From an optimization exercise on the open Yosys and OpenROAD flow, aimed at small area, a short achievable clock period and few clock cycles; shortcuts taken in it are not production practice. In this exercise RTL edits were held to simulation tests only and were not proved equivalent to the original. The series may have gaps, and a smaller design here may also do less where the tests do not look.

## flow/design.v

```verilog
`timescale 1ns/100ps
`default_nettype none
module Milestone1(
		input logic CLOCK_50,                    
		input  logic		Resetn,						 
		input logic start,
		output logic finish,
		input logic [15:0] SRAM_read_data,
		output logic [17:0] SRAM_address,
		output logic [15:0] SRAM_write_data,
		output logic SRAM_we_n
);
typedef enum logic [5:0] {
	S_m1_IDLE,
	S_lead_in_1,
	S_lead_in_2,
	S_lead_in_3,
	S_lead_in_4,
	S_lead_in_5,
	S_lead_in_6,
	S_lead_in_7,
	S_lead_in_8,
	S_lead_in_9,
	S_lead_in_10,
	S_lead_in_11,
	S_lead_in_12,
	S_lead_in_13,
	S_lead_in_14,
	S_lead_in_15,
	S_lead_in_16,
	S_lead_in_17,
	S_lead_in_18,
	S_lead_in_19,
	S_lead_in_20,
	S_lead_in_21,
	S_lead_in_22,
	S_common_0,
	S_common_1,
	S_common_2,
	S_common_3,
	S_common_4,
	S_common_5,
	S_common_6,
	S_common_7,
	S_common_8,
	S_common_9,
	S_common_10,
	S_common_11,
	S_lead_out_common_0,
	S_lead_out_common_1,
	S_lead_out_common_2,
	S_lead_out_common_3,
	S_lead_out_common_4,
	S_lead_out_common_5,
	S_lead_out_0,
	S_lead_out_1,
	S_lead_out_2,
	S_lead_out_3,
	S_lead_out_4,
	S_lead_out_5,
	S_lead_out_6,
	S_lead_out_7,
	S_lead_out_8,
	S_lead_out_9
}m1_state_type;
m1_state_type state;
logic [7:0] sram_u_data [5:0];
logic [7:0] u0_buf;
logic [7:0] sram_v_data [5:0];
logic [15:0] u_buf;
logic [15:0] v_buf;
logic [32:0] y_even;
logic [32:0] y_odd;
logic [31:0] u_prime_odd;
logic [31:0] u_prime_even;
logic [31:0] v_prime_odd;
logic [31:0] v_prime_even;
logic [31:0] sum_u_prime;
logic [31:0] sum_v_prime;
logic [31:0] y_multi_buf_even; 
logic [31:0] y_multi_buf_odd; 
logic [31:0] multi_sum_even;
logic [31:0] multi_sum_odd;
logic [17:0] y_addr;
logic [17:0] u_addr;
logic [17:0] v_addr;
logic [17:0] RGB_addr;
logic [17:0] uv_stop_addr;
logic [17:0] y_addr_finish_row;
logic [17:0] y_addr_into_common_out;
logic [7:0] R_even;
logic [7:0] G_even;
logic [7:0] B_even;
logic [7:0] R_odd;
logic [7:0] G_odd;
logic [7:0] B_odd;
logic [7:0] R_odd_buf;
logic [31:0] op1,op2,op3,op4,op5,op6,op7,op8;
logic [31:0] m1,m2,m3,m4;
logic [7:0] R_even_data;
logic [7:0] G_even_data;
logic [7:0] B_even_data;
logic [7:0] R_odd_data;
logic [7:0] G_odd_data;
logic [7:0] B_odd_data;
assign m1=op1*op2;
assign m2=op3*op4;
assign m3=op5*op6;
assign m4=op7*op8;
assign R_even_data=(multi_sum_even[31]==1'b1)?8'd0:((|multi_sum_even[30:24])?8'd255:multi_sum_even[23:16]);
assign G_even_data=(multi_sum_even[31]==1'b1)?8'd0:((|multi_sum_even[30:24])?8'd255:multi_sum_even[23:16]);
assign B_even_data=(multi_sum_even[31]==1'b1)?8'd0:((|multi_sum_even[30:24])?8'd255:multi_sum_even[23:16]);
assign R_odd_data=(multi_sum_odd[31]==1'b1)?8'd0:((|multi_sum_odd[30:24])?8'd255:multi_sum_odd[23:16]);
assign G_odd_data=(multi_sum_odd[31]==1'b1)?8'd0:((|multi_sum_odd[30:24])?8'd255:multi_sum_odd[23:16]);
assign B_odd_data=(multi_sum_odd[31]==1'b1)?8'd0:((|multi_sum_odd[30:24])?8'd255:multi_sum_odd[23:16]);
always_ff @ (posedge CLOCK_50 or negedge Resetn) begin
	if (~Resetn) begin
		finish<=1'b0;
		SRAM_we_n <= 1'b1;  
		SRAM_write_data <= 16'd0;
		SRAM_address <= 18'd0;
		sram_u_data[0]<=8'd0;
		sram_u_data[1]<=8'd0;
		sram_u_data[2]<=8'd0;
		sram_u_data[3]<=8'd0;
		sram_u_data[4]<=8'd0;
		sram_u_data[5]<=8'd0;
		u0_buf<=8'd0;
		sram_v_data[0]<=8'd0;
		sram_v_data[1]<=8'd0;
		sram_v_data[2]<=8'd0;
		sram_v_data[3]<=8'd0;
		sram_v_data[4]<=8'd0;
		sram_v_data[5]<=8'd0;
		u_buf<=16'd0;
		v_buf<=16'd0;
		y_even<=32'd0;
		y_odd<=32'd0;
		u_prime_odd<=32'd0;
		u_prime_even<=32'd0;
		v_prime_odd<=32'd0;
		v_prime_even<=32'd0;
		sum_u_prime<=32'd0;
		sum_v_prime<=32'd0;
		y_multi_buf_even<=32'd0;
		y_multi_buf_odd<=32'd0;
		multi_sum_even<=32'd0;
		multi_sum_odd<=32'd0;
		y_addr<=18'd0;
		u_addr<=18'd38400;
		v_addr<=18'd57600;
		RGB_addr<=18'd146944;
		uv_stop_addr<=18'd79;  
		y_addr_finish_row<=18'd159;  
		y_addr_into_common_out<=18'd156;  
		R_even<=8'd0;
		G_even<=8'd0;
		B_even<=8'd0;
		R_odd<=8'd0;
		G_odd<=8'd0;
		B_odd<=8'd0;
		R_odd_buf<=8'd0;
		state<=S_m1_IDLE;
	end 
	else begin
	y_even[31:8] <= 24'd0;
	case (state)
		S_m1_IDLE: begin
			if (start==1'b1)begin
				SRAM_address<=u_addr;
				u_addr<=u_addr+18'd1;
				state<=S_lead_in_1;
			end
		end
		S_lead_in_1: begin
			SRAM_address<=v_addr;
			v_addr<=v_addr+18'd1;
			state<=S_lead_in_2;
		end
		S_lead_in_2: begin
			state<=S_lead_in_3;
		end
		S_lead_in_3: begin
			u_buf<=SRAM_read_data;
			sram_u_data[0]<= sram_u_data[1];
			sram_u_data[1]<= sram_u_data[2];
			sram_u_data[2]<= sram_u_data[3];
			sram_u_data[3]<= sram_u_data[4];
			sram_u_data[4]<= sram_u_data[5];
			sram_u_data[5]<= SRAM_read_data[15:8];
			state<=S_lead_in_4;
		end
		S_lead_in_4: begin
			v_buf<=SRAM_read_data;
			SRAM_address<=u_addr;
			u_addr<=u_addr+18'd1;
			sram_u_data[0]<= sram_u_data[1];
			sram_u_data[1]<= sram_u_data[2];
			sram_u_data[2]<= sram_u_data[3];
			sram_u_data[3]<= sram_u_data[4];
			sram_u_data[4]<= sram_u_data[5];
			sram_u_data[5]<= u_buf[15:8];
			sram_v_data[0]<= sram_v_data[1];
			sram_v_data[1]<= sram_v_data[2];
			sram_v_data[2]<= sram_v_data[3];
			sram_v_data[3]<= sram_v_data[4];
			sram_v_data[4]<= sram_v_data[5];
			sram_v_data[5]<= SRAM_read_data[15:8];
			state<=S_lead_in_5;
		end
		S_lead_in_5: begin
			SRAM_address<=v_addr;
			v_addr<=v_addr+18'd1;
			sram_u_data[0]<= sram_u_data[1];
			sram_u_data[1]<= sram_u_data[2];
			sram_u_data[2]<= sram_u_data[3];
			sram_u_data[3]<= sram_u_data[4];
			sram_u_data[4]<= sram_u_data[5];
			sram_u_data[5]<= u_buf[15:8];
			sram_v_data[0]<= sram_v_data[1];
			sram_v_data[1]<= sram_v_data[2];
			sram_v_data[2]<= sram_v_data[3];
			sram_v_data[3]<= sram_v_data[4];
			sram_v_data[4]<= sram_v_data[5];
			sram_v_data[5]<= v_buf[15:8];
			state<=S_lead_in_6;
		end
		S_lead_in_6: begin
			sram_u_data[0]<= sram_u_data[1];
			sram_u_data[1]<= sram_u_data[2];
			sram_u_data[2]<= sram_u_data[3];
			sram_u_data[3]<= sram_u_data[4];
			sram_u_data[4]<= sram_u_data[5];
			sram_u_data[5]<= u_buf[7:0];
			sram_v_data[0]<= sram_v_data[1];
			sram_v_data[1]<= sram_v_data[2];
			sram_v_data[2]<= sram_v_data[3];
			sram_v_data[3]<= sram_v_data[4];
			sram_v_data[4]<= sram_v_data[5];
			sram_v_data[5]<= v_buf[15:8];
			state<=S_lead_in_7;
		end
		S_lead_in_7: begin
			u_buf<=SRAM_read_data;
			sram_u_data[0]<= sram_u_data[1];
			sram_u_data[1]<= sram_u_data[2];
			sram_u_data[2]<= sram_u_data[3];
			sram_u_data[3]<= sram_u_data[4];
			sram_u_data[4]<= sram_u_data[5];
			sram_u_data[5]<= SRAM_read_data[15:8];
			sram_v_data[0]<= sram_v_data[1];
			sram_v_data[1]<= sram_v_data[2];
			sram_v_data[2]<= sram_v_data[3];
			sram_v_data[3]<= sram_v_data[4];
			sram_v_data[4]<= sram_v_data[5];
			sram_v_data[5]<= v_buf[7:0];
			state<=S_lead_in_8;
			end
		S_lead_in_8: begin
			v_buf<=SRAM_read_data;
			sram_u_data[0]<= sram_u_data[1];
			sram_u_data[1]<= sram_u_data[2];
			sram_u_data[2]<= sram_u_data[3];
			sram_u_data[3]<= sram_u_data[4];
			sram_u_data[4]<= sram_u_data[5];
			sram_u_data[5]<= u_buf[7:0];
			sram_v_data[0]<= sram_v_data[1];
			sram_v_data[1]<= sram_v_data[2];
			sram_v_data[2]<= sram_v_data[3];
			sram_v_data[3]<= sram_v_data[4];
			sram_v_data[4]<= sram_v_data[5];
			sram_v_data[5]<= SRAM_read_data[15:8];
			state<=S_lead_in_9;
		end
		S_lead_in_9: begin
			u0_buf<=sram_u_data[0];
			sram_v_data[0]<= sram_v_data[1];
			sram_v_data[1]<= sram_v_data[2];
			sram_v_data[2]<= sram_v_data[3];
			sram_v_data[3]<= sram_v_data[4];
			sram_v_data[4]<= sram_v_data[5];
			sram_v_data[5]<= v_buf[7:0];
			state<=S_lead_in_10;
		end
		S_lead_in_10: begin
			sum_u_prime<=m1;
			sum_v_prime<=m2;
			state<=S_lead_in_11;
		end
		S_lead_in_11:begin
			SRAM_address<=u_addr;
			sum_u_prime<=sum_u_prime-m1;
			sum_v_prime<=sum_v_prime-m2;
			state<=S_lead_in_12;
		end
		S_lead_in_12:begin
			SRAM_address<=v_addr;
			sum_u_prime<=sum_u_prime+m1;
			sum_v_prime<=sum_v_prime+m2;
			state<=S_lead_in_13;
		end
		S_lead_in_13:begin
			SRAM_address<=y_addr;
			y_addr<=y_addr+18'd1;
			sum_u_prime<=sum_u_prime+m1;
			sum_v_prime<=sum_v_prime+m2;
			state<=S_lead_in_14;
		end
		S_lead_in_14:begin
			sum_u_prime<=sum_u_prime-m1;
			sum_v_prime<=sum_v_prime-m2;
			sram_u_data[0]<= sram_u_data[1];
			sram_u_data[1]<= sram_u_data[2];
			sram_u_data[2]<= sram_u_data[3];
			sram_u_data[3]<= sram_u_data[4];
			sram_u_data[4]<= sram_u_data[5];
			sram_u_data[5]<= SRAM_read_data[15:8];
			state<=S_lead_in_15;
		end
		S_lead_in_15:begin
			u0_buf<=sram_u_data[0];
			sum_u_prime<=sum_u_prime+m1+32'd128;
			sum_v_prime<=sum_v_prime+m2+32'd128;
			sram_v_data[0]<= sram_v_data[1];
			sram_v_data[1]<= sram_v_data[2];
			sram_v_data[2]<= sram_v_data[3];
			sram_v_data[3]<= sram_v_data[4];
			sram_v_data[4]<= sram_v_data[5];
			sram_v_data[5]<= SRAM_read_data[15:8];
			state<=S_lead_in_16;
		end
		S_lead_in_16:begin
			y_even[7:0]<= SRAM_read_data[15:8];
			y_odd[7:0]<= SRAM_read_data[7:0];
			u_prime_odd<={{8{sum_u_prime[31]}},sum_u_prime[31:8]};  
			u_prime_even<={24'd0,sram_u_data[1]};
			v_prime_odd<={{8{sum_v_prime[31]}},sum_v_prime[31:8]};  
			v_prime_even<={24'd0,sram_v_data[1]};
			sum_u_prime<=m1;
			sum_v_prime<=m2;
			state<=S_lead_in_17;
		end
		S_lead_in_17:begin
			SRAM_address<=u_addr;
			u_addr<=u_addr+18'd1;
			sum_u_prime<=sum_u_prime-m1;
			sum_v_prime<=sum_v_prime-m2;
			y_multi_buf_even<=m3;
			y_multi_buf_odd<=m4;
			multi_sum_even<=m3;
			multi_sum_odd<=m4;
			state<=S_lead_in_18;
		end
		S_lead_in_18:begin
			SRAM_address<=v_addr;
			v_addr<=v_addr+18'd1;
			sum_u_prime<=sum_u_prime+m1;
			sum_v_prime<=sum_v_prime+m2;
			multi_sum_even<=multi_sum_even+m3;
			multi_sum_odd<=multi_sum_odd+m4;
			state<=S_lead_in_19;
		end
		S_lead_in_19:begin
			SRAM_address<=y_addr;
			y_addr<=y_addr+18'd1;
			sum_u_prime<=sum_u_prime+m1;
			sum_v_prime<=sum_v_prime+m2;
			multi_sum_even<=y_multi_buf_even-m3;
			multi_sum_odd<=y_multi_buf_odd-m4;
			R_even<=R_even_data;
			R_odd<=R_odd_data;
			state<=S_lead_in_20;
		end
		S_lead_in_20:begin
			sram_u_data[0]<= sram_u_data[1];
			sram_u_data[1]<= sram_u_data[2];
			sram_u_data[2]<= sram_u_data[3];
			sram_u_data[3]<= sram_u_data[4];
			sram_u_data[4]<= sram_u_data[5];
			sram_u_data[5]<= SRAM_read_data[7:0];
			sum_u_prime<=sum_u_prime-m1;
			sum_v_prime<=sum_v_prime-m2;
			multi_sum_even<=multi_sum_even-m3;
			multi_sum_odd<=multi_sum_odd-m4;
			R_odd_buf<=R_odd;
			state<=S_lead_in_21;
		end
		S_lead_in_21:begin
			sram_v_data[0]<= sram_v_data[1];
			sram_v_data[1]<= sram_v_data[2];
			sram_v_data[2]<= sram_v_data[3];
			sram_v_data[3]<= sram_v_data[4];
			sram_v_data[4]<= sram_v_data[5];
			sram_v_data[5]<= SRAM_read_data[7:0];
			sum_u_prime<=sum_u_prime+m1+32'd128;
			sum_v_prime<=sum_v_prime+m2+32'd128;
			u0_buf<=sram_u_data[0];
			multi_sum_even<=y_multi_buf_even+m3;
			multi_sum_odd<=y_multi_buf_odd+m4;
			G_even<=G_even_data;
			G_odd<=G_odd_data;
			state<=S_common_0;
		end
		S_common_0:begin
			y_even[7:0]<= SRAM_read_data[15:8];
			y_odd[7:0]<= SRAM_read_data[7:0];
			u_prime_odd<={{8{sum_u_prime[31]}},sum_u_prime[31:8]};  
			u_prime_even<={24'd0,sram_u_data[1]};
			v_prime_odd<={{8{sum_v_prime[31]}},sum_v_prime[31:8]};  
			v_prime_even<={24'd0,sram_v_data[1]};
			sum_u_prime<=m1;
			sum_v_prime<=m2;
			B_even<=B_even_data;
			B_odd<=B_odd_data;
			SRAM_we_n <= 1'b0;
			SRAM_address<=RGB_addr;
			RGB_addr<=RGB_addr+18'd1;
			SRAM_write_data <= {{R_even}, {G_even}};
			state<=S_common_1;
		end
		S_common_1:begin
			SRAM_address<=u_addr;
			SRAM_we_n <= 1'b1;
			sum_u_prime<=sum_u_prime-m1;
			sum_v_prime<=sum_v_prime-m2;
			y_multi_buf_even<=m3;
			y_multi_buf_odd<=m4;
			multi_sum_even<=m3;
			multi_sum_odd<=m4;
			state<=S_common_2;
		end
		S_common_2:begin
			SRAM_address<=v_addr;
			sum_u_prime<=sum_u_prime+m1;
			sum_v_prime<=sum_v_prime+m2;
			multi_sum_even<=multi_sum_even+m3;
			multi_sum_odd<=multi_sum_odd+m4;
			state<=S_common_3;
		end
		S_common_3:begin
			SRAM_address<=y_addr;
			y_addr<=y_addr+18'd1;
			sum_u_prime<=sum_u_prime+m1;
			sum_v_prime<=sum_v_prime+m2;
			multi_sum_even<=y_multi_buf_even-m3;
			multi_sum_odd<=y_multi_buf_odd-m4;
			R_even<=R_even_data;
			R_odd<=R_odd_data;
			state<=S_common_4;
		end
		S_common_4:begin
			sram_u_data[0]<= sram_u_data[1];
			sram_u_data[1]<= sram_u_data[2];
			sram_u_data[2]<= sram_u_data[3];
			sram_u_data[3]<= sram_u_data[4];
			sram_u_data[4]<= sram_u_data[5];
			sram_u_data[5]<= SRAM_read_data[15:8];
			sum_u_prime<=sum_u_prime-m1;
			sum_v_prime<=sum_v_prime-m2;
			multi_sum_even<=multi_sum_even-m3;
			multi_sum_odd<=multi_sum_odd-m4;
			R_odd_buf<=R_odd;
			SRAM_we_n <= 1'b0;
			SRAM_address<=RGB_addr;
			RGB_addr<=RGB_addr+18'd1;
			SRAM_write_data <= {{B_even}, {R_odd_buf}};
			state<=S_common_5;
		end
		S_common_5:begin
			sram_v_data[0]<= sram_v_data[1];
			sram_v_data[1]<= sram_v_data[2];
			sram_v_data[2]<= sram_v_data[3];
			sram_v_data[3]<= sram_v_data[4];
			sram_v_data[4]<= sram_v_data[5];
			sram_v_data[5]<= SRAM_read_data[15:8];
			sum_u_prime<=sum_u_prime+m1+32'd128;
			sum_v_prime<=sum_v_prime+m2+32'd128;
			u0_buf<=sram_u_data[0];
			multi_sum_even<=y_multi_buf_even+m3;
			multi_sum_odd<=y_multi_buf_odd+m4;
			G_even<=G_even_data;
			G_odd<=G_odd_data;
			SRAM_address<=RGB_addr;
			RGB_addr<=RGB_addr+18'd1;
			SRAM_address<=RGB_addr;
			RGB_addr<=RGB_addr+18'd1;
			SRAM_write_data <= {{G_odd}, {B_odd}};
			state<=S_common_6;
		end
		S_common_6:begin
			y_even[7:0]<= SRAM_read_data[15:8];
			y_odd[7:0]<= SRAM_read_data[7:0];
			u_prime_odd<={{8{sum_u_prime[31]}},sum_u_prime[31:8]};  
			u_prime_even<={24'd0,sram_u_data[1]};
			v_prime_odd<={{8{sum_v_prime[31]}},sum_v_prime[31:8]};  
			v_prime_even<={24'd0,sram_v_data[1]};
			sum_u_prime<=m1;
			sum_v_prime<=m2;		
			B_even<=B_even_data;
			B_odd<=B_odd_data;
			SRAM_address<=RGB_addr;
			RGB_addr<=RGB_addr+18'd1;
			SRAM_write_data <= {{R_even}, {G_even}};
			state<=S_common_7;
		end
		S_common_7:begin
			if (u_addr<uv_stop_addr+18'd38400)begin  
				SRAM_address<=u_addr;
				u_addr<=u_addr+18'd1;
			end
			else 
				SRAM_address<=u_addr;
			SRAM_we_n <= 1'b1;
			sum_u_prime<=sum_u_prime-m1;
			sum_v_prime<=sum_v_prime-m2;
			y_multi_buf_even<=m3;
			y_multi_buf_odd<=m4;
			multi_sum_even<=m3;
			multi_sum_odd<=m4;
			state<=S_common_8;
		end
		S_common_8:begin
			if (v_addr<uv_stop_addr+18'd57600)begin  
				SRAM_address<=v_addr;
				v_addr<=v_addr+18'd1;
			end
			else begin
				SRAM_address<=v_addr;
				uv_stop_addr<=uv_stop_addr+18'd80;
			end
			sum_u_prime<=sum_u_prime+m1;
			sum_v_prime<=sum_v_prime+m2;
			multi_sum_even<=multi_sum_even+m3;
			multi_sum_odd<=multi_sum_odd+m4;
			state<=S_common_9;
		end
		S_common_9:begin
			SRAM_address<=y_addr;
			y_addr<=y_addr+18'd1;
			sum_u_prime<=sum_u_prime+m1;
			sum_v_prime<=sum_v_prime+m2;
			multi_sum_even<=y_multi_buf_even-m3;
			multi_sum_odd<=y_multi_buf_odd-m4;
			R_even<=R_even_data;
			R_odd<=R_odd_data;
			state<=S_common_10;
		end
		S_common_10:begin
			sram_u_data[0]<= sram_u_data[1];
			sram_u_data[1]<= sram_u_data[2];
			sram_u_data[2]<= sram_u_data[3];
			sram_u_data[3]<= sram_u_data[4];
			sram_u_data[4]<= sram_u_data[5];
			sram_u_data[5]<= SRAM_read_data[7:0];
			sum_u_prime<=sum_u_prime-m1;
			sum_v_prime<=sum_v_prime-m2;
			multi_sum_even<=multi_sum_even-m3;
			multi_sum_odd<=multi_sum_odd-m4;
			R_odd_buf<=R_odd;
			SRAM_we_n <= 1'b0;
			SRAM_address<=RGB_addr;
			RGB_addr<=RGB_addr+18'd1;
			SRAM_write_data <= {{B_even}, {R_odd_buf}};
			state<=S_common_11;
		end
		S_common_11:begin
			sram_v_data[0]<= sram_v_data[1];
			sram_v_data[1]<= sram_v_data[2];
			sram_v_data[2]<= sram_v_data[3];
			sram_v_data[3]<= sram_v_data[4];
			sram_v_data[4]<= sram_v_data[5];
			sram_v_data[5]<= SRAM_read_data[7:0];
			sum_u_prime<=sum_u_prime+m1+32'd128;
			sum_v_prime<=sum_v_prime+m2+32'd128;
			u0_buf<=sram_u_data[0];
			multi_sum_even<=y_multi_buf_even+m3;
			multi_sum_odd<=y_multi_buf_odd+m4;
			G_even<=G_even_data;
			G_odd<=G_odd_data;
			SRAM_address<=RGB_addr;
			RGB_addr<=RGB_addr+18'd1;
			SRAM_write_data <= {{G_odd}, {B_odd}};
			if (y_addr<y_addr_into_common_out)   
				state<=S_common_0;
			else begin
				y_addr_into_common_out<=y_addr_into_common_out+18'd160;
				state<=S_lead_out_common_0;
			end
		end
		S_lead_out_common_0:begin
			y_even[7:0]<= SRAM_read_data[15:8];
			y_odd[7:0]<= SRAM_read_data[7:0];
			u_prime_odd<={{8{sum_u_prime[31]}},sum_u_prime[31:8]};  
			u_prime_even<={24'd0,sram_u_data[1]};
			v_prime_odd<={{8{sum_v_prime[31]}},sum_v_prime[31:8]};  
			v_prime_even<={24'd0,sram_v_data[1]};
			sum_u_prime<=m1;
			sum_v_prime<=m2;
			B_even<=B_even_data;
			B_odd<=B_odd_data;
			SRAM_address<=RGB_addr;
			RGB_addr<=RGB_addr+18'd1;
			SRAM_write_data <= {{R_even}, {G_even}};
			state<=S_lead_out_common_1;
		end
		S_lead_out_common_1:begin
			SRAM_address<=u_addr;
			SRAM_we_n <= 1'b1;
			sum_u_prime<=sum_u_prime-m1;
			sum_v_prime<=sum_v_prime-m2;
			y_multi_buf_even<=m3;
			y_multi_buf_odd<=m4;
			multi_sum_even<=m3;
			multi_sum_odd<=m4;
			state<=S_lead_out_common_2;
		end
		S_lead_out_common_2:begin
			SRAM_address<=v_addr;
			sum_u_prime<=sum_u_prime+m1;
			sum_v_prime<=sum_v_prime+m2;
			multi_sum_even<=multi_sum_even+m3;
			multi_sum_odd<=multi_sum_odd+m4;
			state<=S_lead_out_common_3;
		end
		S_lead_out_common_3:begin
			SRAM_address<=y_addr; 
			sum_u_prime<=sum_u_prime+m1;
			sum_v_prime<=sum_v_prime+m2;
			multi_sum_even<=y_multi_buf_even-m3;
			multi_sum_odd<=y_multi_buf_odd-m4;
			R_even<=R_even_data;
			R_odd<=R_odd_data;
			state<=S_lead_out_common_4;
		end
		S_lead_out_common_4:begin
			sram_u_data[0]<= sram_u_data[1];
			sram_u_data[1]<= sram_u_data[2];
			sram_u_data[2]<= sram_u_data[3];
			sram_u_data[3]<= sram_u_data[4];
			sram_u_data[4]<= sram_u_data[5];
			sram_u_data[5]<= SRAM_read_data[7:0];
			sum_u_prime<=sum_u_prime-m1;
			sum_v_prime<=sum_v_prime-m2;
			multi_sum_even<=multi_sum_even-m3;
			multi_sum_odd<=multi_sum_odd-m4;
			R_odd_buf<=R_odd;
			SRAM_we_n <= 1'b0;
			SRAM_address<=RGB_addr;
			RGB_addr<=RGB_addr+18'd1;
			SRAM_write_data <= {{B_even}, {R_odd_buf}};
			state<=S_lead_out_common_5;
		end
		S_lead_out_common_5:begin
			sram_v_data[0]<= sram_v_data[1];
			sram_v_data[1]<= sram_v_data[2];
			sram_v_data[2]<= sram_v_data[3];
			sram_v_data[3]<= sram_v_data[4];
			sram_v_data[4]<= sram_v_data[5];
			sram_v_data[5]<= SRAM_read_data[7:0];
			sum_u_prime<=sum_u_prime+m1+32'd128;
			sum_v_prime<=sum_v_prime+m2+32'd128;
			u0_buf<=sram_u_data[0];
			multi_sum_even<=y_multi_buf_even+m3;
			multi_sum_odd<=y_multi_buf_odd+m4;
			G_even<=G_even_data;
			G_odd<=G_odd_data;
			SRAM_address<=RGB_addr;
			RGB_addr<=RGB_addr+18'd1;
			SRAM_write_data <= {{G_odd}, {B_odd}};
			if (y_addr<y_addr_finish_row) begin
				y_addr<=y_addr+18'd1; 
				state<=S_lead_out_common_0;
			end
			else begin     
				state<=S_lead_out_0;
				y_addr_finish_row<=y_addr_finish_row+18'd160;
			end
		end
		S_lead_out_0:begin
			y_even[7:0]<= SRAM_read_data[15:8];
			y_odd[7:0]<= SRAM_read_data[7:0];
			u_prime_odd<={{8{sum_u_prime[31]}},sum_u_prime[31:8]};  
			u_prime_even<={24'd0,sram_u_data[1]};
			v_prime_odd<={{8{sum_v_prime[31]}},sum_v_prime[31:8]};  
			v_prime_even<={24'd0,sram_v_data[1]};
			B_even<=B_even_data;
			B_odd<=B_odd_data;
			SRAM_address<=RGB_addr;
			RGB_addr<=RGB_addr+18'd1;
			SRAM_write_data <= {{R_even}, {G_even}};
			state<=S_lead_out_1;
		end
		S_lead_out_1:begin
			y_multi_buf_even<=m3;
			y_multi_buf_odd<=m4;
			multi_sum_even<=m3;
			multi_sum_odd<=m4;
			SRAM_address<=RGB_addr;
			RGB_addr<=RGB_addr+18'd1;
			SRAM_write_data <= {{B_even}, {R_odd_buf}};
			state<=S_lead_out_2;
		end
		S_lead_out_2:begin
			multi_sum_even<=multi_sum_even+m3;
			multi_sum_odd<=multi_sum_odd+m4;
			SRAM_address<=RGB_addr;
			RGB_addr<=RGB_addr+18'd1;
			SRAM_write_data <= {{G_odd}, {B_odd}};
			state<=S_lead_out_3;
		end
		S_lead_out_3:begin
			SRAM_we_n <= 1'b1;
			multi_sum_even<=y_multi_buf_even-m3;
			multi_sum_odd<=y_multi_buf_odd-m4;
			R_even<=R_even_data;
			R_odd<=R_odd_data;
			state<=S_lead_out_4;
		end
		S_lead_out_4:begin
			multi_sum_even<=multi_sum_even-m3;
			multi_sum_odd<=multi_sum_odd-m4;
			R_odd_buf<=R_odd;
			state<=S_lead_out_5;
		end
		S_lead_out_5:begin
			multi_sum_even<=y_multi_buf_even+m3;
			multi_sum_odd<=y_multi_buf_odd+m4;
			G_even<=G_even_data;
			G_odd<=G_odd_data;
			state<=S_lead_out_6;
		end
		S_lead_out_6:begin
			B_even<=B_even_data;
			B_odd<=B_odd_data;
			SRAM_we_n <= 1'b0;
			SRAM_address<=RGB_addr;
			RGB_addr<=RGB_addr+18'd1;
			SRAM_write_data <= {{R_even}, {G_even}};
			state<=S_lead_out_7;
		end
		S_lead_out_7:begin
			SRAM_address<=RGB_addr;
			RGB_addr<=RGB_addr+18'd1;
			SRAM_write_data <= {{B_even}, {R_odd_buf}};
			state<=S_lead_out_8;
		end
		S_lead_out_8:begin
			SRAM_we_n <= 1'b0;
			SRAM_address<=RGB_addr;
			RGB_addr<=RGB_addr+18'd1;
			SRAM_write_data <= {{G_odd}, {B_odd}};
			state<=S_lead_out_9;
		end
		S_lead_out_9:begin
			SRAM_we_n <= 1'b1;
			if(y_addr < 18'd38399) begin
				u_addr<=u_addr+18'd1;
				v_addr<=v_addr+18'd1;
				y_addr<=y_addr+18'd1;
				state<=S_m1_IDLE;
			end
			else 
			finish<=1'b1;
		end
		default: state <= S_m1_IDLE;		
	endcase
	end
end
always_comb begin
	op1=32'd0;
	op2=32'd0;
	op3=32'd0;
	op4=32'd0;
	op5=32'd0;
	op6=32'd0;
	op7=32'd0;
	op8=32'd0;
	if (state==S_lead_in_10)begin
		op1={24'd0,sram_u_data[5]};
		op2=32'd21;
		op3={24'd0,sram_v_data[5]};
		op4=32'd21;
	end
	else if (state==S_lead_in_11) begin
		op1={24'd0,sram_u_data[4]};
		op2=32'd52;
		op3={24'd0,sram_v_data[4]};
		op4=32'd52;
	end
	else if (state==S_lead_in_12) begin
		op1={24'd0,sram_u_data[3]};
		op2=32'd159;
		op3={24'd0,sram_v_data[3]};
		op4=32'd159;
	end
	else if (state==S_lead_in_13) begin
		op1={24'd0,sram_u_data[2]};
		op2=32'd159;
		op3={24'd0,sram_v_data[2]};
		op4=32'd159;
	end
	else if (state==S_lead_in_14) begin
		op1={24'd0,sram_u_data[1]};
		op2=32'd52;
		op3={24'd0,sram_v_data[1]};
		op4=32'd52;
	end
	else if (state==S_lead_in_15) begin
		op1={24'd0,u0_buf};
		op2=32'd21;
		op3={24'd0,sram_v_data[0]};
		op4=32'd21;
	end
	else if ((state==S_lead_in_16) | (state==S_common_0) | (state==S_common_6)
				| (state==S_lead_out_common_0))begin
		op1={24'd0,sram_u_data[5]};
		op2=32'd21;
		op3={24'd0,sram_v_data[5]};
		op4=32'd21;
	end
	else if ((state==S_lead_in_17) | (state==S_common_1) | (state==S_common_7)
				| (state==S_lead_out_common_1))begin
		op1={24'd0,sram_u_data[4]};
		op2=32'd52;
		op3={24'd0,sram_v_data[4]};
		op4=32'd52;
		op5=y_even-32'd16;
		op6=32'd76284;
		op7=y_odd-32'd16;
		op8=32'd76284;
	end
	else if ((state==S_lead_in_18) | (state==S_common_2) | (state==S_common_8)
				| (state==S_lead_out_common_2))begin
		op1={24'd0,sram_u_data[3]};
		op2=32'd159;
		op3={24'd0,sram_v_data[3]};
		op4=32'd159;
		op5=v_prime_even-32'd128;
		op6=32'd104595;
		op7=v_prime_odd-32'd128;
		op8=32'd104595;
	end
	else if ((state==S_lead_in_19) | (state==S_common_3) | (state==S_common_9)
				| (state==S_lead_out_common_3))begin
		op1={24'd0,sram_u_data[2]};
		op2=32'd159;
		op3={24'd0,sram_v_data[2]};
		op4=32'd159;
		op5=u_prime_even-32'd128;
		op6=32'd25624;
		op7=u_prime_odd-32'd128;
		op8=32'd25624;
	end
	else if ((state==S_lead_in_20) | (state==S_common_4) | (state==S_common_10)
				| (state==S_lead_out_common_4))begin
		op1={24'd0,sram_u_data[1]};
		op2=32'd52;
		op3={24'd0,sram_v_data[1]};
		op4=32'd52;
		op5=v_prime_even-32'd128;
		op6=32'd53281;
		op7=v_prime_odd-32'd128;
		op8=32'd53281;
	end
	else if ((state==S_lead_in_21) | (state==S_common_5) | (state==S_common_11)
				| (state==S_lead_out_common_5))begin
		op1={24'd0,u0_buf};
		op2=32'd21;
		op3={24'd0,sram_v_data[0]};
		op4=32'd21;
		op5=u_prime_even-32'd128;
		op6=32'd132251;
		op7=u_prime_odd-32'd128;
		op8=32'd132251;
	end
	else if (state==S_lead_out_1)begin
		op5=y_even-32'd16;
		op6=32'd76284;
		op7=y_odd-32'd16;
		op8=32'd76284;
	end
	else if (state==S_lead_out_2)begin
		op5=v_prime_even-32'd128;
		op6=32'd104595;
		op7=v_prime_odd-32'd128;
		op8=32'd104595;
	end
	else if (state==S_lead_out_3)begin
		op5=u_prime_even-32'd128;
		op6=32'd25624;
		op7=u_prime_odd-32'd128;
		op8=32'd25624;
	end
	else if (state==S_lead_out_4)begin
		op5=v_prime_even-32'd128;
		op6=32'd53281;
		op7=v_prime_odd-32'd128;
		op8=32'd53281;
	end
	else if (state==S_lead_out_5)begin
		op5=u_prime_even-32'd128;
		op6=32'd132251;
		op7=u_prime_odd-32'd128;
		op8=32'd132251;
	end
end 
endmodule
```

## flow/run.sh

```bash
#!/bin/bash
# synth_recipe.tcl (not shown) runs the flow's synth.tcl, then flattens the netlist and writes it again
# the make line also repeats each setting of config.mk as NAME=value (left out here)
make -C /OpenROAD-flow-scripts/flow DESIGN_CONFIG=/design/flow/config.mk WORK_HOME=/design/flow/orfs CLKGATE_MAP_FILE= SYNTH_SCRIPT=/design/flow/synth_recipe.tcl finish
```

## flow/config.mk

```make
export PLATFORM = sky130hd
export DESIGN_NAME = Milestone1
export DESIGN_NICKNAME = Milestone1
export VERILOG_FILES = /design/flow/design.v
export SDC_FILE = /design/flow/constraint.sdc
export NUM_CORES = 4
export LEC_CHECK = 0
export CAP_MARGIN = 20
export CORE_MARGIN = 2
export CORE_UTILIZATION = 40
export SLEW_MARGIN = 20
```

## flow/constraint.sdc

```tcl
create_clock -name core_clock -period 11.5 [get_ports {CLOCK_50}]
set_input_delay 2.3000 -clock core_clock [delete_from_list [all_inputs] [get_ports {CLOCK_50}]]
set_output_delay 2.3000 -clock core_clock [all_outputs]
set_load 0.01 [all_outputs]
```

run_1/m1.png
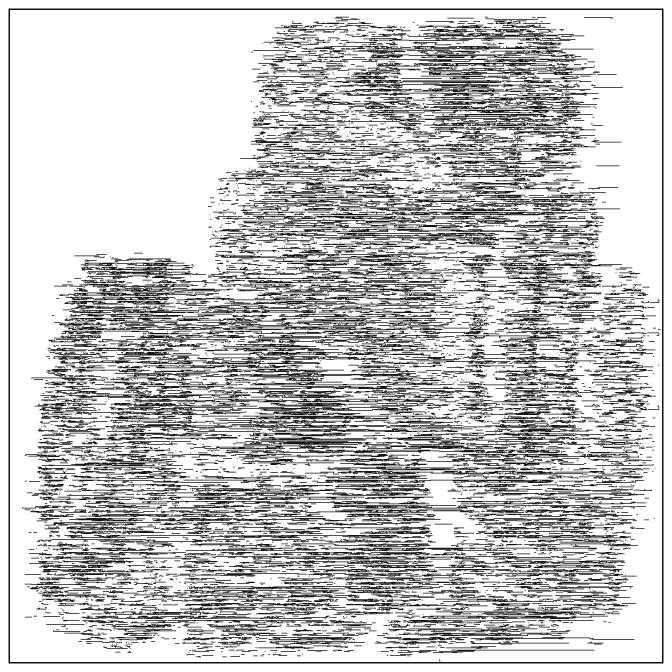
The layer carries 98.4 mm of wire. The wires run mostly horizontal. The layer holds 45% of the routed length.
vias: 57900
GR Util met1: 34.8%

run_1/m2.png
Scale bar: 100 µm.
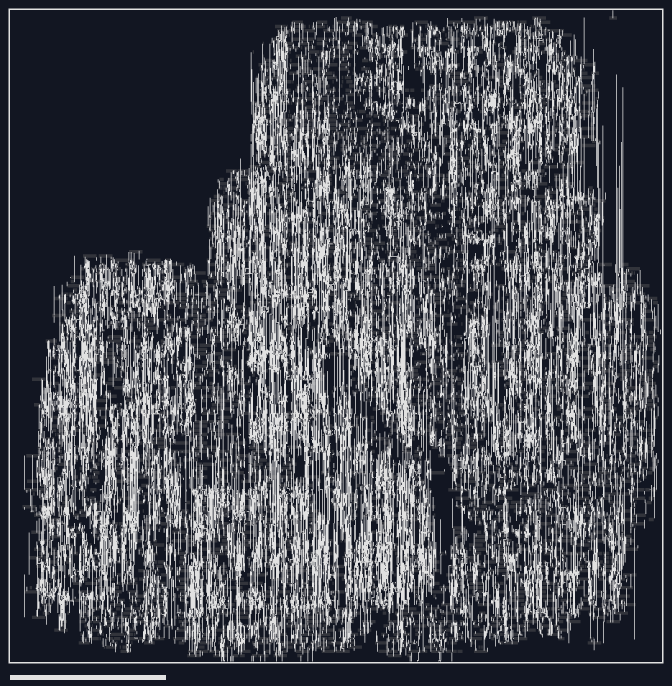
The longest straight run is 195 µm. The layer carries 97.6 mm of wire.
DRT Wirelength: 217000 µm
GR Util met2: 39.6%

run_1/m3.png
Scale bar: 100 µm.
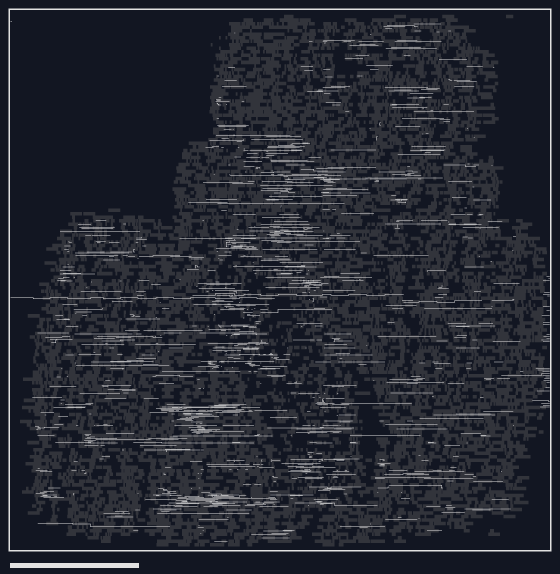
The wires run mostly horizontal. The longest straight run is 97.8 µm. 632 nets have wire on it.
M3 GR Usage: 2.93%

==> flow_summary.ini, run 1 <==
[placed_design]
dp.cells = 10100
pre_cts_slack_ns = 0.268
hpwl_um = 166000
globalplace.congestion = 0.967
port-buffer-count = 54

[floorplan]
core_mm2 = 0.169
ios = 55
initial_core_util_pct = 40.3
num_tap_cells = 2218
die_x_um = 417
rows = 151

[logic_synthesis]
synth.avg_cell_area_um2 = 8.61
yosys_warnings = 3
yosysTopAreaCell = dfrtp_1
synth_top_area_share_pct = 22.0
yosysMostFrequentCell = inv_1
netlist_area_mm2 = 0.0683
synth-simple-area-share_pct = 15.8
ys_seq_area_share_pct = 22.7
synth-edff-count = 0
synth_common_cells = 994 x inv_1, 834 x nor2_1, 654 x nand2_1

[setup_path]
cp.arrival_ns = 11.53
cp_data_required_time_ns = 12.04
cp-end-kind = register
rr_startpoint = state[0]
reg2regPathDepth = 43
startpoint = state[0]
timing.rr.end = multi_sum_even[29]
startpoint_type = register

[status]
status = finished clean

[min_path]
min_path_cells = 1
min_to = finish
hp-class = reg2reg

[finish]
num-fill-cells = 16500
seq_area_share_pct = 20.5
nClkBuffers = 110
n_antenna_cell = 1
seq_area_mm2 = 0.0155
stdcell_count = 10300
clk_share_pct = 3.59
multiInputGateArea_mm2 = 0.0480
num-nonclk-inverters = 998
nonClkBufAreaFrac_pct = 3.67
biggestCellCategory = multi-input gates
comb.multi_input.count = 5934
nets = 9058
drive_above_1_share_pct = 9.89
design.seq.count = 618

[clock_tree]
cts_hold_buf = 0
h-tree-depth = 3
cts_buffer_depth = 3
cts-resized-gates = 0

[sta]
slew_violations = 0
fin_skew_ns = 0.0877
rsz0062_at_grt = true
slew_headroom_pct = 30.8
setup_slack_ns = 0.513
period_share_pct = 95.5
finalHoldViolCount = 0
period_needed_ns = 10.99

[route]
post_drt_wl_per_cell_um = 21.2
via_per_inst = 5.65
met2_length_um = 97600
drc = 0
dr.max_layer_used = met5

[grt]
grtUsageTotal_pct = 24.9
grt_pass1_wl_um = 343000

[flow_run]
maxCapViolations = 0
Testbench counts for the RTL of run 1, summed over its fixed seeds: cycles 940,800.
[run 1: through the flow]
step,TNS (ns),hold slack (ns),util (%),area (µm²)
after floorplan,0,0.437,-,68300
after global placement,0,0.452,42.7,72400
after detailed placement,0,0.452,42.7,72400
after CTS,0,0.469,44.3,75100
after global routing,-0.117,0.493,44.5,75500
final,0,0.463,44.5,75500
[run 1: critical path, delay by kind of cell, from the launching register on]
| kind | cells | cell delay, ns |
|---|---|---|
| adder cells (fa/ha/maj) | 8 | 3.40 |
| XOR/XNOR | 3 | 0.73 |
| AO/OA/AOI/OAI | 10 | 2.32 |
| AND/OR/NAND/NOR | 13 | 2.22 |
| buffers and inverters | 9 | 1.57 |
| flip-flops | 1 | 0.51 |
[run 1: routing by layer]
| layer | global-route usage [%] | vias up |
|---|---|---|
| met4 | 8.97 | 4 |
| li1 | - | 27000 |
| met3 | 2.93 | 400 |
| met5 | 0 | - |
| met1 | 34.8 | 28600 |
| met2 | 39.6 | 1907 |
run_1/m4.png
Scale bar: 100 µm.
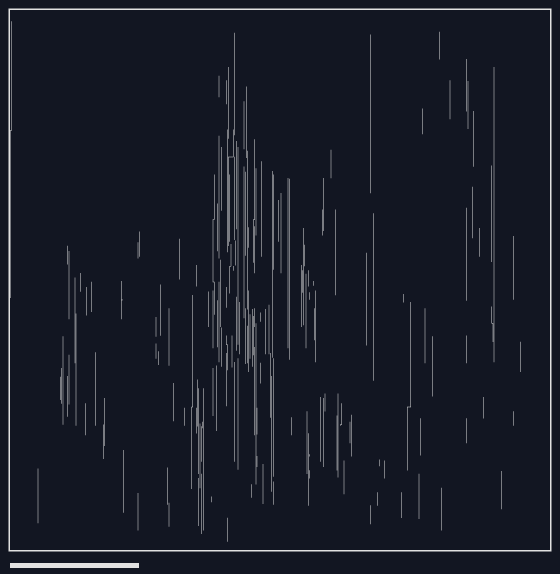

--- run 2: outline of the changes from run 1 ---
flow/design.v: 907 -> 667 lines; modules unchanged: 0
  Milestone1: edited, 905 -> 659 lines
  m1_fa: new, 3 lines
  m1_ha: new, 3 lines
==> module m1_fa as of run 2 <==
module m1_fa(input logic a, input logic b, input logic c, output logic s, output logic co);
	assign {co, s} = {1'b0, a} + {1'b0, b} + {1'b0, c};
endmodule
==> module m1_ha as of run 2 <==
module m1_ha(input logic a, input logic b, output logic s, output logic co);
	assign {co, s} = {1'b0, a} + {1'b0, b};
endmodule
--- a/flow/config.mk
+++ b/flow/config.mk
@@ -10,2 +10,4 @@
 export CORE_UTILIZATION = 40
 export SLEW_MARGIN = 20
+export SYNTH_HIERARCHICAL = 1
+export SYNTH_MINIMUM_KEEP_SIZE = 0
run_2/m4.png
Scale bar: 50 µm.
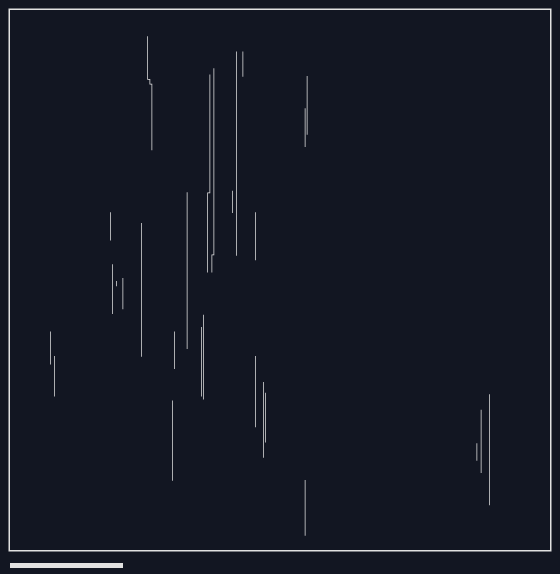
The longest straight run is 90.4 µm. 21 nets have wire on it.
vias: 14900
DRT Wirelength: 55300 µm

run_2/m1.png
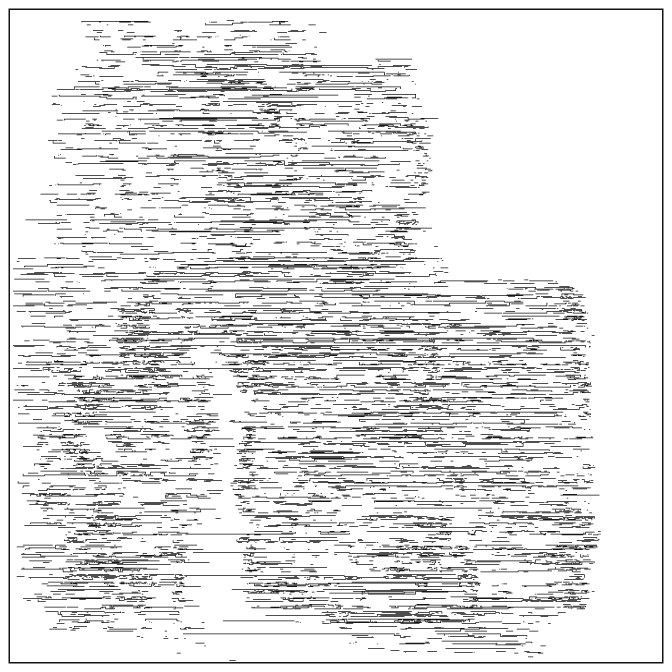
GR Util met1: 27.4%

run_2/m2.png
Scale bar: 50 µm.
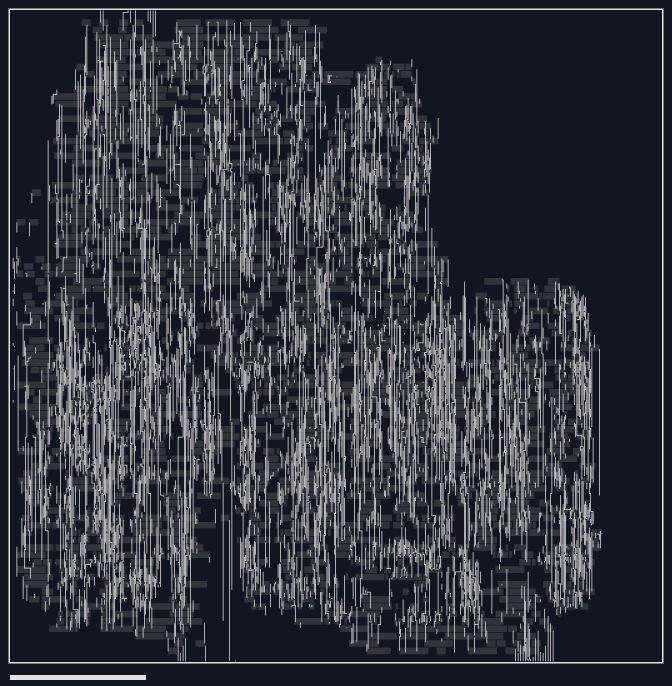
2112 nets have wire on it. The longest straight run is 79.2 µm. The layer carries 26.6 mm of wire.
GR Util met2: 32.9%

==> run 2 against run 1 <==
Area after synthesis decreased by 67%; still clean; synthesized cell count shrank 76%; global-route usage fell by 5.2 points; wire length down 75%; register-to-register slack improved by 2.6 ns; via count is 74% lower; largest cell class unchanged.
==> flow_summary.ini, run 2 <==
[setup_path]
reg2regPathDepth = 27
cp_top_family = adder cells
cp.arrival_ns = 8.66
cp_num_buf_inv = 3
rr_startpoint = ph[2]
timing.rr.end = vo[8]
cp_data_required_time_ns = 11.79
startpoint_type = register

[min_path]
min_to = wv[3][6]
hp-class = reg2reg

[floorplan]
die_x_um = 240
core_mm2 = 0.0551
initial_core_util_pct = 40.4

[sta]
period_share_pct = 72.7
finalSetupTns_ns = 0
slew_headroom_pct = 38.5
slew_violations = 0
period_needed_ns = 8.36
hold_slack_ns = 0.444
setup_slack_ns = 3.14

[finish]
postLayoutCellArea_mm2 = 0.0247
stdcell_count = 2727
drive_above_1_share_pct = 9.50
final_util_pct = 44.9
nets = 2449
n_antenna_cell = 0

[logic_synthesis]
synth.avg_cell_area_um2 = 11.9
synth-simple-area-share_pct = 8.38
synth-edff-count = 190
yosysTopAreaCell = edfxtp_1
synth_common_cells = 263 x fa_1, 209 x ha_1, 200 x inv_1
synth_top_area_share_pct = 25.6
yosys_warnings = 9
netlist_area_mm2 = 0.0223
ys_seq_area_share_pct = 32.9

[route]
post_drt_wl_per_cell_um = 20.3
via_per_inst = 5.45
drc = 0

[grt]
grt_pass1_wl_um = 88000

[placed_design]
hpwl_um = 43900
port-buffer-count = 54
pre_cts_slack_ns = 3.16
placed_cell_area_mm2 = 0.0239

[status]
status = finished clean

[clock_tree]
h-tree-depth = 1
cts-resized-gates = 0
cts_buffer_depth = 3
Testbench counts for the RTL of run 2, summed over its fixed seeds: cycles 773,764.
-- run 2: area by class of cell --
cell class / count / area (µm²)
fillers: 5129 / 30300
multi-input cells: 1383 / 14000
flip-flops and latches: 254 / 7320
well taps: 748 / 936
repair buffers: 92 / 825
inverters: 200 / 751
clock buffers: 33 / 708
clock inverters: 17 / 173
-- run 2: per-layer routing --
metal  global-route usage (%)  part of all wire, %  vias to the layer above
met4                     4.14                  1.7                        0
met3                     2.63                  4.9                       61
li1                         -                    -                     6868
met5                        0                    0                        -
met1                     27.4                   45                     7529
met2                     32.9                   48                      405
-- run 2: modules after synthesis (local to each module, per instance) --
module	times used	flip-flops and latches
Milestone1	1	254
m1_fa	260	0
m1_ha	53	0
-- run 2: worst max-delay path by stage --
stage               startpoint    end  slack, ns  depth (start not counted)
finish                   ph[2]  vo[8]       3.14                         27
global route             ph[2]  uo[8]       2.60                         27
CTS                      ph[2]  vo[8]       3.12                         27
detailed placement       ph[2]  uo[8]       3.16                         27
global placement         ph[2]  uo[8]       3.24                         27
floorplan                ph[0]  uo[8]       3.76                         31
run_2/cts.png
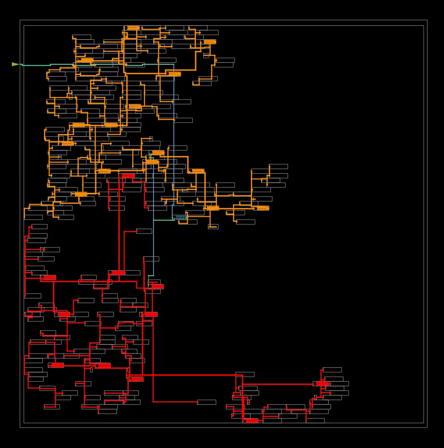

## Run 3: what changed since run 2
--- a/flow/design.v
+++ b/flow/design.v
@@ -10,8 +10,8 @@
 		output logic [15:0] SRAM_write_data,
 		output logic        SRAM_we_n
 );
-localparam logic [2:0] S_IDLE = 3'd0, S_PRO = 3'd1, S_RUN = 3'd2, S_DONE = 3'd3;
-logic [2:0]  state;
+localparam logic [1:0] S_IDLE = 2'd0, S_PRO = 2'd1, S_RUN = 2'd2, S_DONE = 2'd3;
+logic [1:0]  state;
 logic [3:0]  ph;         
 logic [6:0]  kcol;       
 logic [15:0] ya;         
@@ -20,23 +20,30 @@
 logic [7:0]  wu [0:5];
 logic [7:0]  wv [0:5];
 logic [7:0]  pu, pv;     
-logic [15:0] yw;         
-logic [9:0]  uo, vo;     
+logic [7:0]  ylo;        
+logic [9:0]  vo;         
 logic [7:0]  bbuf;       
-logic        fir_v;
-logic [7:0]  f0, f1, f2, f3, f4, f5;
+wire run   = (state == S_RUN);
+wire pro   = (state == S_PRO);
+wire first = (kcol == 7'd0);
+wire edge_dup = (kcol >= 7'd78);
+logic        fsel_v;     
 logic [8:0]  fp1, fp2, fp3;
+always_ff @(posedge CLOCK_50) begin
+	if (fsel_v) begin
+		fp1 <= {1'b0, wv[2]} + {1'b0, wv[3]};
+		fp2 <= {1'b0, wv[1]} + {1'b0, wv[4]};
+		fp3 <= {1'b0, wv[0]} + {1'b0, wv[5]};
+	end else begin
+		fp1 <= {1'b0, wu[2]} + {1'b0, wu[3]};
+		fp2 <= {1'b0, wu[1]} + {1'b0, wu[4]};
+		fp3 <= {1'b0, wu[0]} + {1'b0, wu[5]};
+	end
+end
+logic [8:0]  fp1n, fp2n, fp3n;
 logic [17:0] fsum;
 logic [9:0]  fout;
 always_comb begin
-	if (fir_v) begin
-		f0 = wv[0]; f1 = wv[1]; f2 = wv[2]; f3 = wv[3]; f4 = wv[4]; f5 = wv[5];
-	end else begin
-		f0 = wu[0]; f1 = wu[1]; f2 = wu[2]; f3 = wu[3]; f4 = wu[4]; f5 = wu[5];
-	end
-	fp1 = {1'b0, f2} + {1'b0, f3};
-	fp2 = {1'b0, f1} + {1'b0, f4};
-	fp3 = {1'b0, f0} + {1'b0, f5};
 	fp1n = ~fp1; fp2n = ~fp2; fp3n = ~fp3;
 	fout = fsum[17:8];
 end
@@ -138,20 +145,14 @@
 assign f_140 = f_108 | f_109;
 m1_fa u_f_141 (.a(f_110), .b(f_84), .c(fp1[8]), .s(f_141), .co(f_142));
 assign fsum = {1'b1, f_142, f_140, f_138, f_136, f_134, f_132, f_130, f_128, f_126, f_124, f_122, f_120, f_118, f_116, f_114, f_112, f_111} + {1'b0, 1'b1, f_141, f_139, f_137, f_135, f_133, f_131, f_129, f_127, f_125, f_123, f_121, f_119, f_117, f_115, f_113, 1'b1};
-logic        sel_hi, sel_odd;
-logic [7:0]  py;
+logic [7:0]  py, pyn;
 logic [9:0]  xu, xv, xun, xvn;
-logic [7:0]  pyn;
-logic [8:0]  fp1n, fp2n, fp3n;
 logic [27:0] sr, sg, sb;
 logic [7:0]  cr, cg, cb;
 function automatic logic [7:0] clip(input logic [27:0] s);
 	clip = s[27] ? 8'd0 : ((|s[26:24]) ? 8'd255 : s[23:16]);
 endfunction
 always_comb begin
-	py = sel_hi ? yw[15:8] : yw[7:0];
-	xu = sel_odd ? {~uo[9], uo[8:0]} : {2'b10, wu[2]};
-	xv = sel_odd ? {~vo[9], vo[8:0]} : {2'b10, wv[2]};
 	pyn = ~py; xun = ~xu; xvn = ~xv;
 	cr = clip(sr);
 	cg = clip(sg);
@@ -536,12 +537,6 @@
 assign csb_147 = ~xu[8];
 assign csb_148 = xu[8];
 assign sb = {1'b1, csb_148, csb_146, csb_144, csb_142, csb_140, csb_138, csb_136, csb_134, csb_132, csb_130, csb_128, csb_126, csb_124, csb_122, csb_120, csb_118, csb_116, csb_114, csb_112, csb_110, csb_108, csb_106, csb_104, csb_102, csb_101, xun[1], xun[0]} + {1'b0, xu[9], csb_147, csb_145, csb_143, csb_141, csb_139, csb_137, csb_135, csb_133, csb_131, csb_129, csb_127, csb_125, csb_123, csb_121, csb_119, csb_117, csb_115, csb_113, csb_111, csb_109, csb_107, csb_105, csb_103, xun[0], 1'b0, 1'b1};
-always_comb begin
-	fir_v   = (ph == 4'd2) || (ph == 4'd5);
-	sel_hi  = (ph == 4'd3) || (ph == 4'd6);
-	sel_odd = !sel_hi;
-end
-wire edge_dup = (kcol >= 7'd78);
 always_ff @(posedge CLOCK_50 or negedge Resetn) begin
 	if (!Resetn) begin
 		state     <= S_IDLE;
@@ -552,7 +547,9 @@
 		rgb       <= 17'h03E00;
 		finish    <= 1'b0;
 		SRAM_we_n <= 1'b1;
+		fsel_v    <= 1'b0;
 	end else begin
+		fsel_v <= run && (ph == 4'd0 || ph == 4'd3);
 		case (state)
 		S_IDLE: begin
 			if (start) begin
@@ -563,7 +560,7 @@
 		S_PRO: begin
 			ph <= ph + 4'd1;
 			if (ph == 4'd0 || ph == 4'd4) ua <= ua + 16'd1;
-			if (ph == 4'd5) begin
+			if (ph == 4'd6) begin
 				ya    <= ya + 16'd1;
 				state <= S_RUN;
 				ph    <= 4'd0;
@@ -599,38 +596,28 @@
 	end
 end
 wire [16:0] va = {1'b0, ua} + 17'd19200;
+logic sel_va, sel_ya, sel_rgb;
+always_comb begin
+	sel_va  = (state == S_IDLE) || (pro && ph == 4'd3) ||
+	          (run && (ph == 4'd0 || (ph == 4'd9 && kcol == 7'd79)));
+	sel_ya  = (pro && ph == 4'd6) ||
+	          (run && (ph == 4'd2 || (ph == 4'd9 && kcol != 7'd79)));
+	sel_rgb = run && ph >= 4'd3 && ph <= 4'd8;
+end
 always_ff @(posedge CLOCK_50) begin
-	case (state)
-	S_IDLE: SRAM_address <= {1'b0, va};
-	S_PRO: begin
-		case (ph)
-			4'd0, 4'd4: SRAM_address <= {2'b00, ua};
-			4'd3:       SRAM_address <= {1'b0, va};
-			4'd5:       SRAM_address <= {2'b00, ya};
-			default: ;
-		endcase
-	end
-	S_RUN: begin
-		case (ph)
-			4'd0: SRAM_address <= {1'b0, va};
-			4'd1: SRAM_address <= {2'b00, ua};
-			4'd2: SRAM_address <= {2'b00, ya};
-			4'd9: SRAM_address <= (kcol == 7'd79) ? {1'b0, va} : {2'b00, ya};
-			default: SRAM_address <= {1'b1, rgb};
-		endcase
-	end
-	default: ;
-	endcase
+	if (sel_rgb)     SRAM_address <= {1'b1, rgb};
+	else if (sel_ya) SRAM_address <= {2'b00, ya};
+	else if (sel_va) SRAM_address <= {1'b0, va};
+	else             SRAM_address <= {2'b00, ua};
 end
 logic u_load, u_dup, u_pend, v_load, v_dup, v_pend;
-wire  first = (kcol == 7'd0);
 always_comb begin
-	v_load = (state == S_PRO && ph == 4'd2) || (state == S_RUN && ((first && ph == 4'd0) || (ph == 4'd3 && !edge_dup)));
-	v_dup  = (state == S_PRO && (ph == 4'd3 || ph == 4'd4)) || (state == S_RUN && edge_dup && (ph == 4'd3 || ph == 4'd6));
-	v_pend = (state == S_PRO && ph == 4'd5) || (state == S_RUN && ((first && ph == 4'd1) || (ph == 4'd6 && !edge_dup)));
-	u_load = (state == S_PRO && ph == 4'd3) || (state == S_RUN && ((first && ph == 4'd1) || (ph == 4'd4 && !edge_dup)));
-	u_dup  = (state == S_PRO && (ph == 4'd4 || ph == 4'd5)) || (state == S_RUN && edge_dup && (ph == 4'd4 || ph == 4'd6));
-	u_pend = (state == S_RUN && ((first && (ph == 4'd0 || ph == 4'd2)) || (ph == 4'd6 && !edge_dup)));
+	v_load = (pro && (ph == 4'd2 || ph == 4'd6)) || (run && ph == 4'd3 && !edge_dup);
+	v_dup  = (pro && (ph == 4'd3 || ph == 4'd4)) || (run && edge_dup && (ph == 4'd3 || ph == 4'd6));
+	v_pend = (pro && ph == 4'd5) || (run && ((first && ph == 4'd0) || (ph == 4'd6 && !edge_dup)));
+	u_load = (pro && ph == 4'd3) || (run && ((first && ph == 4'd0) || (ph == 4'd4 && !edge_dup)));
+	u_dup  = (pro && (ph == 4'd4 || ph == 4'd5)) || (run && edge_dup && (ph == 4'd4 || ph == 4'd6));
+	u_pend = (pro && ph == 4'd6) || (run && ((first && ph == 4'd1) || (ph == 4'd6 && !edge_dup)));
 end
 always_ff @(posedge CLOCK_50) begin
 	if (u_load || u_dup || u_pend) begin
@@ -645,18 +632,29 @@
 		else if (v_pend) wv[5] <= pv;
 	end
 	if (v_load) pv <= SRAM_read_data[7:0];
-	if (state == S_RUN && (ph == 4'd2 || ph == 4'd5))
-		yw <= SRAM_read_data;
-	if (state == S_RUN && (ph == 4'd2 || ph == 4'd5)) vo <= fout;
-	if (state == S_RUN && (ph == 4'd3 || ph == 4'd6)) uo <= fout;
-	if (state == S_RUN) begin
-		case (ph)
-			4'd3, 4'd6: begin SRAM_write_data <= {cr, cg}; bbuf <= cb; end
-			4'd4, 4'd7: SRAM_write_data <= {bbuf, cr};
-			4'd5, 4'd8: SRAM_write_data <= {cg, cb};
-			default: ;
-		endcase
-	end
+end
+always_ff @(posedge CLOCK_50) begin
+	if (ph == 4'd2 || ph == 4'd5) ylo <= SRAM_read_data[7:0];
+	if (ph == 4'd2 || ph == 4'd5) vo <= fout;
+	case (ph)
+		4'd2, 4'd5: begin
+			py <= SRAM_read_data[15:8];
+			xu <= {2'b10, wu[2]};
+			xv <= {2'b10, wv[2]};
+		end
+		4'd3, 4'd6: begin
+			py <= ylo;
+			xu <= {~fout[9], fout[8:0]};
+			xv <= {~vo[9], vo[8:0]};
+		end
+		default: ;
+	endcase
+	bbuf <= cb;
+	case (ph)
+		4'd3, 4'd6: SRAM_write_data <= {cr, cg};
+		4'd4, 4'd7: SRAM_write_data <= {bbuf, cr};
+		default:    SRAM_write_data <= {cg, cb};
+	endcase
 end
 endmodule
 module m1_fa(input logic a, input logic b, input logic c, output logic s, output logic co);
run_3/cts.png
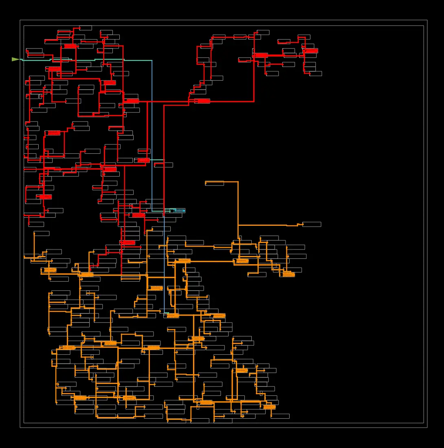
Seq cells: 292
root buffer cell: clkbuf_16
CTS HTree Levels: 1
TritonCTS buffer count: 31

run_3/m2.png
Scale bar: 50 µm.
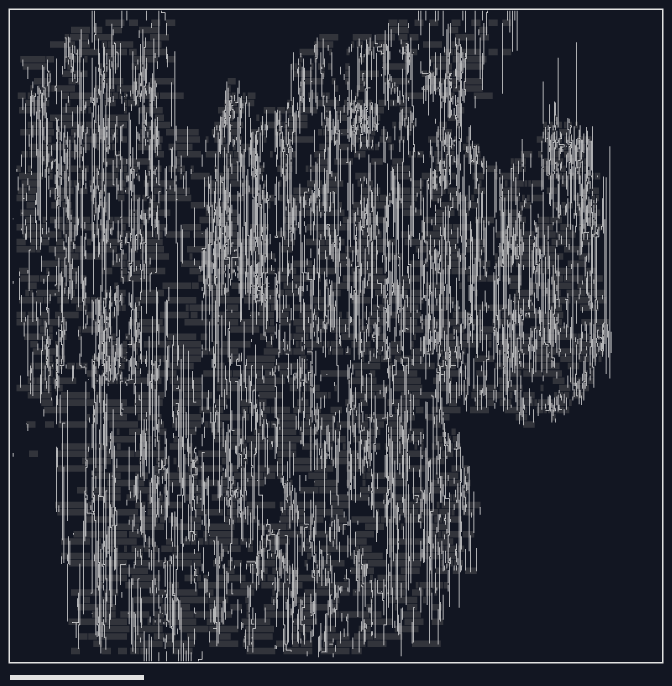
2172 nets have wire on it. The longest straight run is 89.1 µm. The layer holds 49% of the routed length. The layer carries 27.1 mm of wire.
vias: 14800
GR Util met2: 33.4%
DRT Wirelength: 55800 µm

run_3/m3.png
Scale bar: 50 µm.
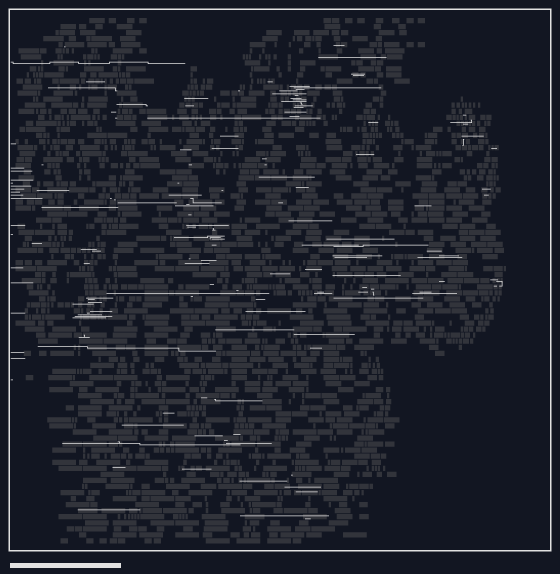
The layer carries 1830 µm of wire. 111 nets have wire on it. The wires run mostly horizontal.
M3 GR Usage: 1.72%

==> run 3 against run 2 <==
Cell area is 2.0% higher; die area is 2.3% higher; register-to-register slack better by 2.0 ns; global-route usage is 0.17 points lower; setup slack better by 2.0 ns; sequential cell count is 38 higher; clock skew is 0.0029 ns lower; core utilization is 0.16 points lower; count of clock-buffer cells in the layout is 11 higher; non-clock buffer count is 27 lower; critical endpoint is now SRAM_write_data[2]; highest routed layer unchanged.
==> flow_summary.ini, run 3 <==
[sta]
setup_slack_ns = 5.12
period_needed_ns = 6.38
tightest_slew_ns = 1.09
slew_violations = 0
finalSetupTns_ns = 0
hold_slack_ns = 0.453
setup_viol = 0
period_share_pct = 55.5
rsz0062_at_grt = false
slew_headroom_pct = 27.5

[grt]
grt_pass1_vias = 16200
grt_util_met1_pct = 27.1
grt_max_degree = 66
grt_pass1_wl_um = 90900
busiest_layer = met2
grt-ovfl-total = 0

[route]
wl_met1_um = 25800
initialDrtViolationCount = 1022
drtPass1Iterations = 5
dr.max_layer_used = met4
drc = 0
met2_length_um = 27100
ant_nets = 0
via_per_inst = 5.25
wl_met3_um = 1830
post_drt_wl_per_cell_um = 19.8

[min_path]
min_path_cells = 0
hp-class = reg2reg
min_to = wu[4][4]

[finish]
n_antenna_cell = 0
nets = 2561
num-fill-cells = 5283
largestRegisters = wu x48, wv x48, SRAM_address x18
final_util_pct = 44.8
stdcell_count = 2824
drive_above_1_share_pct = 5.80
syn_to_final_growth_pct = 10.7
postLayoutCellArea_mm2 = 0.0252

[setup_path]
slowest_delay_ns = 0.98
rr_startpoint = py[5]
cp_data_required_time_ns = 11.93
worstSetupEndpoint = SRAM_write_data[2]
startpoint_type = register
cp-end-kind = register
timing.rr.end = SRAM_write_data[2]
startpoint = py[5]
reg2regPathDepth = 15
crit_fanout = 16
cp.arrival_ns = 6.81
worst_path_max_delay_cell = edfxtp_1
timing.critical_path.cells = ha_1 > fa_1 > fa_1 > fa_1 > fa_1 > ha_1 > nand3_1 > a2111oi_0 > nand2_1 > a31o_2 > a31oi_2 > nor4b_1 > nand3b_1 > o41ai_1 > o211ai_1
cp_top_family = adder cells
cp_num_buf_inv = 0
crit_cells = 15

[logic_synthesis]
synth_top_area_share_pct = 23.4
synth.distinct_cells = 70
synth_fa_ha_area_share_pct = 36.1
yosysTopAreaCell = fa_1
synth-edff-count = 158
synth_common_cells = 266 x fa_1, 233 x ha_1, 201 x inv_1
ys_seq_area_share_pct = 34.1
synth.avg_cell_area_um2 = 11.5
synth-simple-area-share_pct = 9.28
yosys_warnings = 9
netlist_area_mm2 = 0.0228

[clock_tree]
cts_buffer_depth = 3
cts-resized-gates = 0
clkLatencyLatePin_ns = 0.60
cts_setup_buffers = 0
path_clk_slew_ns = 0.06
clock-sinks = 292
cts_tree = yes

[floorplan]
ios = 55
core_mm2 = 0.0564
initial_core_util_pct = 40.4
rows = 87
die-area_mm2 = 0.0589
die_x_um = 243

[placed_design]
hpwl_um = 44300
pre_cts_slack_ns = 5.22
placed_cell_area_mm2 = 0.0243
port-buffer-count = 54

[status]
status = finished clean
Testbench counts for the RTL of run 3, summed over its fixed seeds: cycles 774,724.
## run 3: changes by cell type after synthesis, sizes merged, moves of 11 or more
| cell | before | now |
|---|---|---|
| edfxtp | 190 | 158 |
| a222oi | 18 | 0 |
| a21oi | 76 | 90 |
| o21bai | 16 | 0 |
| mux2 | 66 | 34 |
| ha | 209 | 233 |
| dfxtp | 0 | 69 |
| o21ai | 67 | 96 |
| nor3 | 45 | 29 |
| nand4 | 23 | 12 |
| and2 | 5 | 17 |
| o21a | 4 | 19 |
| nand2 | 86 | 133 |
## run 3: cell type report
type | count | area, µm² | area share (%)
tap | 756 | 946 | 3.75
clock inverter | 14 | 118 | 0.466
inverter | 203 | 762 | 3.02
multi-input combinational | 1450 | 14200 | 56.2
clock buffer | 44 | 856 | 3.39
sequential | 292 | 7760 | 30.8
timing repair buffer | 65 | 618 | 2.45
## run 3: kinds of logic after synthesis
| family | Yosys count |
|---|---|
| DFF | 292 |
| adders and majority gates | 499 |
| AOI/OAI and AO/OA | 340 |
| buffers and inverters | 236 |
| and+or+nand+nor | 441 |
| muxes | 55 |
| xor gates and xnor gates | 115 |
## Run 4: what changed since run 3
--- a/flow/config.mk
+++ b/flow/config.mk
@@ -5,6 +5,7 @@
 export SDC_FILE = /design/flow/constraint.sdc
 export NUM_CORES = 4
 export LEC_CHECK = 0
+export ABC_CLOCK_PERIOD_IN_PS = 4000
 export CAP_MARGIN = 20
 export CORE_MARGIN = 2
 export CORE_UTILIZATION = 40
run_4/congestion_map.png
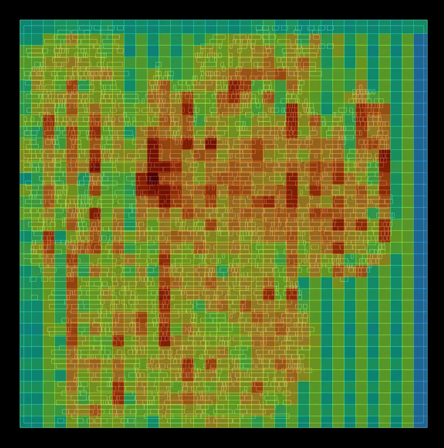
Avg WL per Cell: 19.8 µm
post-route core utilization: 44.8%
GR Util met1: 27.1%
Tot GR Track Use: 19.5%

run_4/m4.png
Scale bar: 50 µm.
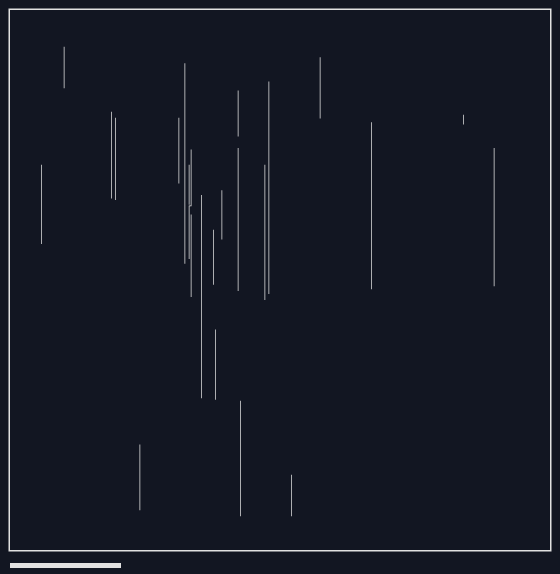
The longest straight run is 95.2 µm. The layer carries 1030 µm of wire. The wires run mostly vertical.

==> run 4 against run 3 <==
Sequential share of layout area did not move; global-route usage did not move; still clean; non-clock buffer count is the same; wire length did not move; critical path type unchanged.
==> flow_summary.ini, run 4 <==
[route]
wirelength_um = 55800
wl_met1_um = 25800
wl_met3_um = 1830
via_per_inst = 5.25
met2_length_um = 27100
drtPass1Iterations = 5
initialDrtViolationCount = 1022
drc = 0

[grt]
grt_pass1_vias = 16200
grt_max_degree = 66
grt_pass1_wl_um = 90900

[clock_tree]
clockRootBuffer = clkbuf_16
clock-sinks = 292
cts_setup_buffers = 0
clkLatencyLatePin_ns = 0.60
cts_buffer_depth = 3
h-tree-depth = 1
cts-resized-gates = 0

[setup_path]
cp_num_buf_inv = 0
worstSetupEndpoint = SRAM_write_data[2]
startpoint = py[5]
cp_top_family = adder cells
cp_data_required_time_ns = 11.93
crit_cells = 15
worst_path_max_delay_cell = edfxtp_1
cp-end-kind = register
timing.critical_path.cells = ha_1 > fa_1 > fa_1 > fa_1 > fa_1 > ha_1 > nand3_1 > a2111oi_0 > nand2_1 > a31o_2 > a31oi_2 > nor4b_1 > nand3b_1 > o41ai_1 > o211ai_1
rr_startpoint = py[5]

[finish]
largestRegisters = wu x48, wv x48, SRAM_address x18
syn_to_final_growth_pct = 10.7
nets = 2561

[logic_synthesis]
synth_common_cells = 266 x fa_1, 233 x ha_1, 201 x inv_1
yosysTopAreaCell = fa_1
ys_seq_area_share_pct = 34.1
synth-edff-count = 158
synth-simple-area-share_pct = 9.28
synth.distinct_cells = 70
yosys_warnings = 9
synth_top_area_share_pct = 23.4

[sta]
rsz0062_at_grt = false
slew_headroom_pct = 27.5
setup_slack_ns = 5.12
setup_viol = 0

[min_path]
min_path_cells = 0
hp-class = reg2reg

[floorplan]
ios = 55

[placed_design]
hpwl_um = 44300

[status]
status = finished clean
run_4/m1.png
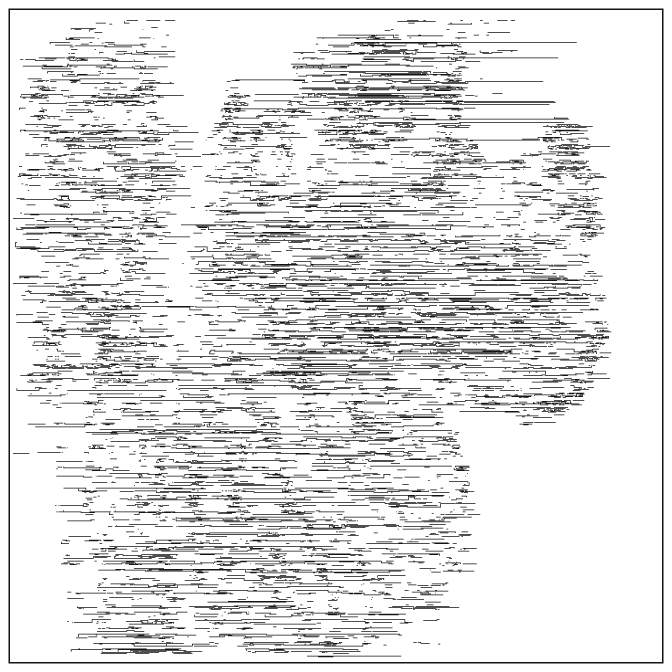
The layer holds 46% of the routed length. 2407 nets have wire on it. The wires run mostly horizontal. The longest straight run is 56.6 µm. The layer carries 25.8 mm of wire.

run 4: cell counts after synthesis:
Identical to the previous run, type by type.
run 4: per-module statistics from Yosys (local to each module, per instance):
module      times used  flops+latches  cell area [µm²]  cells inside
m1_fa              260              0             20.0             1
Milestone1           1            292            16900          1665
m1_ha               53              0             12.5             1
run 4: through the flow:
stage	hold slack (ns)	cell area (µm²)	cells
floorplan	0.409	22800	1978
global placement	0.427	24200	2766
detailed placement	0.439	24300	2766
CTS	0.455	25200	2824
global route	0.464	25200	2824
finish	0.453	25200	2824
run 4: cell type report:
type | count | area, µm²
Fill cell | 5283 | 31100
Sequential cell | 292 | 7760
Clock buffer | 44 | 856
Tap cell | 756 | 946
Multi-Input combinational cell | 1450 | 14200
Inverter | 203 | 762
Clock inverter | 14 | 118
Timing Repair Buffer | 65 | 618
## Run 5: what changed since run 4
--- a/flow/design.v
+++ b/flow/design.v
@@ -20,7 +20,7 @@
 logic [7:0]  wu [0:5];
 logic [7:0]  wv [0:5];
 logic [7:0]  pu, pv;     
-logic [7:0]  ylo;        
+logic [15:0] yw;         
 logic [9:0]  vo;         
 logic [7:0]  bbuf;       
 wire run   = (state == S_RUN);
@@ -147,16 +147,29 @@
 assign fsum = {1'b1, f_142, f_140, f_138, f_136, f_134, f_132, f_130, f_128, f_126, f_124, f_122, f_120, f_118, f_116, f_114, f_112, f_111} + {1'b0, 1'b1, f_141, f_139, f_137, f_135, f_133, f_131, f_129, f_127, f_125, f_123, f_121, f_119, f_117, f_115, f_113, 1'b1};
 logic [7:0]  py, pyn;
 logic [9:0]  xu, xv, xun, xvn;
-logic [27:0] sr, sg, sb;
+logic [11:0] sr_a, sr_b, sg_a, sg_b, sb_a, sb_b;
+logic [15:0] sr_lo, sg_lo, sb_lo;
+logic        sr_c, sg_c, sb_c;
+logic [11:0] rr_a, rr_b, rg_a, rg_b, rb_a, rb_b;
+logic        rr_c, rg_c, rb_c;
+logic [11:0] hr, hg, hb;
 logic [7:0]  cr, cg, cb;
-function automatic logic [7:0] clip(input logic [27:0] s);
-	clip = s[27] ? 8'd0 : ((|s[26:24]) ? 8'd255 : s[23:16]);
+function automatic logic [7:0] clip(input logic [11:0] s);
+	clip = s[11] ? 8'd0 : ((|s[10:8]) ? 8'd255 : s[7:0]);
 endfunction
+always_ff @(posedge CLOCK_50) begin
+	rr_a <= sr_a; rr_b <= sr_b; rr_c <= sr_c;
+	rg_a <= sg_a; rg_b <= sg_b; rg_c <= sg_c;
+	rb_a <= sb_a; rb_b <= sb_b; rb_c <= sb_c;
+end
 always_comb begin
 	pyn = ~py; xun = ~xu; xvn = ~xv;
-	cr = clip(sr);
-	cg = clip(sg);
-	cb = clip(sb);
+	hr = rr_a + rr_b + {11'd0, rr_c};
+	hg = rg_a + rg_b + {11'd0, rg_c};
+	hb = rb_a + rb_b + {11'd0, rb_c};
+	cr = clip(hr);
+	cg = clip(hg);
+	cb = clip(hb);
 end
 logic csr_1, csr_2, csr_3, csr_4, csr_5, csr_6, csr_7, csr_8;
 logic csr_9, csr_10, csr_11, csr_12, csr_13, csr_14, csr_15, csr_16;
@@ -328,7 +341,9 @@
 assign csr_179 = ~(csr_132 ^ csr_133);
 assign csr_180 = csr_132 | csr_133;
 m1_ha u_csr_181 (.a(csr_134), .b(xv[8]), .s(csr_181), .co(csr_182));
-assign sr = {1'b1, csr_182, csr_180, csr_178, csr_176, csr_174, csr_172, csr_170, csr_168, csr_166, csr_164, csr_162, csr_160, csr_158, csr_156, csr_154, csr_152, csr_150, csr_148, csr_146, csr_144, csr_142, csr_140, csr_138, csr_136, csr_135, xvn[1], xvn[0]} + {1'b0, xv[9], csr_181, csr_179, csr_177, csr_175, csr_173, csr_171, csr_169, csr_167, csr_165, csr_163, csr_161, csr_159, csr_157, csr_155, csr_153, csr_151, csr_149, csr_147, csr_145, csr_143, csr_141, csr_139, csr_137, 1'b1, 1'b0, 1'b1};
+assign {sr_c, sr_lo} = {1'b0, csr_160, csr_158, csr_156, csr_154, csr_152, csr_150, csr_148, csr_146, csr_144, csr_142, csr_140, csr_138, csr_136, csr_135, xvn[1], xvn[0]} + {1'b0, csr_161, csr_159, csr_157, csr_155, csr_153, csr_151, csr_149, csr_147, csr_145, csr_143, csr_141, csr_139, csr_137, 1'b1, 1'b0, 1'b1};
+assign sr_a = {1'b1, csr_182, csr_180, csr_178, csr_176, csr_174, csr_172, csr_170, csr_168, csr_166, csr_164, csr_162};
+assign sr_b = {1'b0, xv[9], csr_181, csr_179, csr_177, csr_175, csr_173, csr_171, csr_169, csr_167, csr_165, csr_163};
 m1_ha u_csg_1 (.a(py[5]), .b(py[3]), .s(csg_1), .co(csg_2));
 m1_ha u_csg_3 (.a(py[7]), .b(py[5]), .s(csg_3), .co(csg_4));
 m1_ha u_csg_5 (.a(py[6]), .b(py[4]), .s(csg_5), .co(csg_6));
@@ -450,7 +465,9 @@
 m1_fa u_csg_221 (.a(csg_174), .b(csg_175), .c(csg_137), .s(csg_221), .co(csg_222));
 m1_fa u_csg_223 (.a(csg_176), .b(csg_177), .c(xvn[8]), .s(csg_223), .co(csg_224));
 m1_ha u_csg_225 (.a(csg_178), .b(xvn[9]), .s(csg_225), .co(csg_226));
-assign sg = {1'b1, csg_226, csg_224, csg_222, csg_220, csg_218, csg_216, csg_214, csg_212, csg_210, csg_208, csg_206, csg_204, csg_202, csg_200, csg_198, csg_196, csg_194, csg_192, csg_190, csg_188, csg_186, csg_184, csg_182, csg_180, csg_179, xvn[1], xvn[0]} + {1'b0, 1'b1, csg_225, csg_223, csg_221, csg_219, csg_217, csg_215, csg_213, csg_211, csg_209, csg_207, csg_205, csg_203, csg_201, csg_199, csg_197, csg_195, csg_193, csg_191, csg_189, csg_187, csg_185, csg_183, csg_181, 1'b1, 1'b0, 1'b1};
+assign {sg_c, sg_lo} = {1'b0, csg_204, csg_202, csg_200, csg_198, csg_196, csg_194, csg_192, csg_190, csg_188, csg_186, csg_184, csg_182, csg_180, csg_179, xvn[1], xvn[0]} + {1'b0, csg_205, csg_203, csg_201, csg_199, csg_197, csg_195, csg_193, csg_191, csg_189, csg_187, csg_185, csg_183, csg_181, 1'b1, 1'b0, 1'b1};
+assign sg_a = {1'b1, csg_226, csg_224, csg_222, csg_220, csg_218, csg_216, csg_214, csg_212, csg_210, csg_208, csg_206};
+assign sg_b = {1'b0, 1'b1, csg_225, csg_223, csg_221, csg_219, csg_217, csg_215, csg_213, csg_211, csg_209, csg_207};
 m1_ha u_csb_1 (.a(py[5]), .b(py[3]), .s(csb_1), .co(csb_2));
 m1_ha u_csb_3 (.a(py[6]), .b(py[4]), .s(csb_3), .co(csb_4));
 m1_fa u_csb_5 (.a(py[7]), .b(py[5]), .c(py[3]), .s(csb_5), .co(csb_6));
@@ -536,7 +553,9 @@
 m1_ha u_csb_145 (.a(csb_100), .b(xu[7]), .s(csb_145), .co(csb_146));
 assign csb_147 = ~xu[8];
 assign csb_148 = xu[8];
-assign sb = {1'b1, csb_148, csb_146, csb_144, csb_142, csb_140, csb_138, csb_136, csb_134, csb_132, csb_130, csb_128, csb_126, csb_124, csb_122, csb_120, csb_118, csb_116, csb_114, csb_112, csb_110, csb_108, csb_106, csb_104, csb_102, csb_101, xun[1], xun[0]} + {1'b0, xu[9], csb_147, csb_145, csb_143, csb_141, csb_139, csb_137, csb_135, csb_133, csb_131, csb_129, csb_127, csb_125, csb_123, csb_121, csb_119, csb_117, csb_115, csb_113, csb_111, csb_109, csb_107, csb_105, csb_103, xun[0], 1'b0, 1'b1};
+assign {sb_c, sb_lo} = {1'b0, csb_126, csb_124, csb_122, csb_120, csb_118, csb_116, csb_114, csb_112, csb_110, csb_108, csb_106, csb_104, csb_102, csb_101, xun[1], xun[0]} + {1'b0, csb_127, csb_125, csb_123, csb_121, csb_119, csb_117, csb_115, csb_113, csb_111, csb_109, csb_107, csb_105, csb_103, xun[0], 1'b0, 1'b1};
+assign sb_a = {1'b1, csb_148, csb_146, csb_144, csb_142, csb_140, csb_138, csb_136, csb_134, csb_132, csb_130, csb_128};
+assign sb_b = {1'b0, xu[9], csb_147, csb_145, csb_143, csb_141, csb_139, csb_137, csb_135, csb_133, csb_131, csb_129};
 always_ff @(posedge CLOCK_50 or negedge Resetn) begin
 	if (!Resetn) begin
 		state     <= S_IDLE;
@@ -549,7 +568,7 @@
 		SRAM_we_n <= 1'b1;
 		fsel_v    <= 1'b0;
 	end else begin
-		fsel_v <= run && (ph == 4'd0 || ph == 4'd3);
+		fsel_v <= (run && (ph == 4'd9 || ph == 4'd2)) || (pro && ph == 4'd7);
 		case (state)
 		S_IDLE: begin
 			if (start) begin
@@ -560,16 +579,16 @@
 		S_PRO: begin
 			ph <= ph + 4'd1;
 			if (ph == 4'd0 || ph == 4'd4) ua <= ua + 16'd1;
-			if (ph == 4'd6) begin
-				ya    <= ya + 16'd1;
+			if (ph == 4'd1) ya <= ya + 16'd1;
+			if (ph == 4'd7) begin
 				state <= S_RUN;
 				ph    <= 4'd0;
 			end
 		end
 		S_RUN: begin
 			ph <= (ph == 4'd9) ? 4'd0 : ph + 4'd1;
-			if (ph == 4'd1 && !edge_dup) ua <= ua + 16'd1;
-			if (ph == 4'd2 || (ph == 4'd9 && kcol != 7'd79)) ya <= ya + 16'd1;
+			if (ph == 4'd0 && !edge_dup) ua <= ua + 16'd1;
+			if (ph == 4'd1 || (ph == 4'd2 && kcol != 7'd79)) ya <= ya + 16'd1;
 			if (ph >= 4'd3 && ph <= 4'd8) begin
 				SRAM_we_n <= 1'b0;
 				rgb <= rgb + 17'd1;
@@ -598,10 +617,9 @@
 wire [16:0] va = {1'b0, ua} + 17'd19200;
 logic sel_va, sel_ya, sel_rgb;
 always_comb begin
-	sel_va  = (state == S_IDLE) || (pro && ph == 4'd3) ||
-	          (run && (ph == 4'd0 || (ph == 4'd9 && kcol == 7'd79)));
-	sel_ya  = (pro && ph == 4'd6) ||
-	          (run && (ph == 4'd2 || (ph == 4'd9 && kcol != 7'd79)));
+	sel_va  = (state == S_IDLE) || (pro && (ph == 4'd3 || ph == 4'd7)) ||
+	          (run && ph == 4'd9);
+	sel_ya  = (pro && ph == 4'd1) || (run && (ph == 4'd1 || ph == 4'd2));
 	sel_rgb = run && ph >= 4'd3 && ph <= 4'd8;
 end
 always_ff @(posedge CLOCK_50) begin
@@ -612,12 +630,12 @@
 end
 logic u_load, u_dup, u_pend, v_load, v_dup, v_pend;
 always_comb begin
-	v_load = (pro && (ph == 4'd2 || ph == 4'd6)) || (run && ph == 4'd3 && !edge_dup);
-	v_dup  = (pro && (ph == 4'd3 || ph == 4'd4)) || (run && edge_dup && (ph == 4'd3 || ph == 4'd6));
-	v_pend = (pro && ph == 4'd5) || (run && ((first && ph == 4'd0) || (ph == 4'd6 && !edge_dup)));
-	u_load = (pro && ph == 4'd3) || (run && ((first && ph == 4'd0) || (ph == 4'd4 && !edge_dup)));
-	u_dup  = (pro && (ph == 4'd4 || ph == 4'd5)) || (run && edge_dup && (ph == 4'd4 || ph == 4'd6));
-	u_pend = (pro && ph == 4'd6) || (run && ((first && ph == 4'd1) || (ph == 4'd6 && !edge_dup)));
+	v_load = (pro && (ph == 4'd2 || ph == 4'd6)) || (run && ph == 4'd2 && !edge_dup);
+	v_dup  = (pro && (ph == 4'd3 || ph == 4'd4)) || (run && edge_dup && (ph == 4'd2 || ph == 4'd5));
+	v_pend = (pro && (ph == 4'd5 || ph == 4'd7)) || (run && ph == 4'd5 && !edge_dup);
+	u_load = (pro && (ph == 4'd3 || ph == 4'd7)) || (run && ph == 4'd3 && !edge_dup);
+	u_dup  = (pro && (ph == 4'd4 || ph == 4'd5)) || (run && edge_dup && (ph == 4'd3 || ph == 4'd5));
+	u_pend = (pro && ph == 4'd6) || (run && ((first && ph == 4'd0) || (ph == 4'd5 && !edge_dup)));
 end
 always_ff @(posedge CLOCK_50) begin
 	if (u_load || u_dup || u_pend) begin
@@ -634,16 +652,22 @@
 	if (v_load) pv <= SRAM_read_data[7:0];
 end
 always_ff @(posedge CLOCK_50) begin
-	if (ph == 4'd2 || ph == 4'd5) ylo <= SRAM_read_data[7:0];
-	if (ph == 4'd2 || ph == 4'd5) vo <= fout;
+	if ((pro && ph == 4'd4) || (run && ph == 4'd5)) yw <= SRAM_read_data;
+	else if (run && ph == 4'd4) yw[7:0] <= SRAM_read_data[7:0];
+	if (ph == 4'd1 || ph == 4'd4) vo <= fout;
 	case (ph)
-		4'd2, 4'd5: begin
+		4'd1: begin
+			py <= yw[15:8];
+			xu <= {2'b10, wu[2]};
+			xv <= {2'b10, wv[2]};
+		end
+		4'd4: begin
 			py <= SRAM_read_data[15:8];
 			xu <= {2'b10, wu[2]};
 			xv <= {2'b10, wv[2]};
 		end
-		4'd3, 4'd6: begin
-			py <= ylo;
+		4'd2, 4'd5: begin
+			py <= yw[7:0];
 			xu <= {~fout[9], fout[8:0]};
 			xv <= {~vo[9], vo[8:0]};
 		end
--- a/flow/config.mk
+++ b/flow/config.mk
@@ -5,7 +5,6 @@
 export SDC_FILE = /design/flow/constraint.sdc
 export NUM_CORES = 4
 export LEC_CHECK = 0
-export ABC_CLOCK_PERIOD_IN_PS = 4000
 export CAP_MARGIN = 20
 export CORE_MARGIN = 2
 export CORE_UTILIZATION = 40
run_5/m2.png
Scale bar: 100 µm.
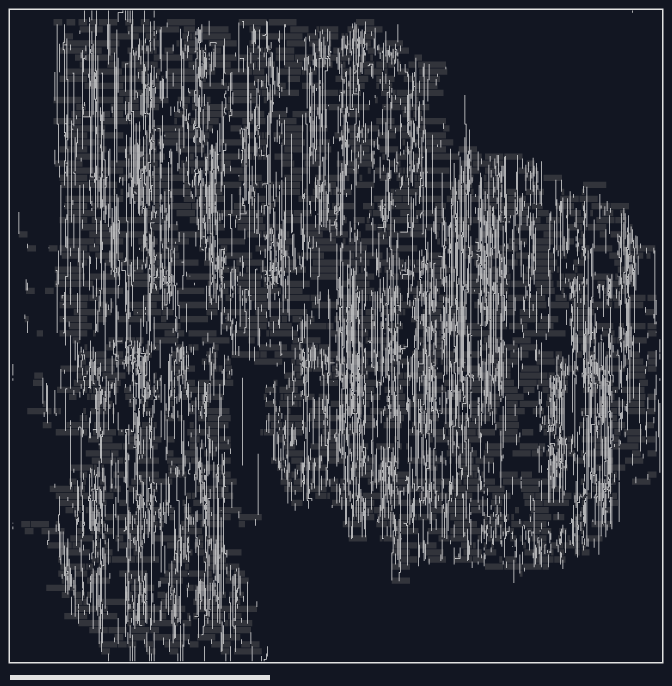
The longest straight run is 91.5 µm. 2198 nets have wire on it. The layer carries 26.8 mm of wire. The wires run mostly vertical.
DRT Wirelength: 56600 µm
vias: 15000
GR Util met2: 30.7%

run_5/m4.png
Scale bar: 100 µm.
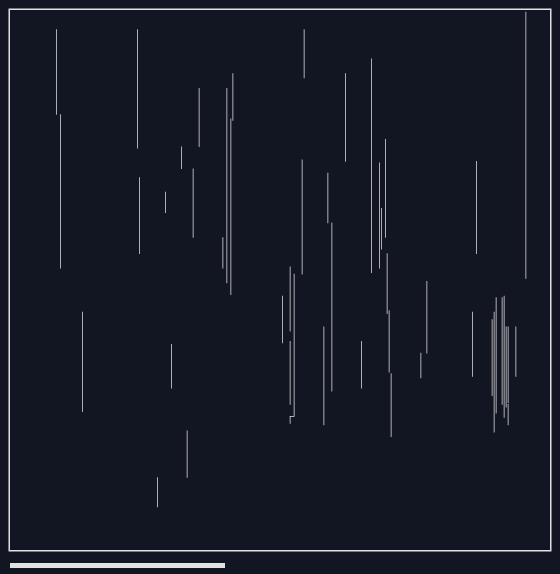

run_5/m1.png
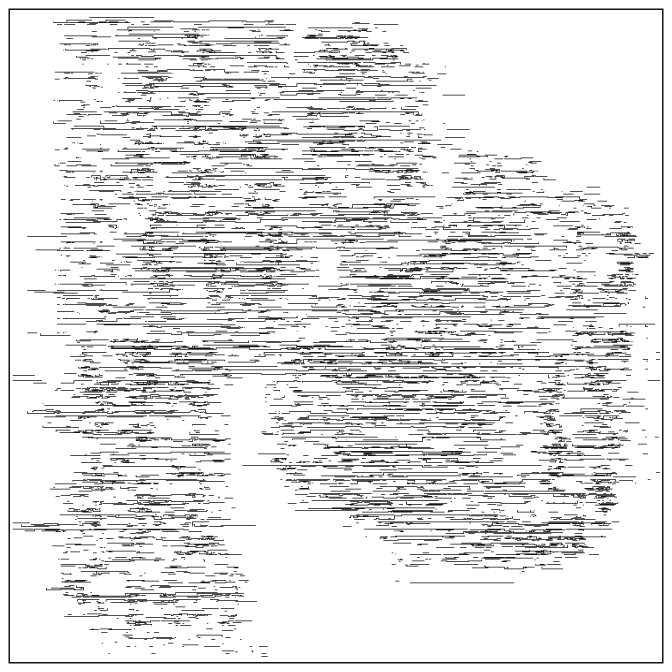
GR Util met1: 24.5%

==> run 5 against run 4 <==
Still clean on timing, DRC and antenna; clock skew increased by 0.014 ns; worst hold slack got worse by 0.0033 ns; register-to-register slack improved by 1.7 ns; sequential share of layout area increased by 3.5 points; critical path type unchanged; largest cell class unchanged.
==> flow_summary.ini, run 5 <==
[placed_design]
dp.cells = 2794
placed_cell_area_mm2 = 0.0258
hpwl_um = 44100

[finish]
largestRegisters = wu x48, wv x48, SRAM_address x18
num-fill-cells = 5483
syn_to_final_growth_pct = 12.0
nets = 2582
postLayoutCellArea_mm2 = 0.0273
seq_area_mm2 = 0.00937
multiInputGateArea_mm2 = 0.0140
final_util_pct = 45.2
stdcell_count = 2871

[sta]
slew_headroom_pct = 29.8
hold_slack_ns = 0.450
setup_viol = 0
rsz0062_at_grt = false
setup_slack_ns = 6.79

[setup_path]
timing.rr.end = xu[6]
timing.critical_path.cells = inv_1 > ha_1 > fa_1 > fa_1 > fa_1 > fa_1 > ha_1 > o21ai_0 > o21bai_1 > a31oi_2 > o311ai_1 > a21oi_1 > xnor2_1 > mux2_2
startpoint = fp1[7]
rr_startpoint = fp1[7]
regToRegSetupSlack_ns = 6.79
cp_data_required_time_ns = 11.84
worstSetupEndpoint = xu[6]
startpoint_type = register
cp-end-kind = register
worst_path_max_delay_cell = fa_1

[logic_synthesis]
yosys_warnings = 9
synth-edff-count = 166
ys_seq_area_share_pct = 38.4
synth_top_area_share_pct = 22.3
synth-simple-area-share_pct = 6.91
synth_common_cells = 272 x fa_1, 234 x ha_1, 219 x inv_1
yosysTopAreaCell = fa_1
synth.distinct_cells = 81

[clock_tree]
clock-sinks = 368
cts_setup_buffers = 0
clockRootBuffer = clkbuf_16
h-tree-depth = 2
cts-resized-gates = 0
cts_buffer_depth = 3
clkLatencyLatePin_ns = 0.60

[status]
status = finished clean

[grt]
grtUsageTotal_pct = 18.5
antenna_found_initial = 0
grt_pass1_vias = 16100
grt_max_degree = 66
grt_pass1_wl_um = 89700

[floorplan]
ios = 55

[route]
post_drt_wl_per_cell_um = 19.7
initialDrtViolationCount = 1044
via_per_inst = 5.24
drc = 0
drtPass1Iterations = 5

[min_path]
hp-class = reg2reg

[flow_run]
maxCapViolations = 0
Testbench counts for the RTL of run 5, summed over its fixed seeds: cycles 775,684.
run 5: routing by layer:
metal / track usage [%] / vias to the layer above / share of wire [%]
met5: 0 / - / 0
met4: 6.55 / 0 / 3.4
met3: 3.09 / 108 / 4.0
met2: 30.7 / 313 / 47
met1: 24.5 / 7585 / 45
li1: - / 7039 / -
run 5: area by class of cell:
class	instances	share of cell area, %
multi-input cells	1360	51.4
flip-flops and latches	368	34.3
clock buffers	56	4.39
well taps	782	3.58
inverters	219	3.01
repair buffers	65	2.26
clock inverters	21	1.07
run 5: worst max-delay path, delay by kind of cell (launching register included):
kind	cells	cell delay, ns
multiplexers	1	0.27
AO/OA/AOI/OAI	5	1.06
flip-flops	1	0.37
adder cells (fa/ha/maj)	6	2.54
buffers and inverters	1	0.07
XOR/XNOR	1	0.16
run_5/cts.png
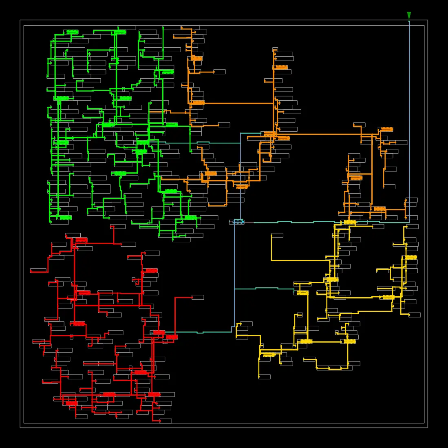

## Run 6: what changed since run 5
--- a/flow/design.v
+++ b/flow/design.v
@@ -15,7 +15,6 @@
 logic [3:0]  ph;         
 logic [6:0]  kcol;       
 logic [15:0] ya;         
-logic [15:0] ua;         
 logic [16:0] rgb;        
 logic [7:0]  wu [0:5];
 logic [7:0]  wv [0:5];
@@ -562,7 +561,6 @@
 		ph        <= 4'd0;
 		kcol      <= 7'd0;
 		ya        <= 16'd0;
-		ua        <= 16'd38400;
 		rgb       <= 17'h03E00;
 		finish    <= 1'b0;
 		SRAM_we_n <= 1'b1;
@@ -578,7 +576,6 @@
 		end
 		S_PRO: begin
 			ph <= ph + 4'd1;
-			if (ph == 4'd0 || ph == 4'd4) ua <= ua + 16'd1;
 			if (ph == 4'd1) ya <= ya + 16'd1;
 			if (ph == 4'd7) begin
 				state <= S_RUN;
@@ -587,7 +584,6 @@
 		end
 		S_RUN: begin
 			ph <= (ph == 4'd9) ? 4'd0 : ph + 4'd1;
-			if (ph == 4'd0 && !edge_dup) ua <= ua + 16'd1;
 			if (ph == 4'd1 || (ph == 4'd2 && kcol != 7'd79)) ya <= ya + 16'd1;
 			if (ph >= 4'd3 && ph <= 4'd8) begin
 				SRAM_we_n <= 1'b0;
@@ -614,19 +610,26 @@
 		endcase
 	end
 end
-wire [16:0] va = {1'b0, ua} + 17'd19200;
-logic sel_va, sel_ya, sel_rgb;
+logic sel_v, sel_ya, sel_rgb;
+logic [1:0]  uv_off;
+logic [16:0] uv_addr;
 always_comb begin
-	sel_va  = (state == S_IDLE) || (pro && (ph == 4'd3 || ph == 4'd7)) ||
+	sel_v   = (state == S_IDLE) || (pro && (ph == 4'd3 || ph == 4'd7)) ||
 	          (run && ph == 4'd9);
 	sel_ya  = (pro && ph == 4'd1) || (run && (ph == 4'd1 || ph == 4'd2));
 	sel_rgb = run && ph >= 4'd3 && ph <= 4'd8;
+	if (state == S_IDLE || (pro && ph == 4'd0) || (run && kcol == 7'd79))
+		uv_off = 2'd0;
+	else if (pro && ph <= 4'd4)
+		uv_off = 2'd1;
+	else
+		uv_off = 2'd2;
+	uv_addr = {2'b00, ya[15:1]} + (sel_v ? 17'd57600 : 17'd38400) + {15'd0, uv_off};
 end
 always_ff @(posedge CLOCK_50) begin
 	if (sel_rgb)     SRAM_address <= {1'b1, rgb};
 	else if (sel_ya) SRAM_address <= {2'b00, ya};
-	else if (sel_va) SRAM_address <= {1'b0, va};
-	else             SRAM_address <= {2'b00, ua};
+	else             SRAM_address <= {1'b0, uv_addr};
 end
 logic u_load, u_dup, u_pend, v_load, v_dup, v_pend;
 always_comb begin
run_6/cts.png
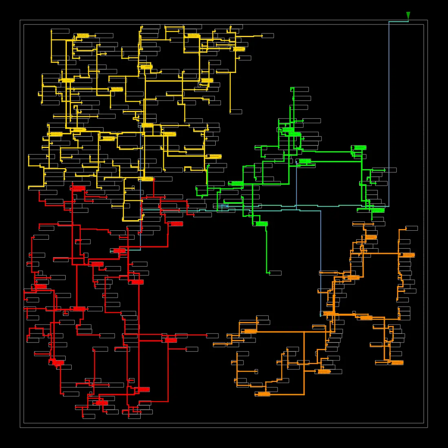
TritonCTS buffer count: 42
CTS Sinks: 352
Seq cells: 352

run_6/m1.png
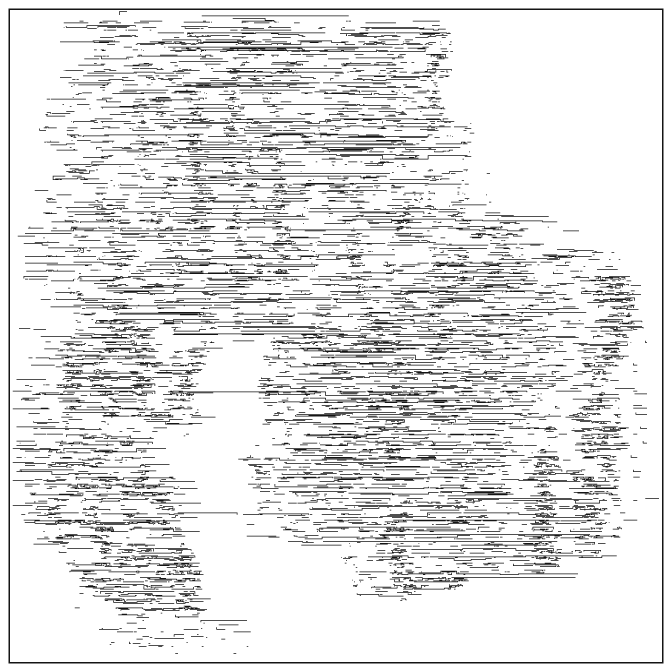
The longest straight run is 88.8 µm. The layer carries 25.1 mm of wire. The wires run mostly horizontal. The layer holds 46% of the routed length. 2449 nets have wire on it.
GR Util met1: 25.3%
vias: 15000

run_6/congestion_map.png
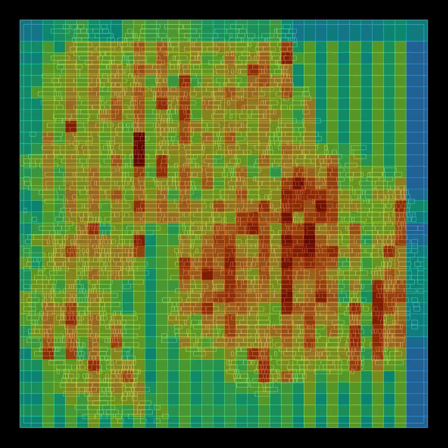
GR Util met2: 31.2%
post-route core utilization: 45.4%

==> run 6 against run 5 <==
Critical path depth down 1; area after synthesis down 2.7%; worst hold slack worse by 0.0040 ns; global-route usage up 0.25 points; register-to-register slack worse by 0.25 ns; maximum frequency down 5.0%; clock skew up 0.023 ns; sequential cell count down 16.
==> flow_summary.ini, run 6 <==
[setup_path]
worstSetupEndpoint = xu[9]
reg2regPathDepth = 13
cp-end-kind = register
rr_startpoint = fp1[8]
worst_path_max_delay_cell = fa_1
timing.rr.end = xu[9]
startpoint_type = register
cp.arrival_ns = 5.25
cp_data_required_time_ns = 11.79
timing.critical_path.cells = inv_1 > ha_1 > fa_1 > fa_1 > fa_1 > fa_1 > ha_1 > nand3_1 > a211oi_1 > a311oi_4 > a21oi_2 > a31o_1 > or4b_4
path_common_cell = fa_1
startpoint = fp1[8]
regToRegSetupSlack_ns = 6.54

[placed_design]
port-buffer-count = 54
placed_cell_area_mm2 = 0.0252
hpwl_um = 42300
dp.cells = 2806

[route]
wl_met1_um = 25100
drtPass1Iterations = 5
drc = 0
initialDrtViolationCount = 910
via_per_inst = 5.20
wl_met3_um = 2310
wirelength_um = 55100
post_drt_wl_per_cell_um = 19.1
dr.max_layer_used = met4
ant_nets = 0
met2_length_um = 26300

[clock_tree]
cts_hold_buf = 0
clockRootBuffer = clkbuf_16
cts_tree = yes
cts_buffer_depth = 3
cts_setup_buffers = 0
clkLatencyLatePin_ns = 0.60
cts-resized-gates = 0
h-tree-depth = 2

[logic_synthesis]
synthTopCellsByArea = fa_1 23%, edfxtp_1 21%, ha_1 13%, dfxtp_1 12%, dfrtp_1 4.5%
yosysTopAreaCell = fa_1
synthCells = 1999
synth_top_area_share_pct = 23.0
synthMuxAreaShare_pct = 1.95
synth-simple-area-share_pct = 7.61
synth.distinct_cells = 71
synth_common_cells = 273 x fa_1, 239 x ha_1, 225 x inv_1
synth_flop_cell = edfxtp_1
ys_ff_latch = 352
ys_seq_area_share_pct = 37.8
netlist_area_mm2 = 0.0237
synth-compound-area-share_pct = 9.45
yosys_warnings = 9
synth-edff-count = 166
synth.avg_cell_area_um2 = 11.9
synth_xor_area_share_pct = 3.40

[finish]
buffers_excl_clock = 71
num-fill-cells = 5356
comb.multi_input.count = 1384
stdcell_count = 2884
final_common_cell = fa_1
multiInputGateArea_mm2 = 0.0138
num-nonclk-inverters = 226
multi_input_area_share_pct = 51.8
nClkBuffers = 53
biggestCellCategory = multi-input gates
nets = 2608
drive_above_1_share_pct = 6.73
seq_area_share_pct = 33.6
postLayoutCellArea_mm2 = 0.0267
largestRegisters = wu x48, wv x48, SRAM_address x18
nonClkBufAreaFrac_pct = 2.49
n_antenna_cell = 0
most-common-layout-cells = 273 x fa_1, 239 x ha_1, 225 x inv_1
syn_to_final_growth_pct = 12.5
clk_share_pct = 5.32
seq_area_mm2 = 0.00896

[sta]
period_needed_ns = 4.96
setup_viol = 0
fin_skew_ns = 0.0636
setup_slack_ns = 6.54
rsz0062_at_grt = false
tightest_slew_ns = 0.958
hold_slack_ns = 0.446
timing.fmax_mhz = 202
finalSetupTns_ns = 0
finalHoldViolCount = 0
slew_headroom_pct = 36.1
slew_violations = 0

[grt]
grt.met3_usage_pct = 2.83
antenna_found_initial = 2
grt_pass1_wl_um = 88700
grtUsageTotal_pct = 18.7
grt_pass1_vias = 16000
grt-ovfl-total = 0
grt_max_degree = 50
busiest_layer = met2

[floorplan]
ios = 55
core_mm2 = 0.0588
die_y_um = 248
die_x_um = 248
num_tap_cells = 773

[min_path]
hp-class = reg2reg

[flow_run]
maxCapViolations = 0

[status]
status = finished clean
Testbench counts for the RTL of run 6, summed over its fixed seeds: cycles 775,684.
[run 6: cell types whose count changed after synthesis, moves of 14 or more]
cell      change
a21o_1       +14
nand3_1      +30
o21ai_0      +25
o211ai_1     -17
nor2_1       +34
a21oi_1      +26
[run 6: worst min-delay path by stage]
stage                     startpoint                  end  slack [ns]  cells after the start
after floorplan              bbuf[2]  SRAM_write_data[10]        0.41                      2
after global placement      wu[4][0]             wu[3][0]        0.44                      0
after detailed placement    wv[4][7]             wv[3][7]        0.44                      0
after CTS                    bbuf[3]  SRAM_write_data[11]        0.45                      2
after global routing        wu[5][6]             wu[4][6]        0.46                      0
final                        bbuf[3]  SRAM_write_data[11]        0.45                      2
[run 6: critical path: cells and delay by family, from the launching register on]
family                     cells  cell delay, ns
adders and majority gates      6            2.61
AOI/OAI and AO/OA              4            0.93
buffers and inverters          1            0.07
and+or+nand+nor                2            0.64
DFF                            1            0.40
run_6/m2.png
Scale bar: 50 µm.
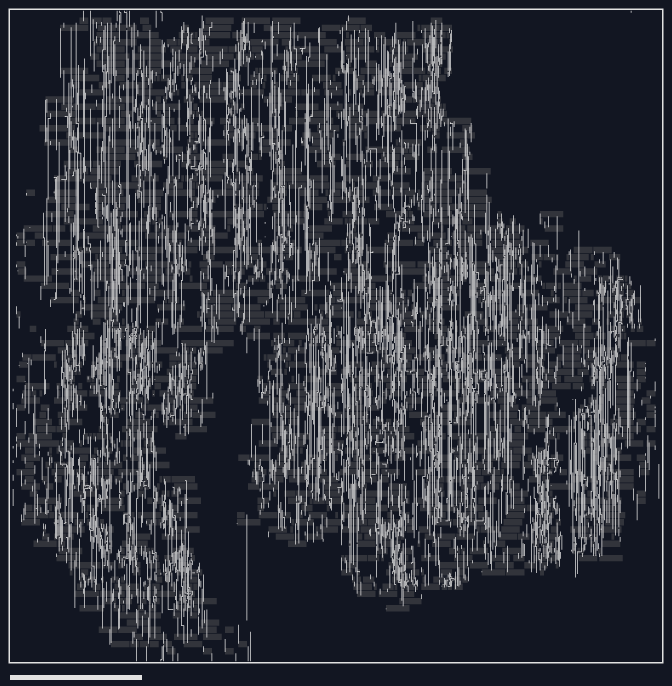

## Run 7: what changed since run 6
==> flow/flow/run.sh (new file) <==
#!/bin/bash
# Standard layout (unchanged synthesis), with timing repair aiming for a
# setup slack margin so that the achieved period, not just 11.5 ns, is
# optimised.  Each run writes its full output to a log of its own.
set -euo pipefail
bash standard.sh SETUP_SLACK_MARGIN=7.8 finish > standard.log 2>&1
==> flow/standard.sh (new file) <==
#!/bin/bash
# synth_recipe.tcl (not shown) runs the flow's synth.tcl, then flattens the netlist and writes it again
# the make line also repeats each setting of config.mk as NAME=value (left out here)
make -C /OpenROAD-flow-scripts/flow DESIGN_CONFIG=/design/flow/config.mk WORK_HOME=/design/flow/orfs CLKGATE_MAP_FILE= SYNTH_SCRIPT=/design/flow/synth_recipe.tcl "${@:-finish}"
removed: flow/run.sh
run_7/m2.png
Scale bar: 50 µm.
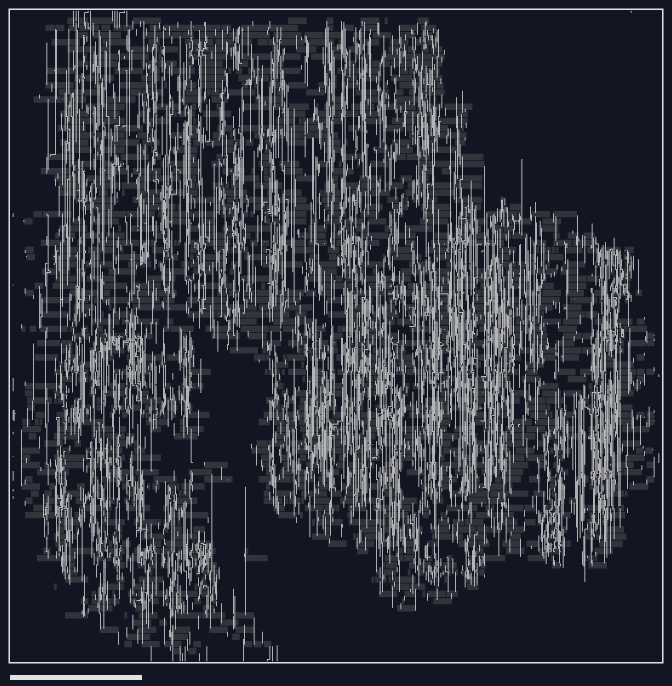
2307 nets have wire on it. The layer holds 48% of the routed length. The longest straight run is 73.4 µm. The wires run mostly vertical. The layer carries 26.9 mm of wire.
DRT Wirelength: 56200 µm
vias: 15300
GR Util met2: 31.6%

run_7/cts.png
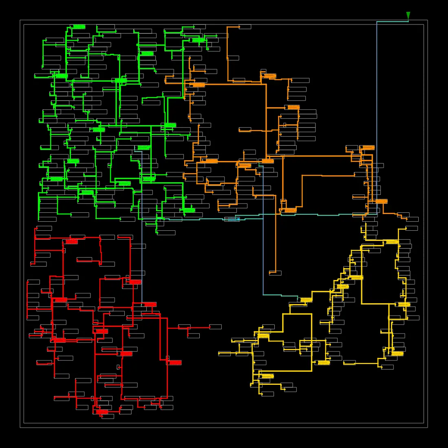
CTS HTree Levels: 2

run_7/m1.png
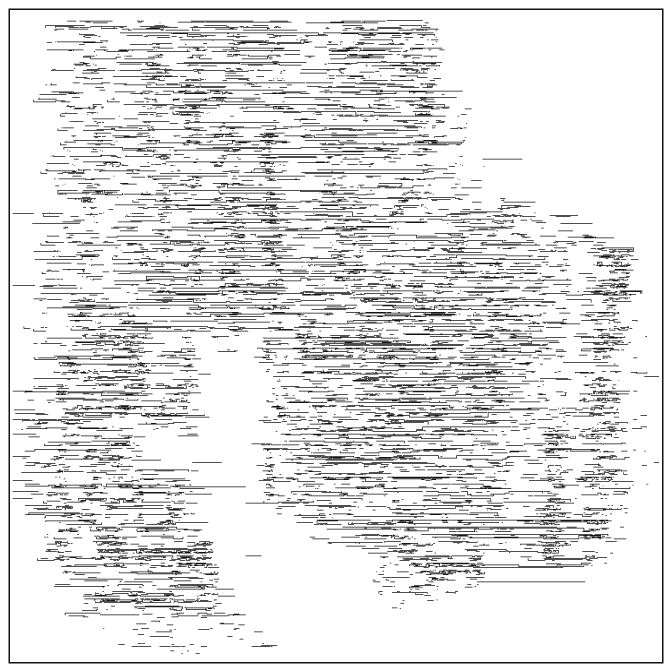
The wires run mostly horizontal. 2548 nets have wire on it. The layer carries 25.1 mm of wire. The longest straight run is 81.4 µm. The layer holds 45% of the routed length.
GR Util met1: 25.1%

==> run 7 against run 6 <==
First-iteration DRC count up 4.5%; clock skew down 0.026 ns; sequential cell count unchanged; non-clock buffer count up 92; wire length up 2.1%; cell area up 4.0%; via count up 2.2%; sequential share of layout area down 1.2 points.
==> flow_summary.ini, run 7 <==
[status]
status = finished clean

[sta]
timing.fmax_mhz = 223
slew_headroom_pct = 28.5
finalSetupTns_ns = 0
hold_slack_ns = 0.452
tightest_slew_ns = 1.07
fin_skew_ns = 0.0378
rsz0062_at_grt = true
period_needed_ns = 4.48
finalHoldViolCount = 0
slew_violations = 0
setup_viol = 0

[floorplan]
die_x_um = 248
core_mm2 = 0.0588
ios = 55
die_y_um = 248

[route]
post_drt_wl_per_cell_um = 18.9
drc = 0
wl_met3_um = 2760
initialDrtViolationCount = 951
drtPass1Iterations = 5
dr.max_layer_used = met4
ant_nets = 0
met2_length_um = 26900
via_per_inst = 5.15
wl_met1_um = 25100

[setup_path]
cp_num_buf_inv = 1
startpoint_type = register
startpoint = fp1[6]
reg2regPathDepth = 13
cp_top_family = adder cells
worstSetupEndpoint = xu[9]
regToRegSetupSlack_ns = 7.02
timing.critical_path.cells = inv_4 > fa_1 > fa_1 > fa_1 > fa_1 > ha_4 > a211o_1 > a21oi_2 > a211oi_2 > a311oi_4 > a21oi_2 > a31o_1 > or4b_4
timing.rr.end = xu[9]
cp.arrival_ns = 4.80
cp-end-kind = register
crit_cells = 13
path_common_cell = fa_1
cp_data_required_time_ns = 11.81
worst_path_max_delay_cell = fa_1
rr_startpoint = fp1[6]

[min_path]
min_to = wu[4][6]
hold_start = wu[5][6]
min_path_cells = 0
hp-class = reg2reg

[clock_tree]
cts-resized-gates = 72
clockRootBuffer = clkbuf_16
clock-sinks = 352
cts_hold_buf = 0
clkLatencyLatePin_ns = 0.60
cts_setup_buffers = 52
path_clk_slew_ns = 0.06
numCtsBuffers = 42
cts_tree = yes
cts_buffer_depth = 3

[grt]
grt-ovfl-total = 0
antenna_found_initial = 0
grt_pass1_vias = 16300
grt.met3_usage_pct = 2.94
grt_max_degree = 50
busiest_layer = met2
grt_pass1_wl_um = 89100

[logic_synthesis]
yosysMostFrequentCell = fa_1
yosysTopAreaCell = fa_1
ys_seq_area_share_pct = 37.8
synth_top_area_share_pct = 23.0
synth.avg_cell_area_um2 = 11.9
synth_flop_cell = edfxtp_1
yosys_warnings = 9
ys_ff_latch = 352
synth_common_cells = 273 x fa_1, 239 x ha_1, 225 x inv_1
synth-edff-count = 166
synth.distinct_cells = 71
netlist_area_mm2 = 0.0237
synthTopCellsByArea = fa_1 23%, edfxtp_1 21%, ha_1 13%, dfxtp_1 12%, dfrtp_1 4.5%
synthCells = 1999

[placed_design]
placed_cell_area_mm2 = 0.0254
port-buffer-count = 54
hpwl_um = 42200

[finish]
postLayoutCellArea_mm2 = 0.0277
nets = 2700
most-common-layout-cells = 259 x fa_1, 229 x ha_1, 211 x inv_1
drive_above_1_share_pct = 13.9
n_antenna_cell = 0
num-fill-cells = 5329
largestRegisters = wu x48, wv x48, SRAM_address x18
final_common_cell = fa_1
syn_to_final_growth_pct = 16.9

[flow_run]
maxCapViolations = 0
run 7: cell counts after synthesis:
Identical to the previous run, type by type.
run 7: cells by family (layout without fill, tap and decap cells):
logic type      count (synthesis)  in the layout  synth area share (%)
flops                         352            352                  37.8
simple gates                  381            381                  7.61
fa+ha+maj                     512            512                  35.6
buf+inv                       263            467                  4.17
mux                            42             42                  1.95
compound gates                357            357                  9.45
xor+xnor                       92             92                  3.40
run 7: modules after synthesis, one instance, submodules excluded:
module      area, µm²  times used  flops+latches  cells
Milestone1      17900           1            352   1686
m1_fa            20.0         260              0      1
m1_ha            12.5          53              0      1
run 7: layout make-up:
class	count	area [µm²]	share of cell area [%]
clock inverter	22	206	0.744
inverter	226	885	3.19
sequential	352	8970	32.4
tap	773	967	3.49
multi-input combinational	1384	14100	50.9
clock buffer	56	1190	4.28
timing repair buffer	163	1410	5.07
run 7: per-stage QoR:
step	instances	worst slack, ns	util (%)
final	2976	7.02	47.2
after global routing	2976	6.90	47.2
after CTS	2936	6.99	46.3
after detailed placement	2806	6.84	43.2
after global placement	2805	6.85	43.1
after floorplan	1999	7.12	-
run_7/m4.png
Scale bar: 50 µm.
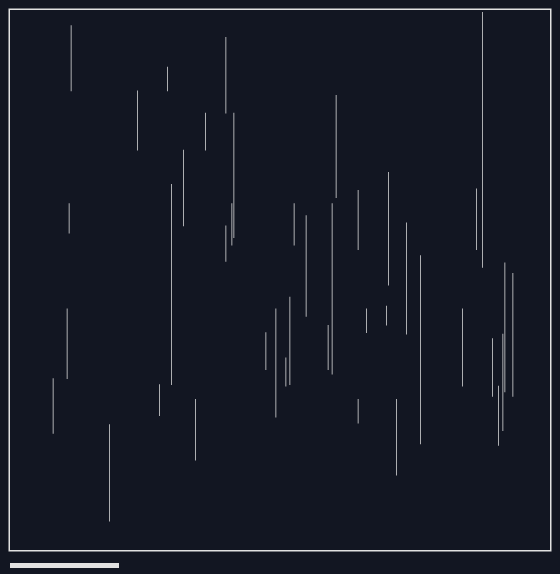

--- run 8: outline of the changes from run 7 ---
flow/design.v: 692 -> 663 lines; modules unchanged: 2
  Milestone1: edited, 684 -> 655 lines
run_8/m4.png
Scale bar: 100 µm.
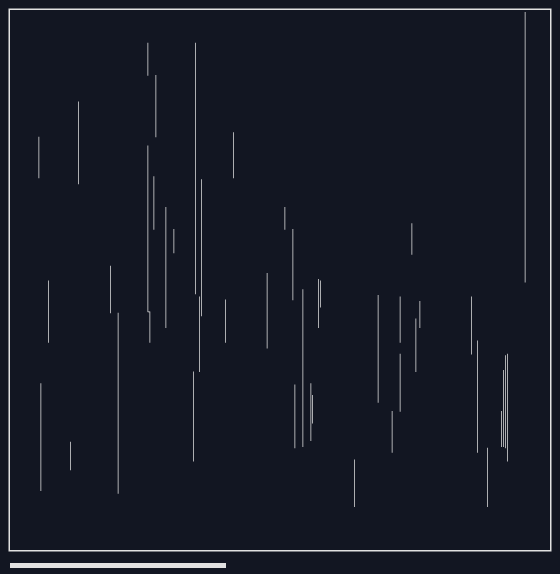
29 nets have wire on it. The wires run mostly vertical. The layer carries 1590 µm of wire. The layer holds 2.8% of the routed length. The longest straight run is 125 µm.
vias: 15400
DRT Wirelength: 56800 µm

run_8/m3.png
Scale bar: 100 µm.
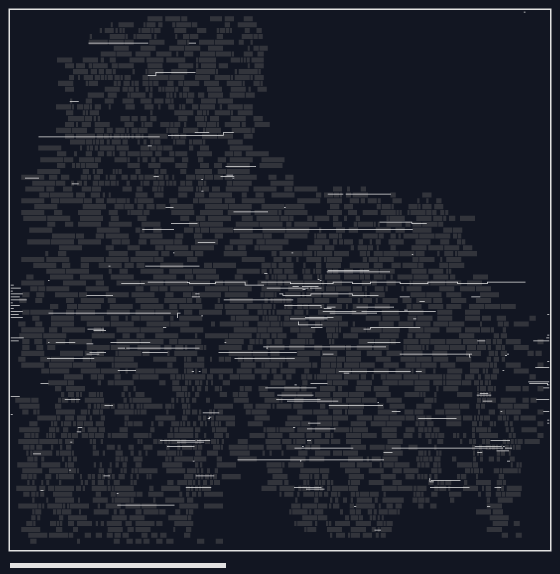
M3 GR Usage: 2.13%

run_8/congestion_map.png
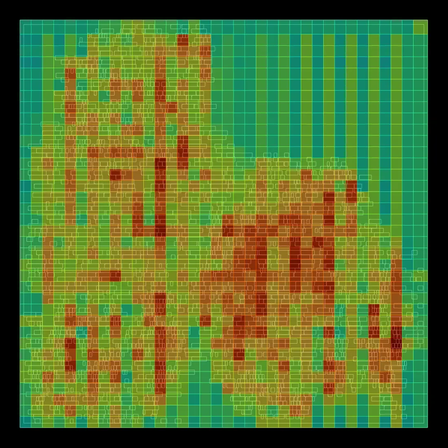
GR Util met1: 24.3%
Avg WL per Cell: 19.1 µm

==> run 8 against run 7 <==
Maximum frequency grew 21%; first-iteration DRC count rose by 7.2%; count of clock-buffer cells in the layout did not move; sequential cell count is 21 higher; sequential share of layout area increased by 1.1 points; worst hold slack got worse by 0.018 ns; non-clock buffer count fell by 27; global-route usage down 0.39 points; die area is 2.2% higher; clock skew rose by 0.012 ns; largest cell class unchanged; highest routed layer unchanged.
==> flow_summary.ini, run 8 <==
[placed_design]
dp.cells = 2822

[grt]
grt_pass1_vias = 16300
antenna_found_initial = 3
grt_max_degree = 50

[logic_synthesis]
synthTopCellsByArea = edfxtp_1 21%, fa_1 20%, dfxtp_1 13%, ha_1 12%, dfrtp_1 4.4%
synth_top_area_share_pct = 20.5
synth_common_cells = 242 x fa_1, 242 x ha_1, 227 x inv_1
ys_seq_area_share_pct = 38.7
synth_flop_cell = edfxtp_1
synth_xor_area_share_pct = 3.94
ys_ff_latch = 373
synthMuxAreaShare_pct = 3.91
yosys_warnings = 9
synth-simple-area-share_pct = 6.73
synth_fa_ha_area_share_pct = 32.5
synth-edff-count = 166
netlist_area_mm2 = 0.0243
synth-compound-area-share_pct = 10.1
synth.avg_cell_area_um2 = 12.1
synth_top_family_by_area = adder cells

[min_path]
hold_start = wu[3][2]
hp-class = reg2reg
min_path_cells = 0

[sta]
hold_slack_ns = 0.434
timing.fmax_mhz = 270
slew_violations = 0
slew_headroom_pct = 33.3
finalSetupTns_ns = 0
finalHoldViolCount = 0
fin_skew_ns = 0.0497
rsz0062_at_grt = true

[finish]
buffers_excl_clock = 136
comb.multi_input.count = 1373
clk_share_pct = 4.82
syn_to_final_growth_pct = 15.8
num-fill-cells = 5479
stdcell_count = 2968
num-nonclk-inverters = 228
n_antenna_cell = 0
most-common-layout-cells = 232 x fa_1, 228 x ha_1, 218 x inv_1
seq_area_share_pct = 33.4
nets = 2656
postLayoutCellArea_mm2 = 0.0281
nClkBuffers = 56
seq_area_mm2 = 0.00939

[status]
status = finished clean

[route]
initialDrtViolationCount = 1019
ant_nets = 0
via_per_inst = 5.18

[setup_path]
startpoint = fe3[4]
rr_startpoint = fe3[4]
cp_data_required_time_ns = 11.79
cp_top_family = adder cells
startpoint_type = register
path_common_cell = fa_1
regToRegSetupSlack_ns = 7.80
timing.rr.end = ur[7]
cp_num_buf_inv = 0
cp-end-kind = register
worstSetupEndpoint = ur[7]

[floorplan]
core_mm2 = 0.0601
die_x_um = 250
ios = 55
die_y_um = 250

[clock_tree]
numCtsBuffers = 41
cts_hold_buf = 0
clkLatencyLatePin_ns = 0.58
cts-resized-gates = 63
cts_setup_buffers = 30
cts_tree = yes
clock-sinks = 373
clockRootBuffer = clkbuf_16
Testbench counts for the RTL of run 8, summed over its fixed seeds: cycles 775,684.
==> run 8: changes by cell type after synthesis, sizes merged, moves of 9 or more <==
| cell | before | now |
|---|---|---|
| a21oi | 95 | 109 |
| clkbuf | 29 | 20 |
| dfxtp | 137 | 158 |
| fa | 273 | 242 |
| mux2 | 33 | 79 |
| nand2 | 103 | 94 |
| nand3 | 51 | 33 |
| nor2 | 114 | 87 |
| o21ai | 115 | 83 |
| o21bai | 5 | 33 |
| xnor2 | 63 | 77 |
==> run 8: per-stage QoR <==
step	worst slack [ns]	util, %
floorplan	7.81	-
global placement	7.29	42.8
detailed placement	7.31	42.8
CTS	7.64	45.6
global route	7.68	46.7
finish	7.80	46.7
==> run 8: metal layers <==
layer	part of all wire [%]	up-vias	global-route usage, %
li1	-	7237	-
met1	44	7751	24.3
met2	49	299	31.7
met3	3.6	99	2.13
met4	2.8	0	5.95
met5	0	-	0
==> run 8: per-module statistics from Yosys, one instance, submodules excluded <==
module | cells inside | times used | cell area (µm²) | flip-flops and latches
Milestone1 | 1732 | 1 | 19100 | 373
m1_fa | 1 | 229 | 20.0 | 0
m1_ha | 1 | 48 | 12.5 | 0
run_8/m2.png
Scale bar: 100 µm.
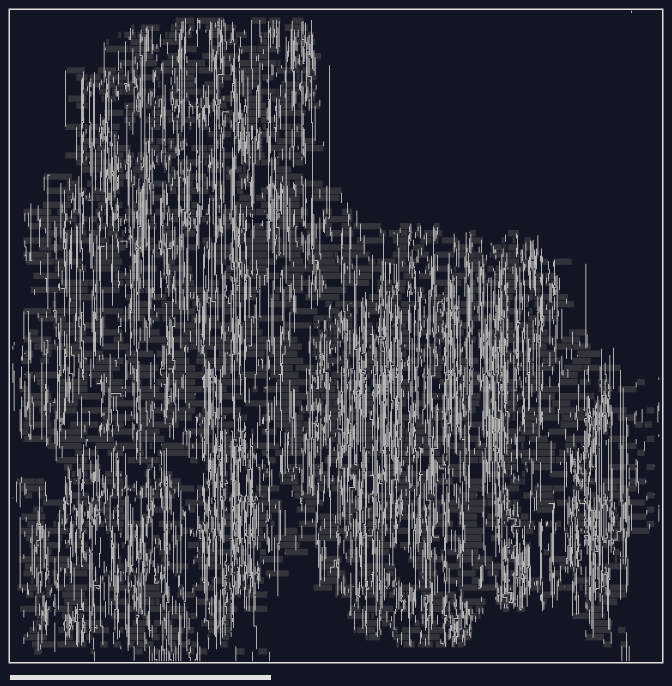

## Run 9: what changed since run 8
==> flow/flow/run.sh (replaced) <==
#!/bin/bash
# Standard layout (unchanged synthesis), with timing repair aiming for a
# setup slack margin so that the achieved period, not just 11.5 ns, is
# optimised.  Each run writes its full output to a log of its own.
set -euo pipefail
bash standard.sh SETUP_SLACK_MARGIN=7.5 finish > standard.log 2>&1
--- a/flow/config.mk
+++ b/flow/config.mk
@@ -7,7 +7,7 @@
 export LEC_CHECK = 0
 export CAP_MARGIN = 20
 export CORE_MARGIN = 2
-export CORE_UTILIZATION = 40
+export CORE_UTILIZATION = 60
 export SLEW_MARGIN = 20
 export SYNTH_HIERARCHICAL = 1
 export SYNTH_MINIMUM_KEEP_SIZE = 0
run_9/m2.png
Scale bar: 50 µm.
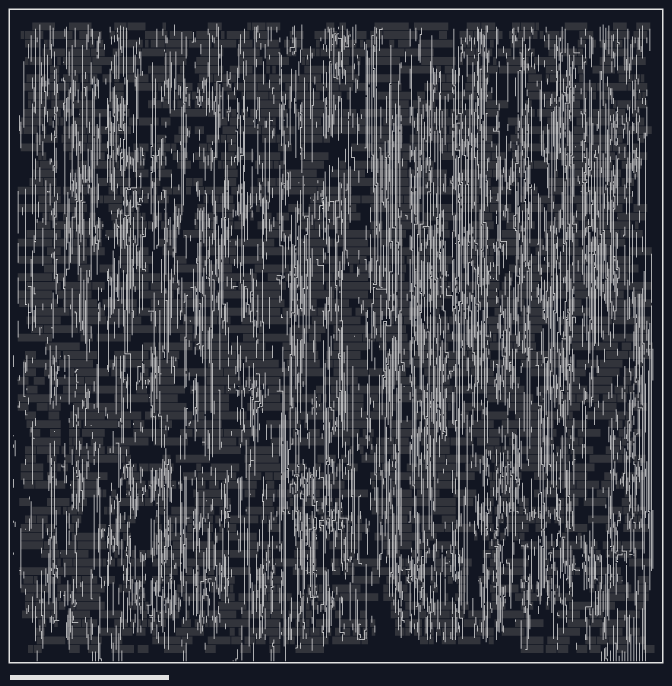
The layer holds 50% of the routed length. 2247 nets have wire on it. The layer carries 27.3 mm of wire. The wires run mostly vertical.
GR Util met2: 46.3%
DRT Wirelength: 55000 µm
vias: 15200

run_9/congestion_map.png
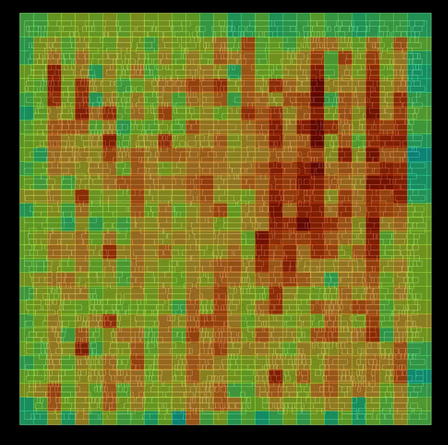
post-route core utilization: 68.4%
GR peak layer: met2
Avg WL per Cell: 20.5 µm
GR Util met1: 35.4%

run_9/cts.png
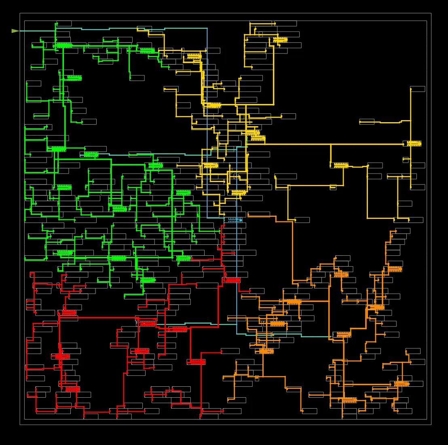
TritonCTS buffer count: 40
CTS Sinks: 373
Seq cells: 373

==> run 9 against run 8 <==
Still clean on timing, DRC and antenna; synthesized cell count is the same; cell area is 3.0% lower; sequential cell count did not move; critical path type is now reg2out; largest cell class unchanged.
==> flow_summary.ini, run 9 <==
[status]
status = finished clean

[logic_synthesis]
synth_common_cells = 242 x fa_1, 242 x ha_1, 227 x inv_1
synthTopCellsByArea = edfxtp_1 21%, fa_1 20%, dfxtp_1 13%, ha_1 12%, dfrtp_1 4.4%
synth.avg_cell_area_um2 = 12.1
synth_flop_cell = edfxtp_1
synth-edff-count = 166
ys_seq_area_share_pct = 38.7
ys_ff_latch = 373
netlist_area_mm2 = 0.0243
yosys_warnings = 9
synth_top_area_share_pct = 20.5

[clock_tree]
clkLatencyLatePin_ns = 0.58
cts_setup_buffers = 10
cts_hold_buf = 0
cts-resized-gates = 6
cts_tree = yes
clockRootBuffer = clkbuf_16

[sta]
rsz0062_at_grt = false
finalSetupTns_ns = 0
finalHoldViolCount = 0
slew_violations = 0
slew_headroom_pct = 31.9
fin_skew_ns = 0.0276
setup_slack_ns = 7.59
timing.fmax_mhz = 256
hold_slack_ns = 0.444

[min_path]
hp-class = reg2reg

[setup_path]
startpoint_type = register
cp-end-kind = output port
cp_num_buf_inv = 1
cp_data_required_time_ns = 9.20
slowest_delay_ns = 0.53
cp_top_family = flip-flops

[grt]
grt.met3_usage_pct = 4.41
grt_pass1_vias = 15900
antenna_found_initial = 1
grt_max_degree = 50

[route]
wl_met1_um = 23500
dr.max_layer_used = met4
wl_met3_um = 2350
met2_length_um = 27300
via_per_inst = 5.68
initialDrtViolationCount = 875
ant_nets = 0

[placed_design]
dp.cells = 2563
hpwl_um = 41700
globalplace.congestion = 0.921
pre_cts_slack_ns = 7.25

[finish]
nets = 2629
syn_to_final_growth_pct = 12.3
n_antenna_cell = 0
most-common-layout-cells = 242 x fa_1, 240 x ha_1, 225 x inv_1
stdcell_count = 2681
seq_area_mm2 = 0.00939
postLayoutCellArea_mm2 = 0.0272
num-fill-cells = 3004

[floorplan]
rows = 73
die_y_um = 205
core_mm2 = 0.0398
die_x_um = 205
ios = 55

[flow_run]
maxCapViolations = 0
-- run 9: kinds of logic (layout without fill, tap and decap cells) --
family	Yosys count	after routing	synth area share [%]
flip-flops	373	373	38.7
multiplexers	85	85	3.91
adder cells (fa/ha/maj)	484	484	32.5
AO/OA/AOI/OAI	363	363	10.1
XOR/XNOR	109	109	3.94
buffers and inverters	263	410	4.22
AND/OR/NAND/NOR	332	332	6.73
-- run 9: cell type report --
type	instances	area share, %
Tap cell	525	2.41
Clock inverter	22	1.03
Sequential cell	373	34.4
Multi-Input combinational cell	1373	51.3
Timing Repair Buffer	110	3.67
Inverter	228	3.17
Clock buffer	50	3.96
-- run 9: worst paths after layout --
path	cells past startpoint	startpoint	end	slack [ns]
max	1	SRAM_we_n	SRAM_we_n	7.59
min	0	wu[4][5]	wu[3][5]	0.44
min in group asynchronous	2	Resetn	rgb[5]	1.84
min reg2reg	0	wu[4][5]	wu[3][5]	0.44
max in group asynchronous	2	Resetn	fsel_v	9.17
max reg2reg	11	fe2[9]	ur[6]	7.60

==> what the ideal ports hide <==
In the flow no input, the clock included, has a driving cell. The finished layouts below were timed again as built, in two steps. Step 1 assumes that a clkbuf_16 drives the clock port and a buf_2 every other input. Step 2 adds t to the input delays and takes it off the output delays; t is the mean of the earliest and latest rising clock arrival at the registers after step 1. Input paths then give back, and output paths get back, about the clock's delay inside the block. Three values: ideal, step 1, step 2; two values: the first two.
run | shift t [ns] | slack for setup (ns) | worst setup path after step 2
run 1 | 0.787 | 0.513 / 0.513 / 0.513 | register to register
run 2 | 0.608 | 3.139 / 3.139 / 3.139 | register to register
run 3 | 0.643 | 5.120 / 5.120 / 5.120 | register to register
run 4 | 0.643 | 5.120 / 5.120 / 5.120 | register to register
run 5 | 0.638 | 6.787 / 6.787 / 6.787 | register to register
run 6 | 0.631 | 6.539 / 6.539 / 6.539 | register to register
run 7 | 0.642 | 7.016 / 7.016 / 7.016 | register to register
run 8 | 0.620 | 7.799 / 7.795 / 7.584 | input to register
run 9 | 0.624 | 7.590 / 7.532 / 7.538 | input to register
After both steps setup and hold are still met in every run listed. The setup slack of run 8, which loses most, moves by -0.004 ns with the drivers and by -0.215 ns with both steps.
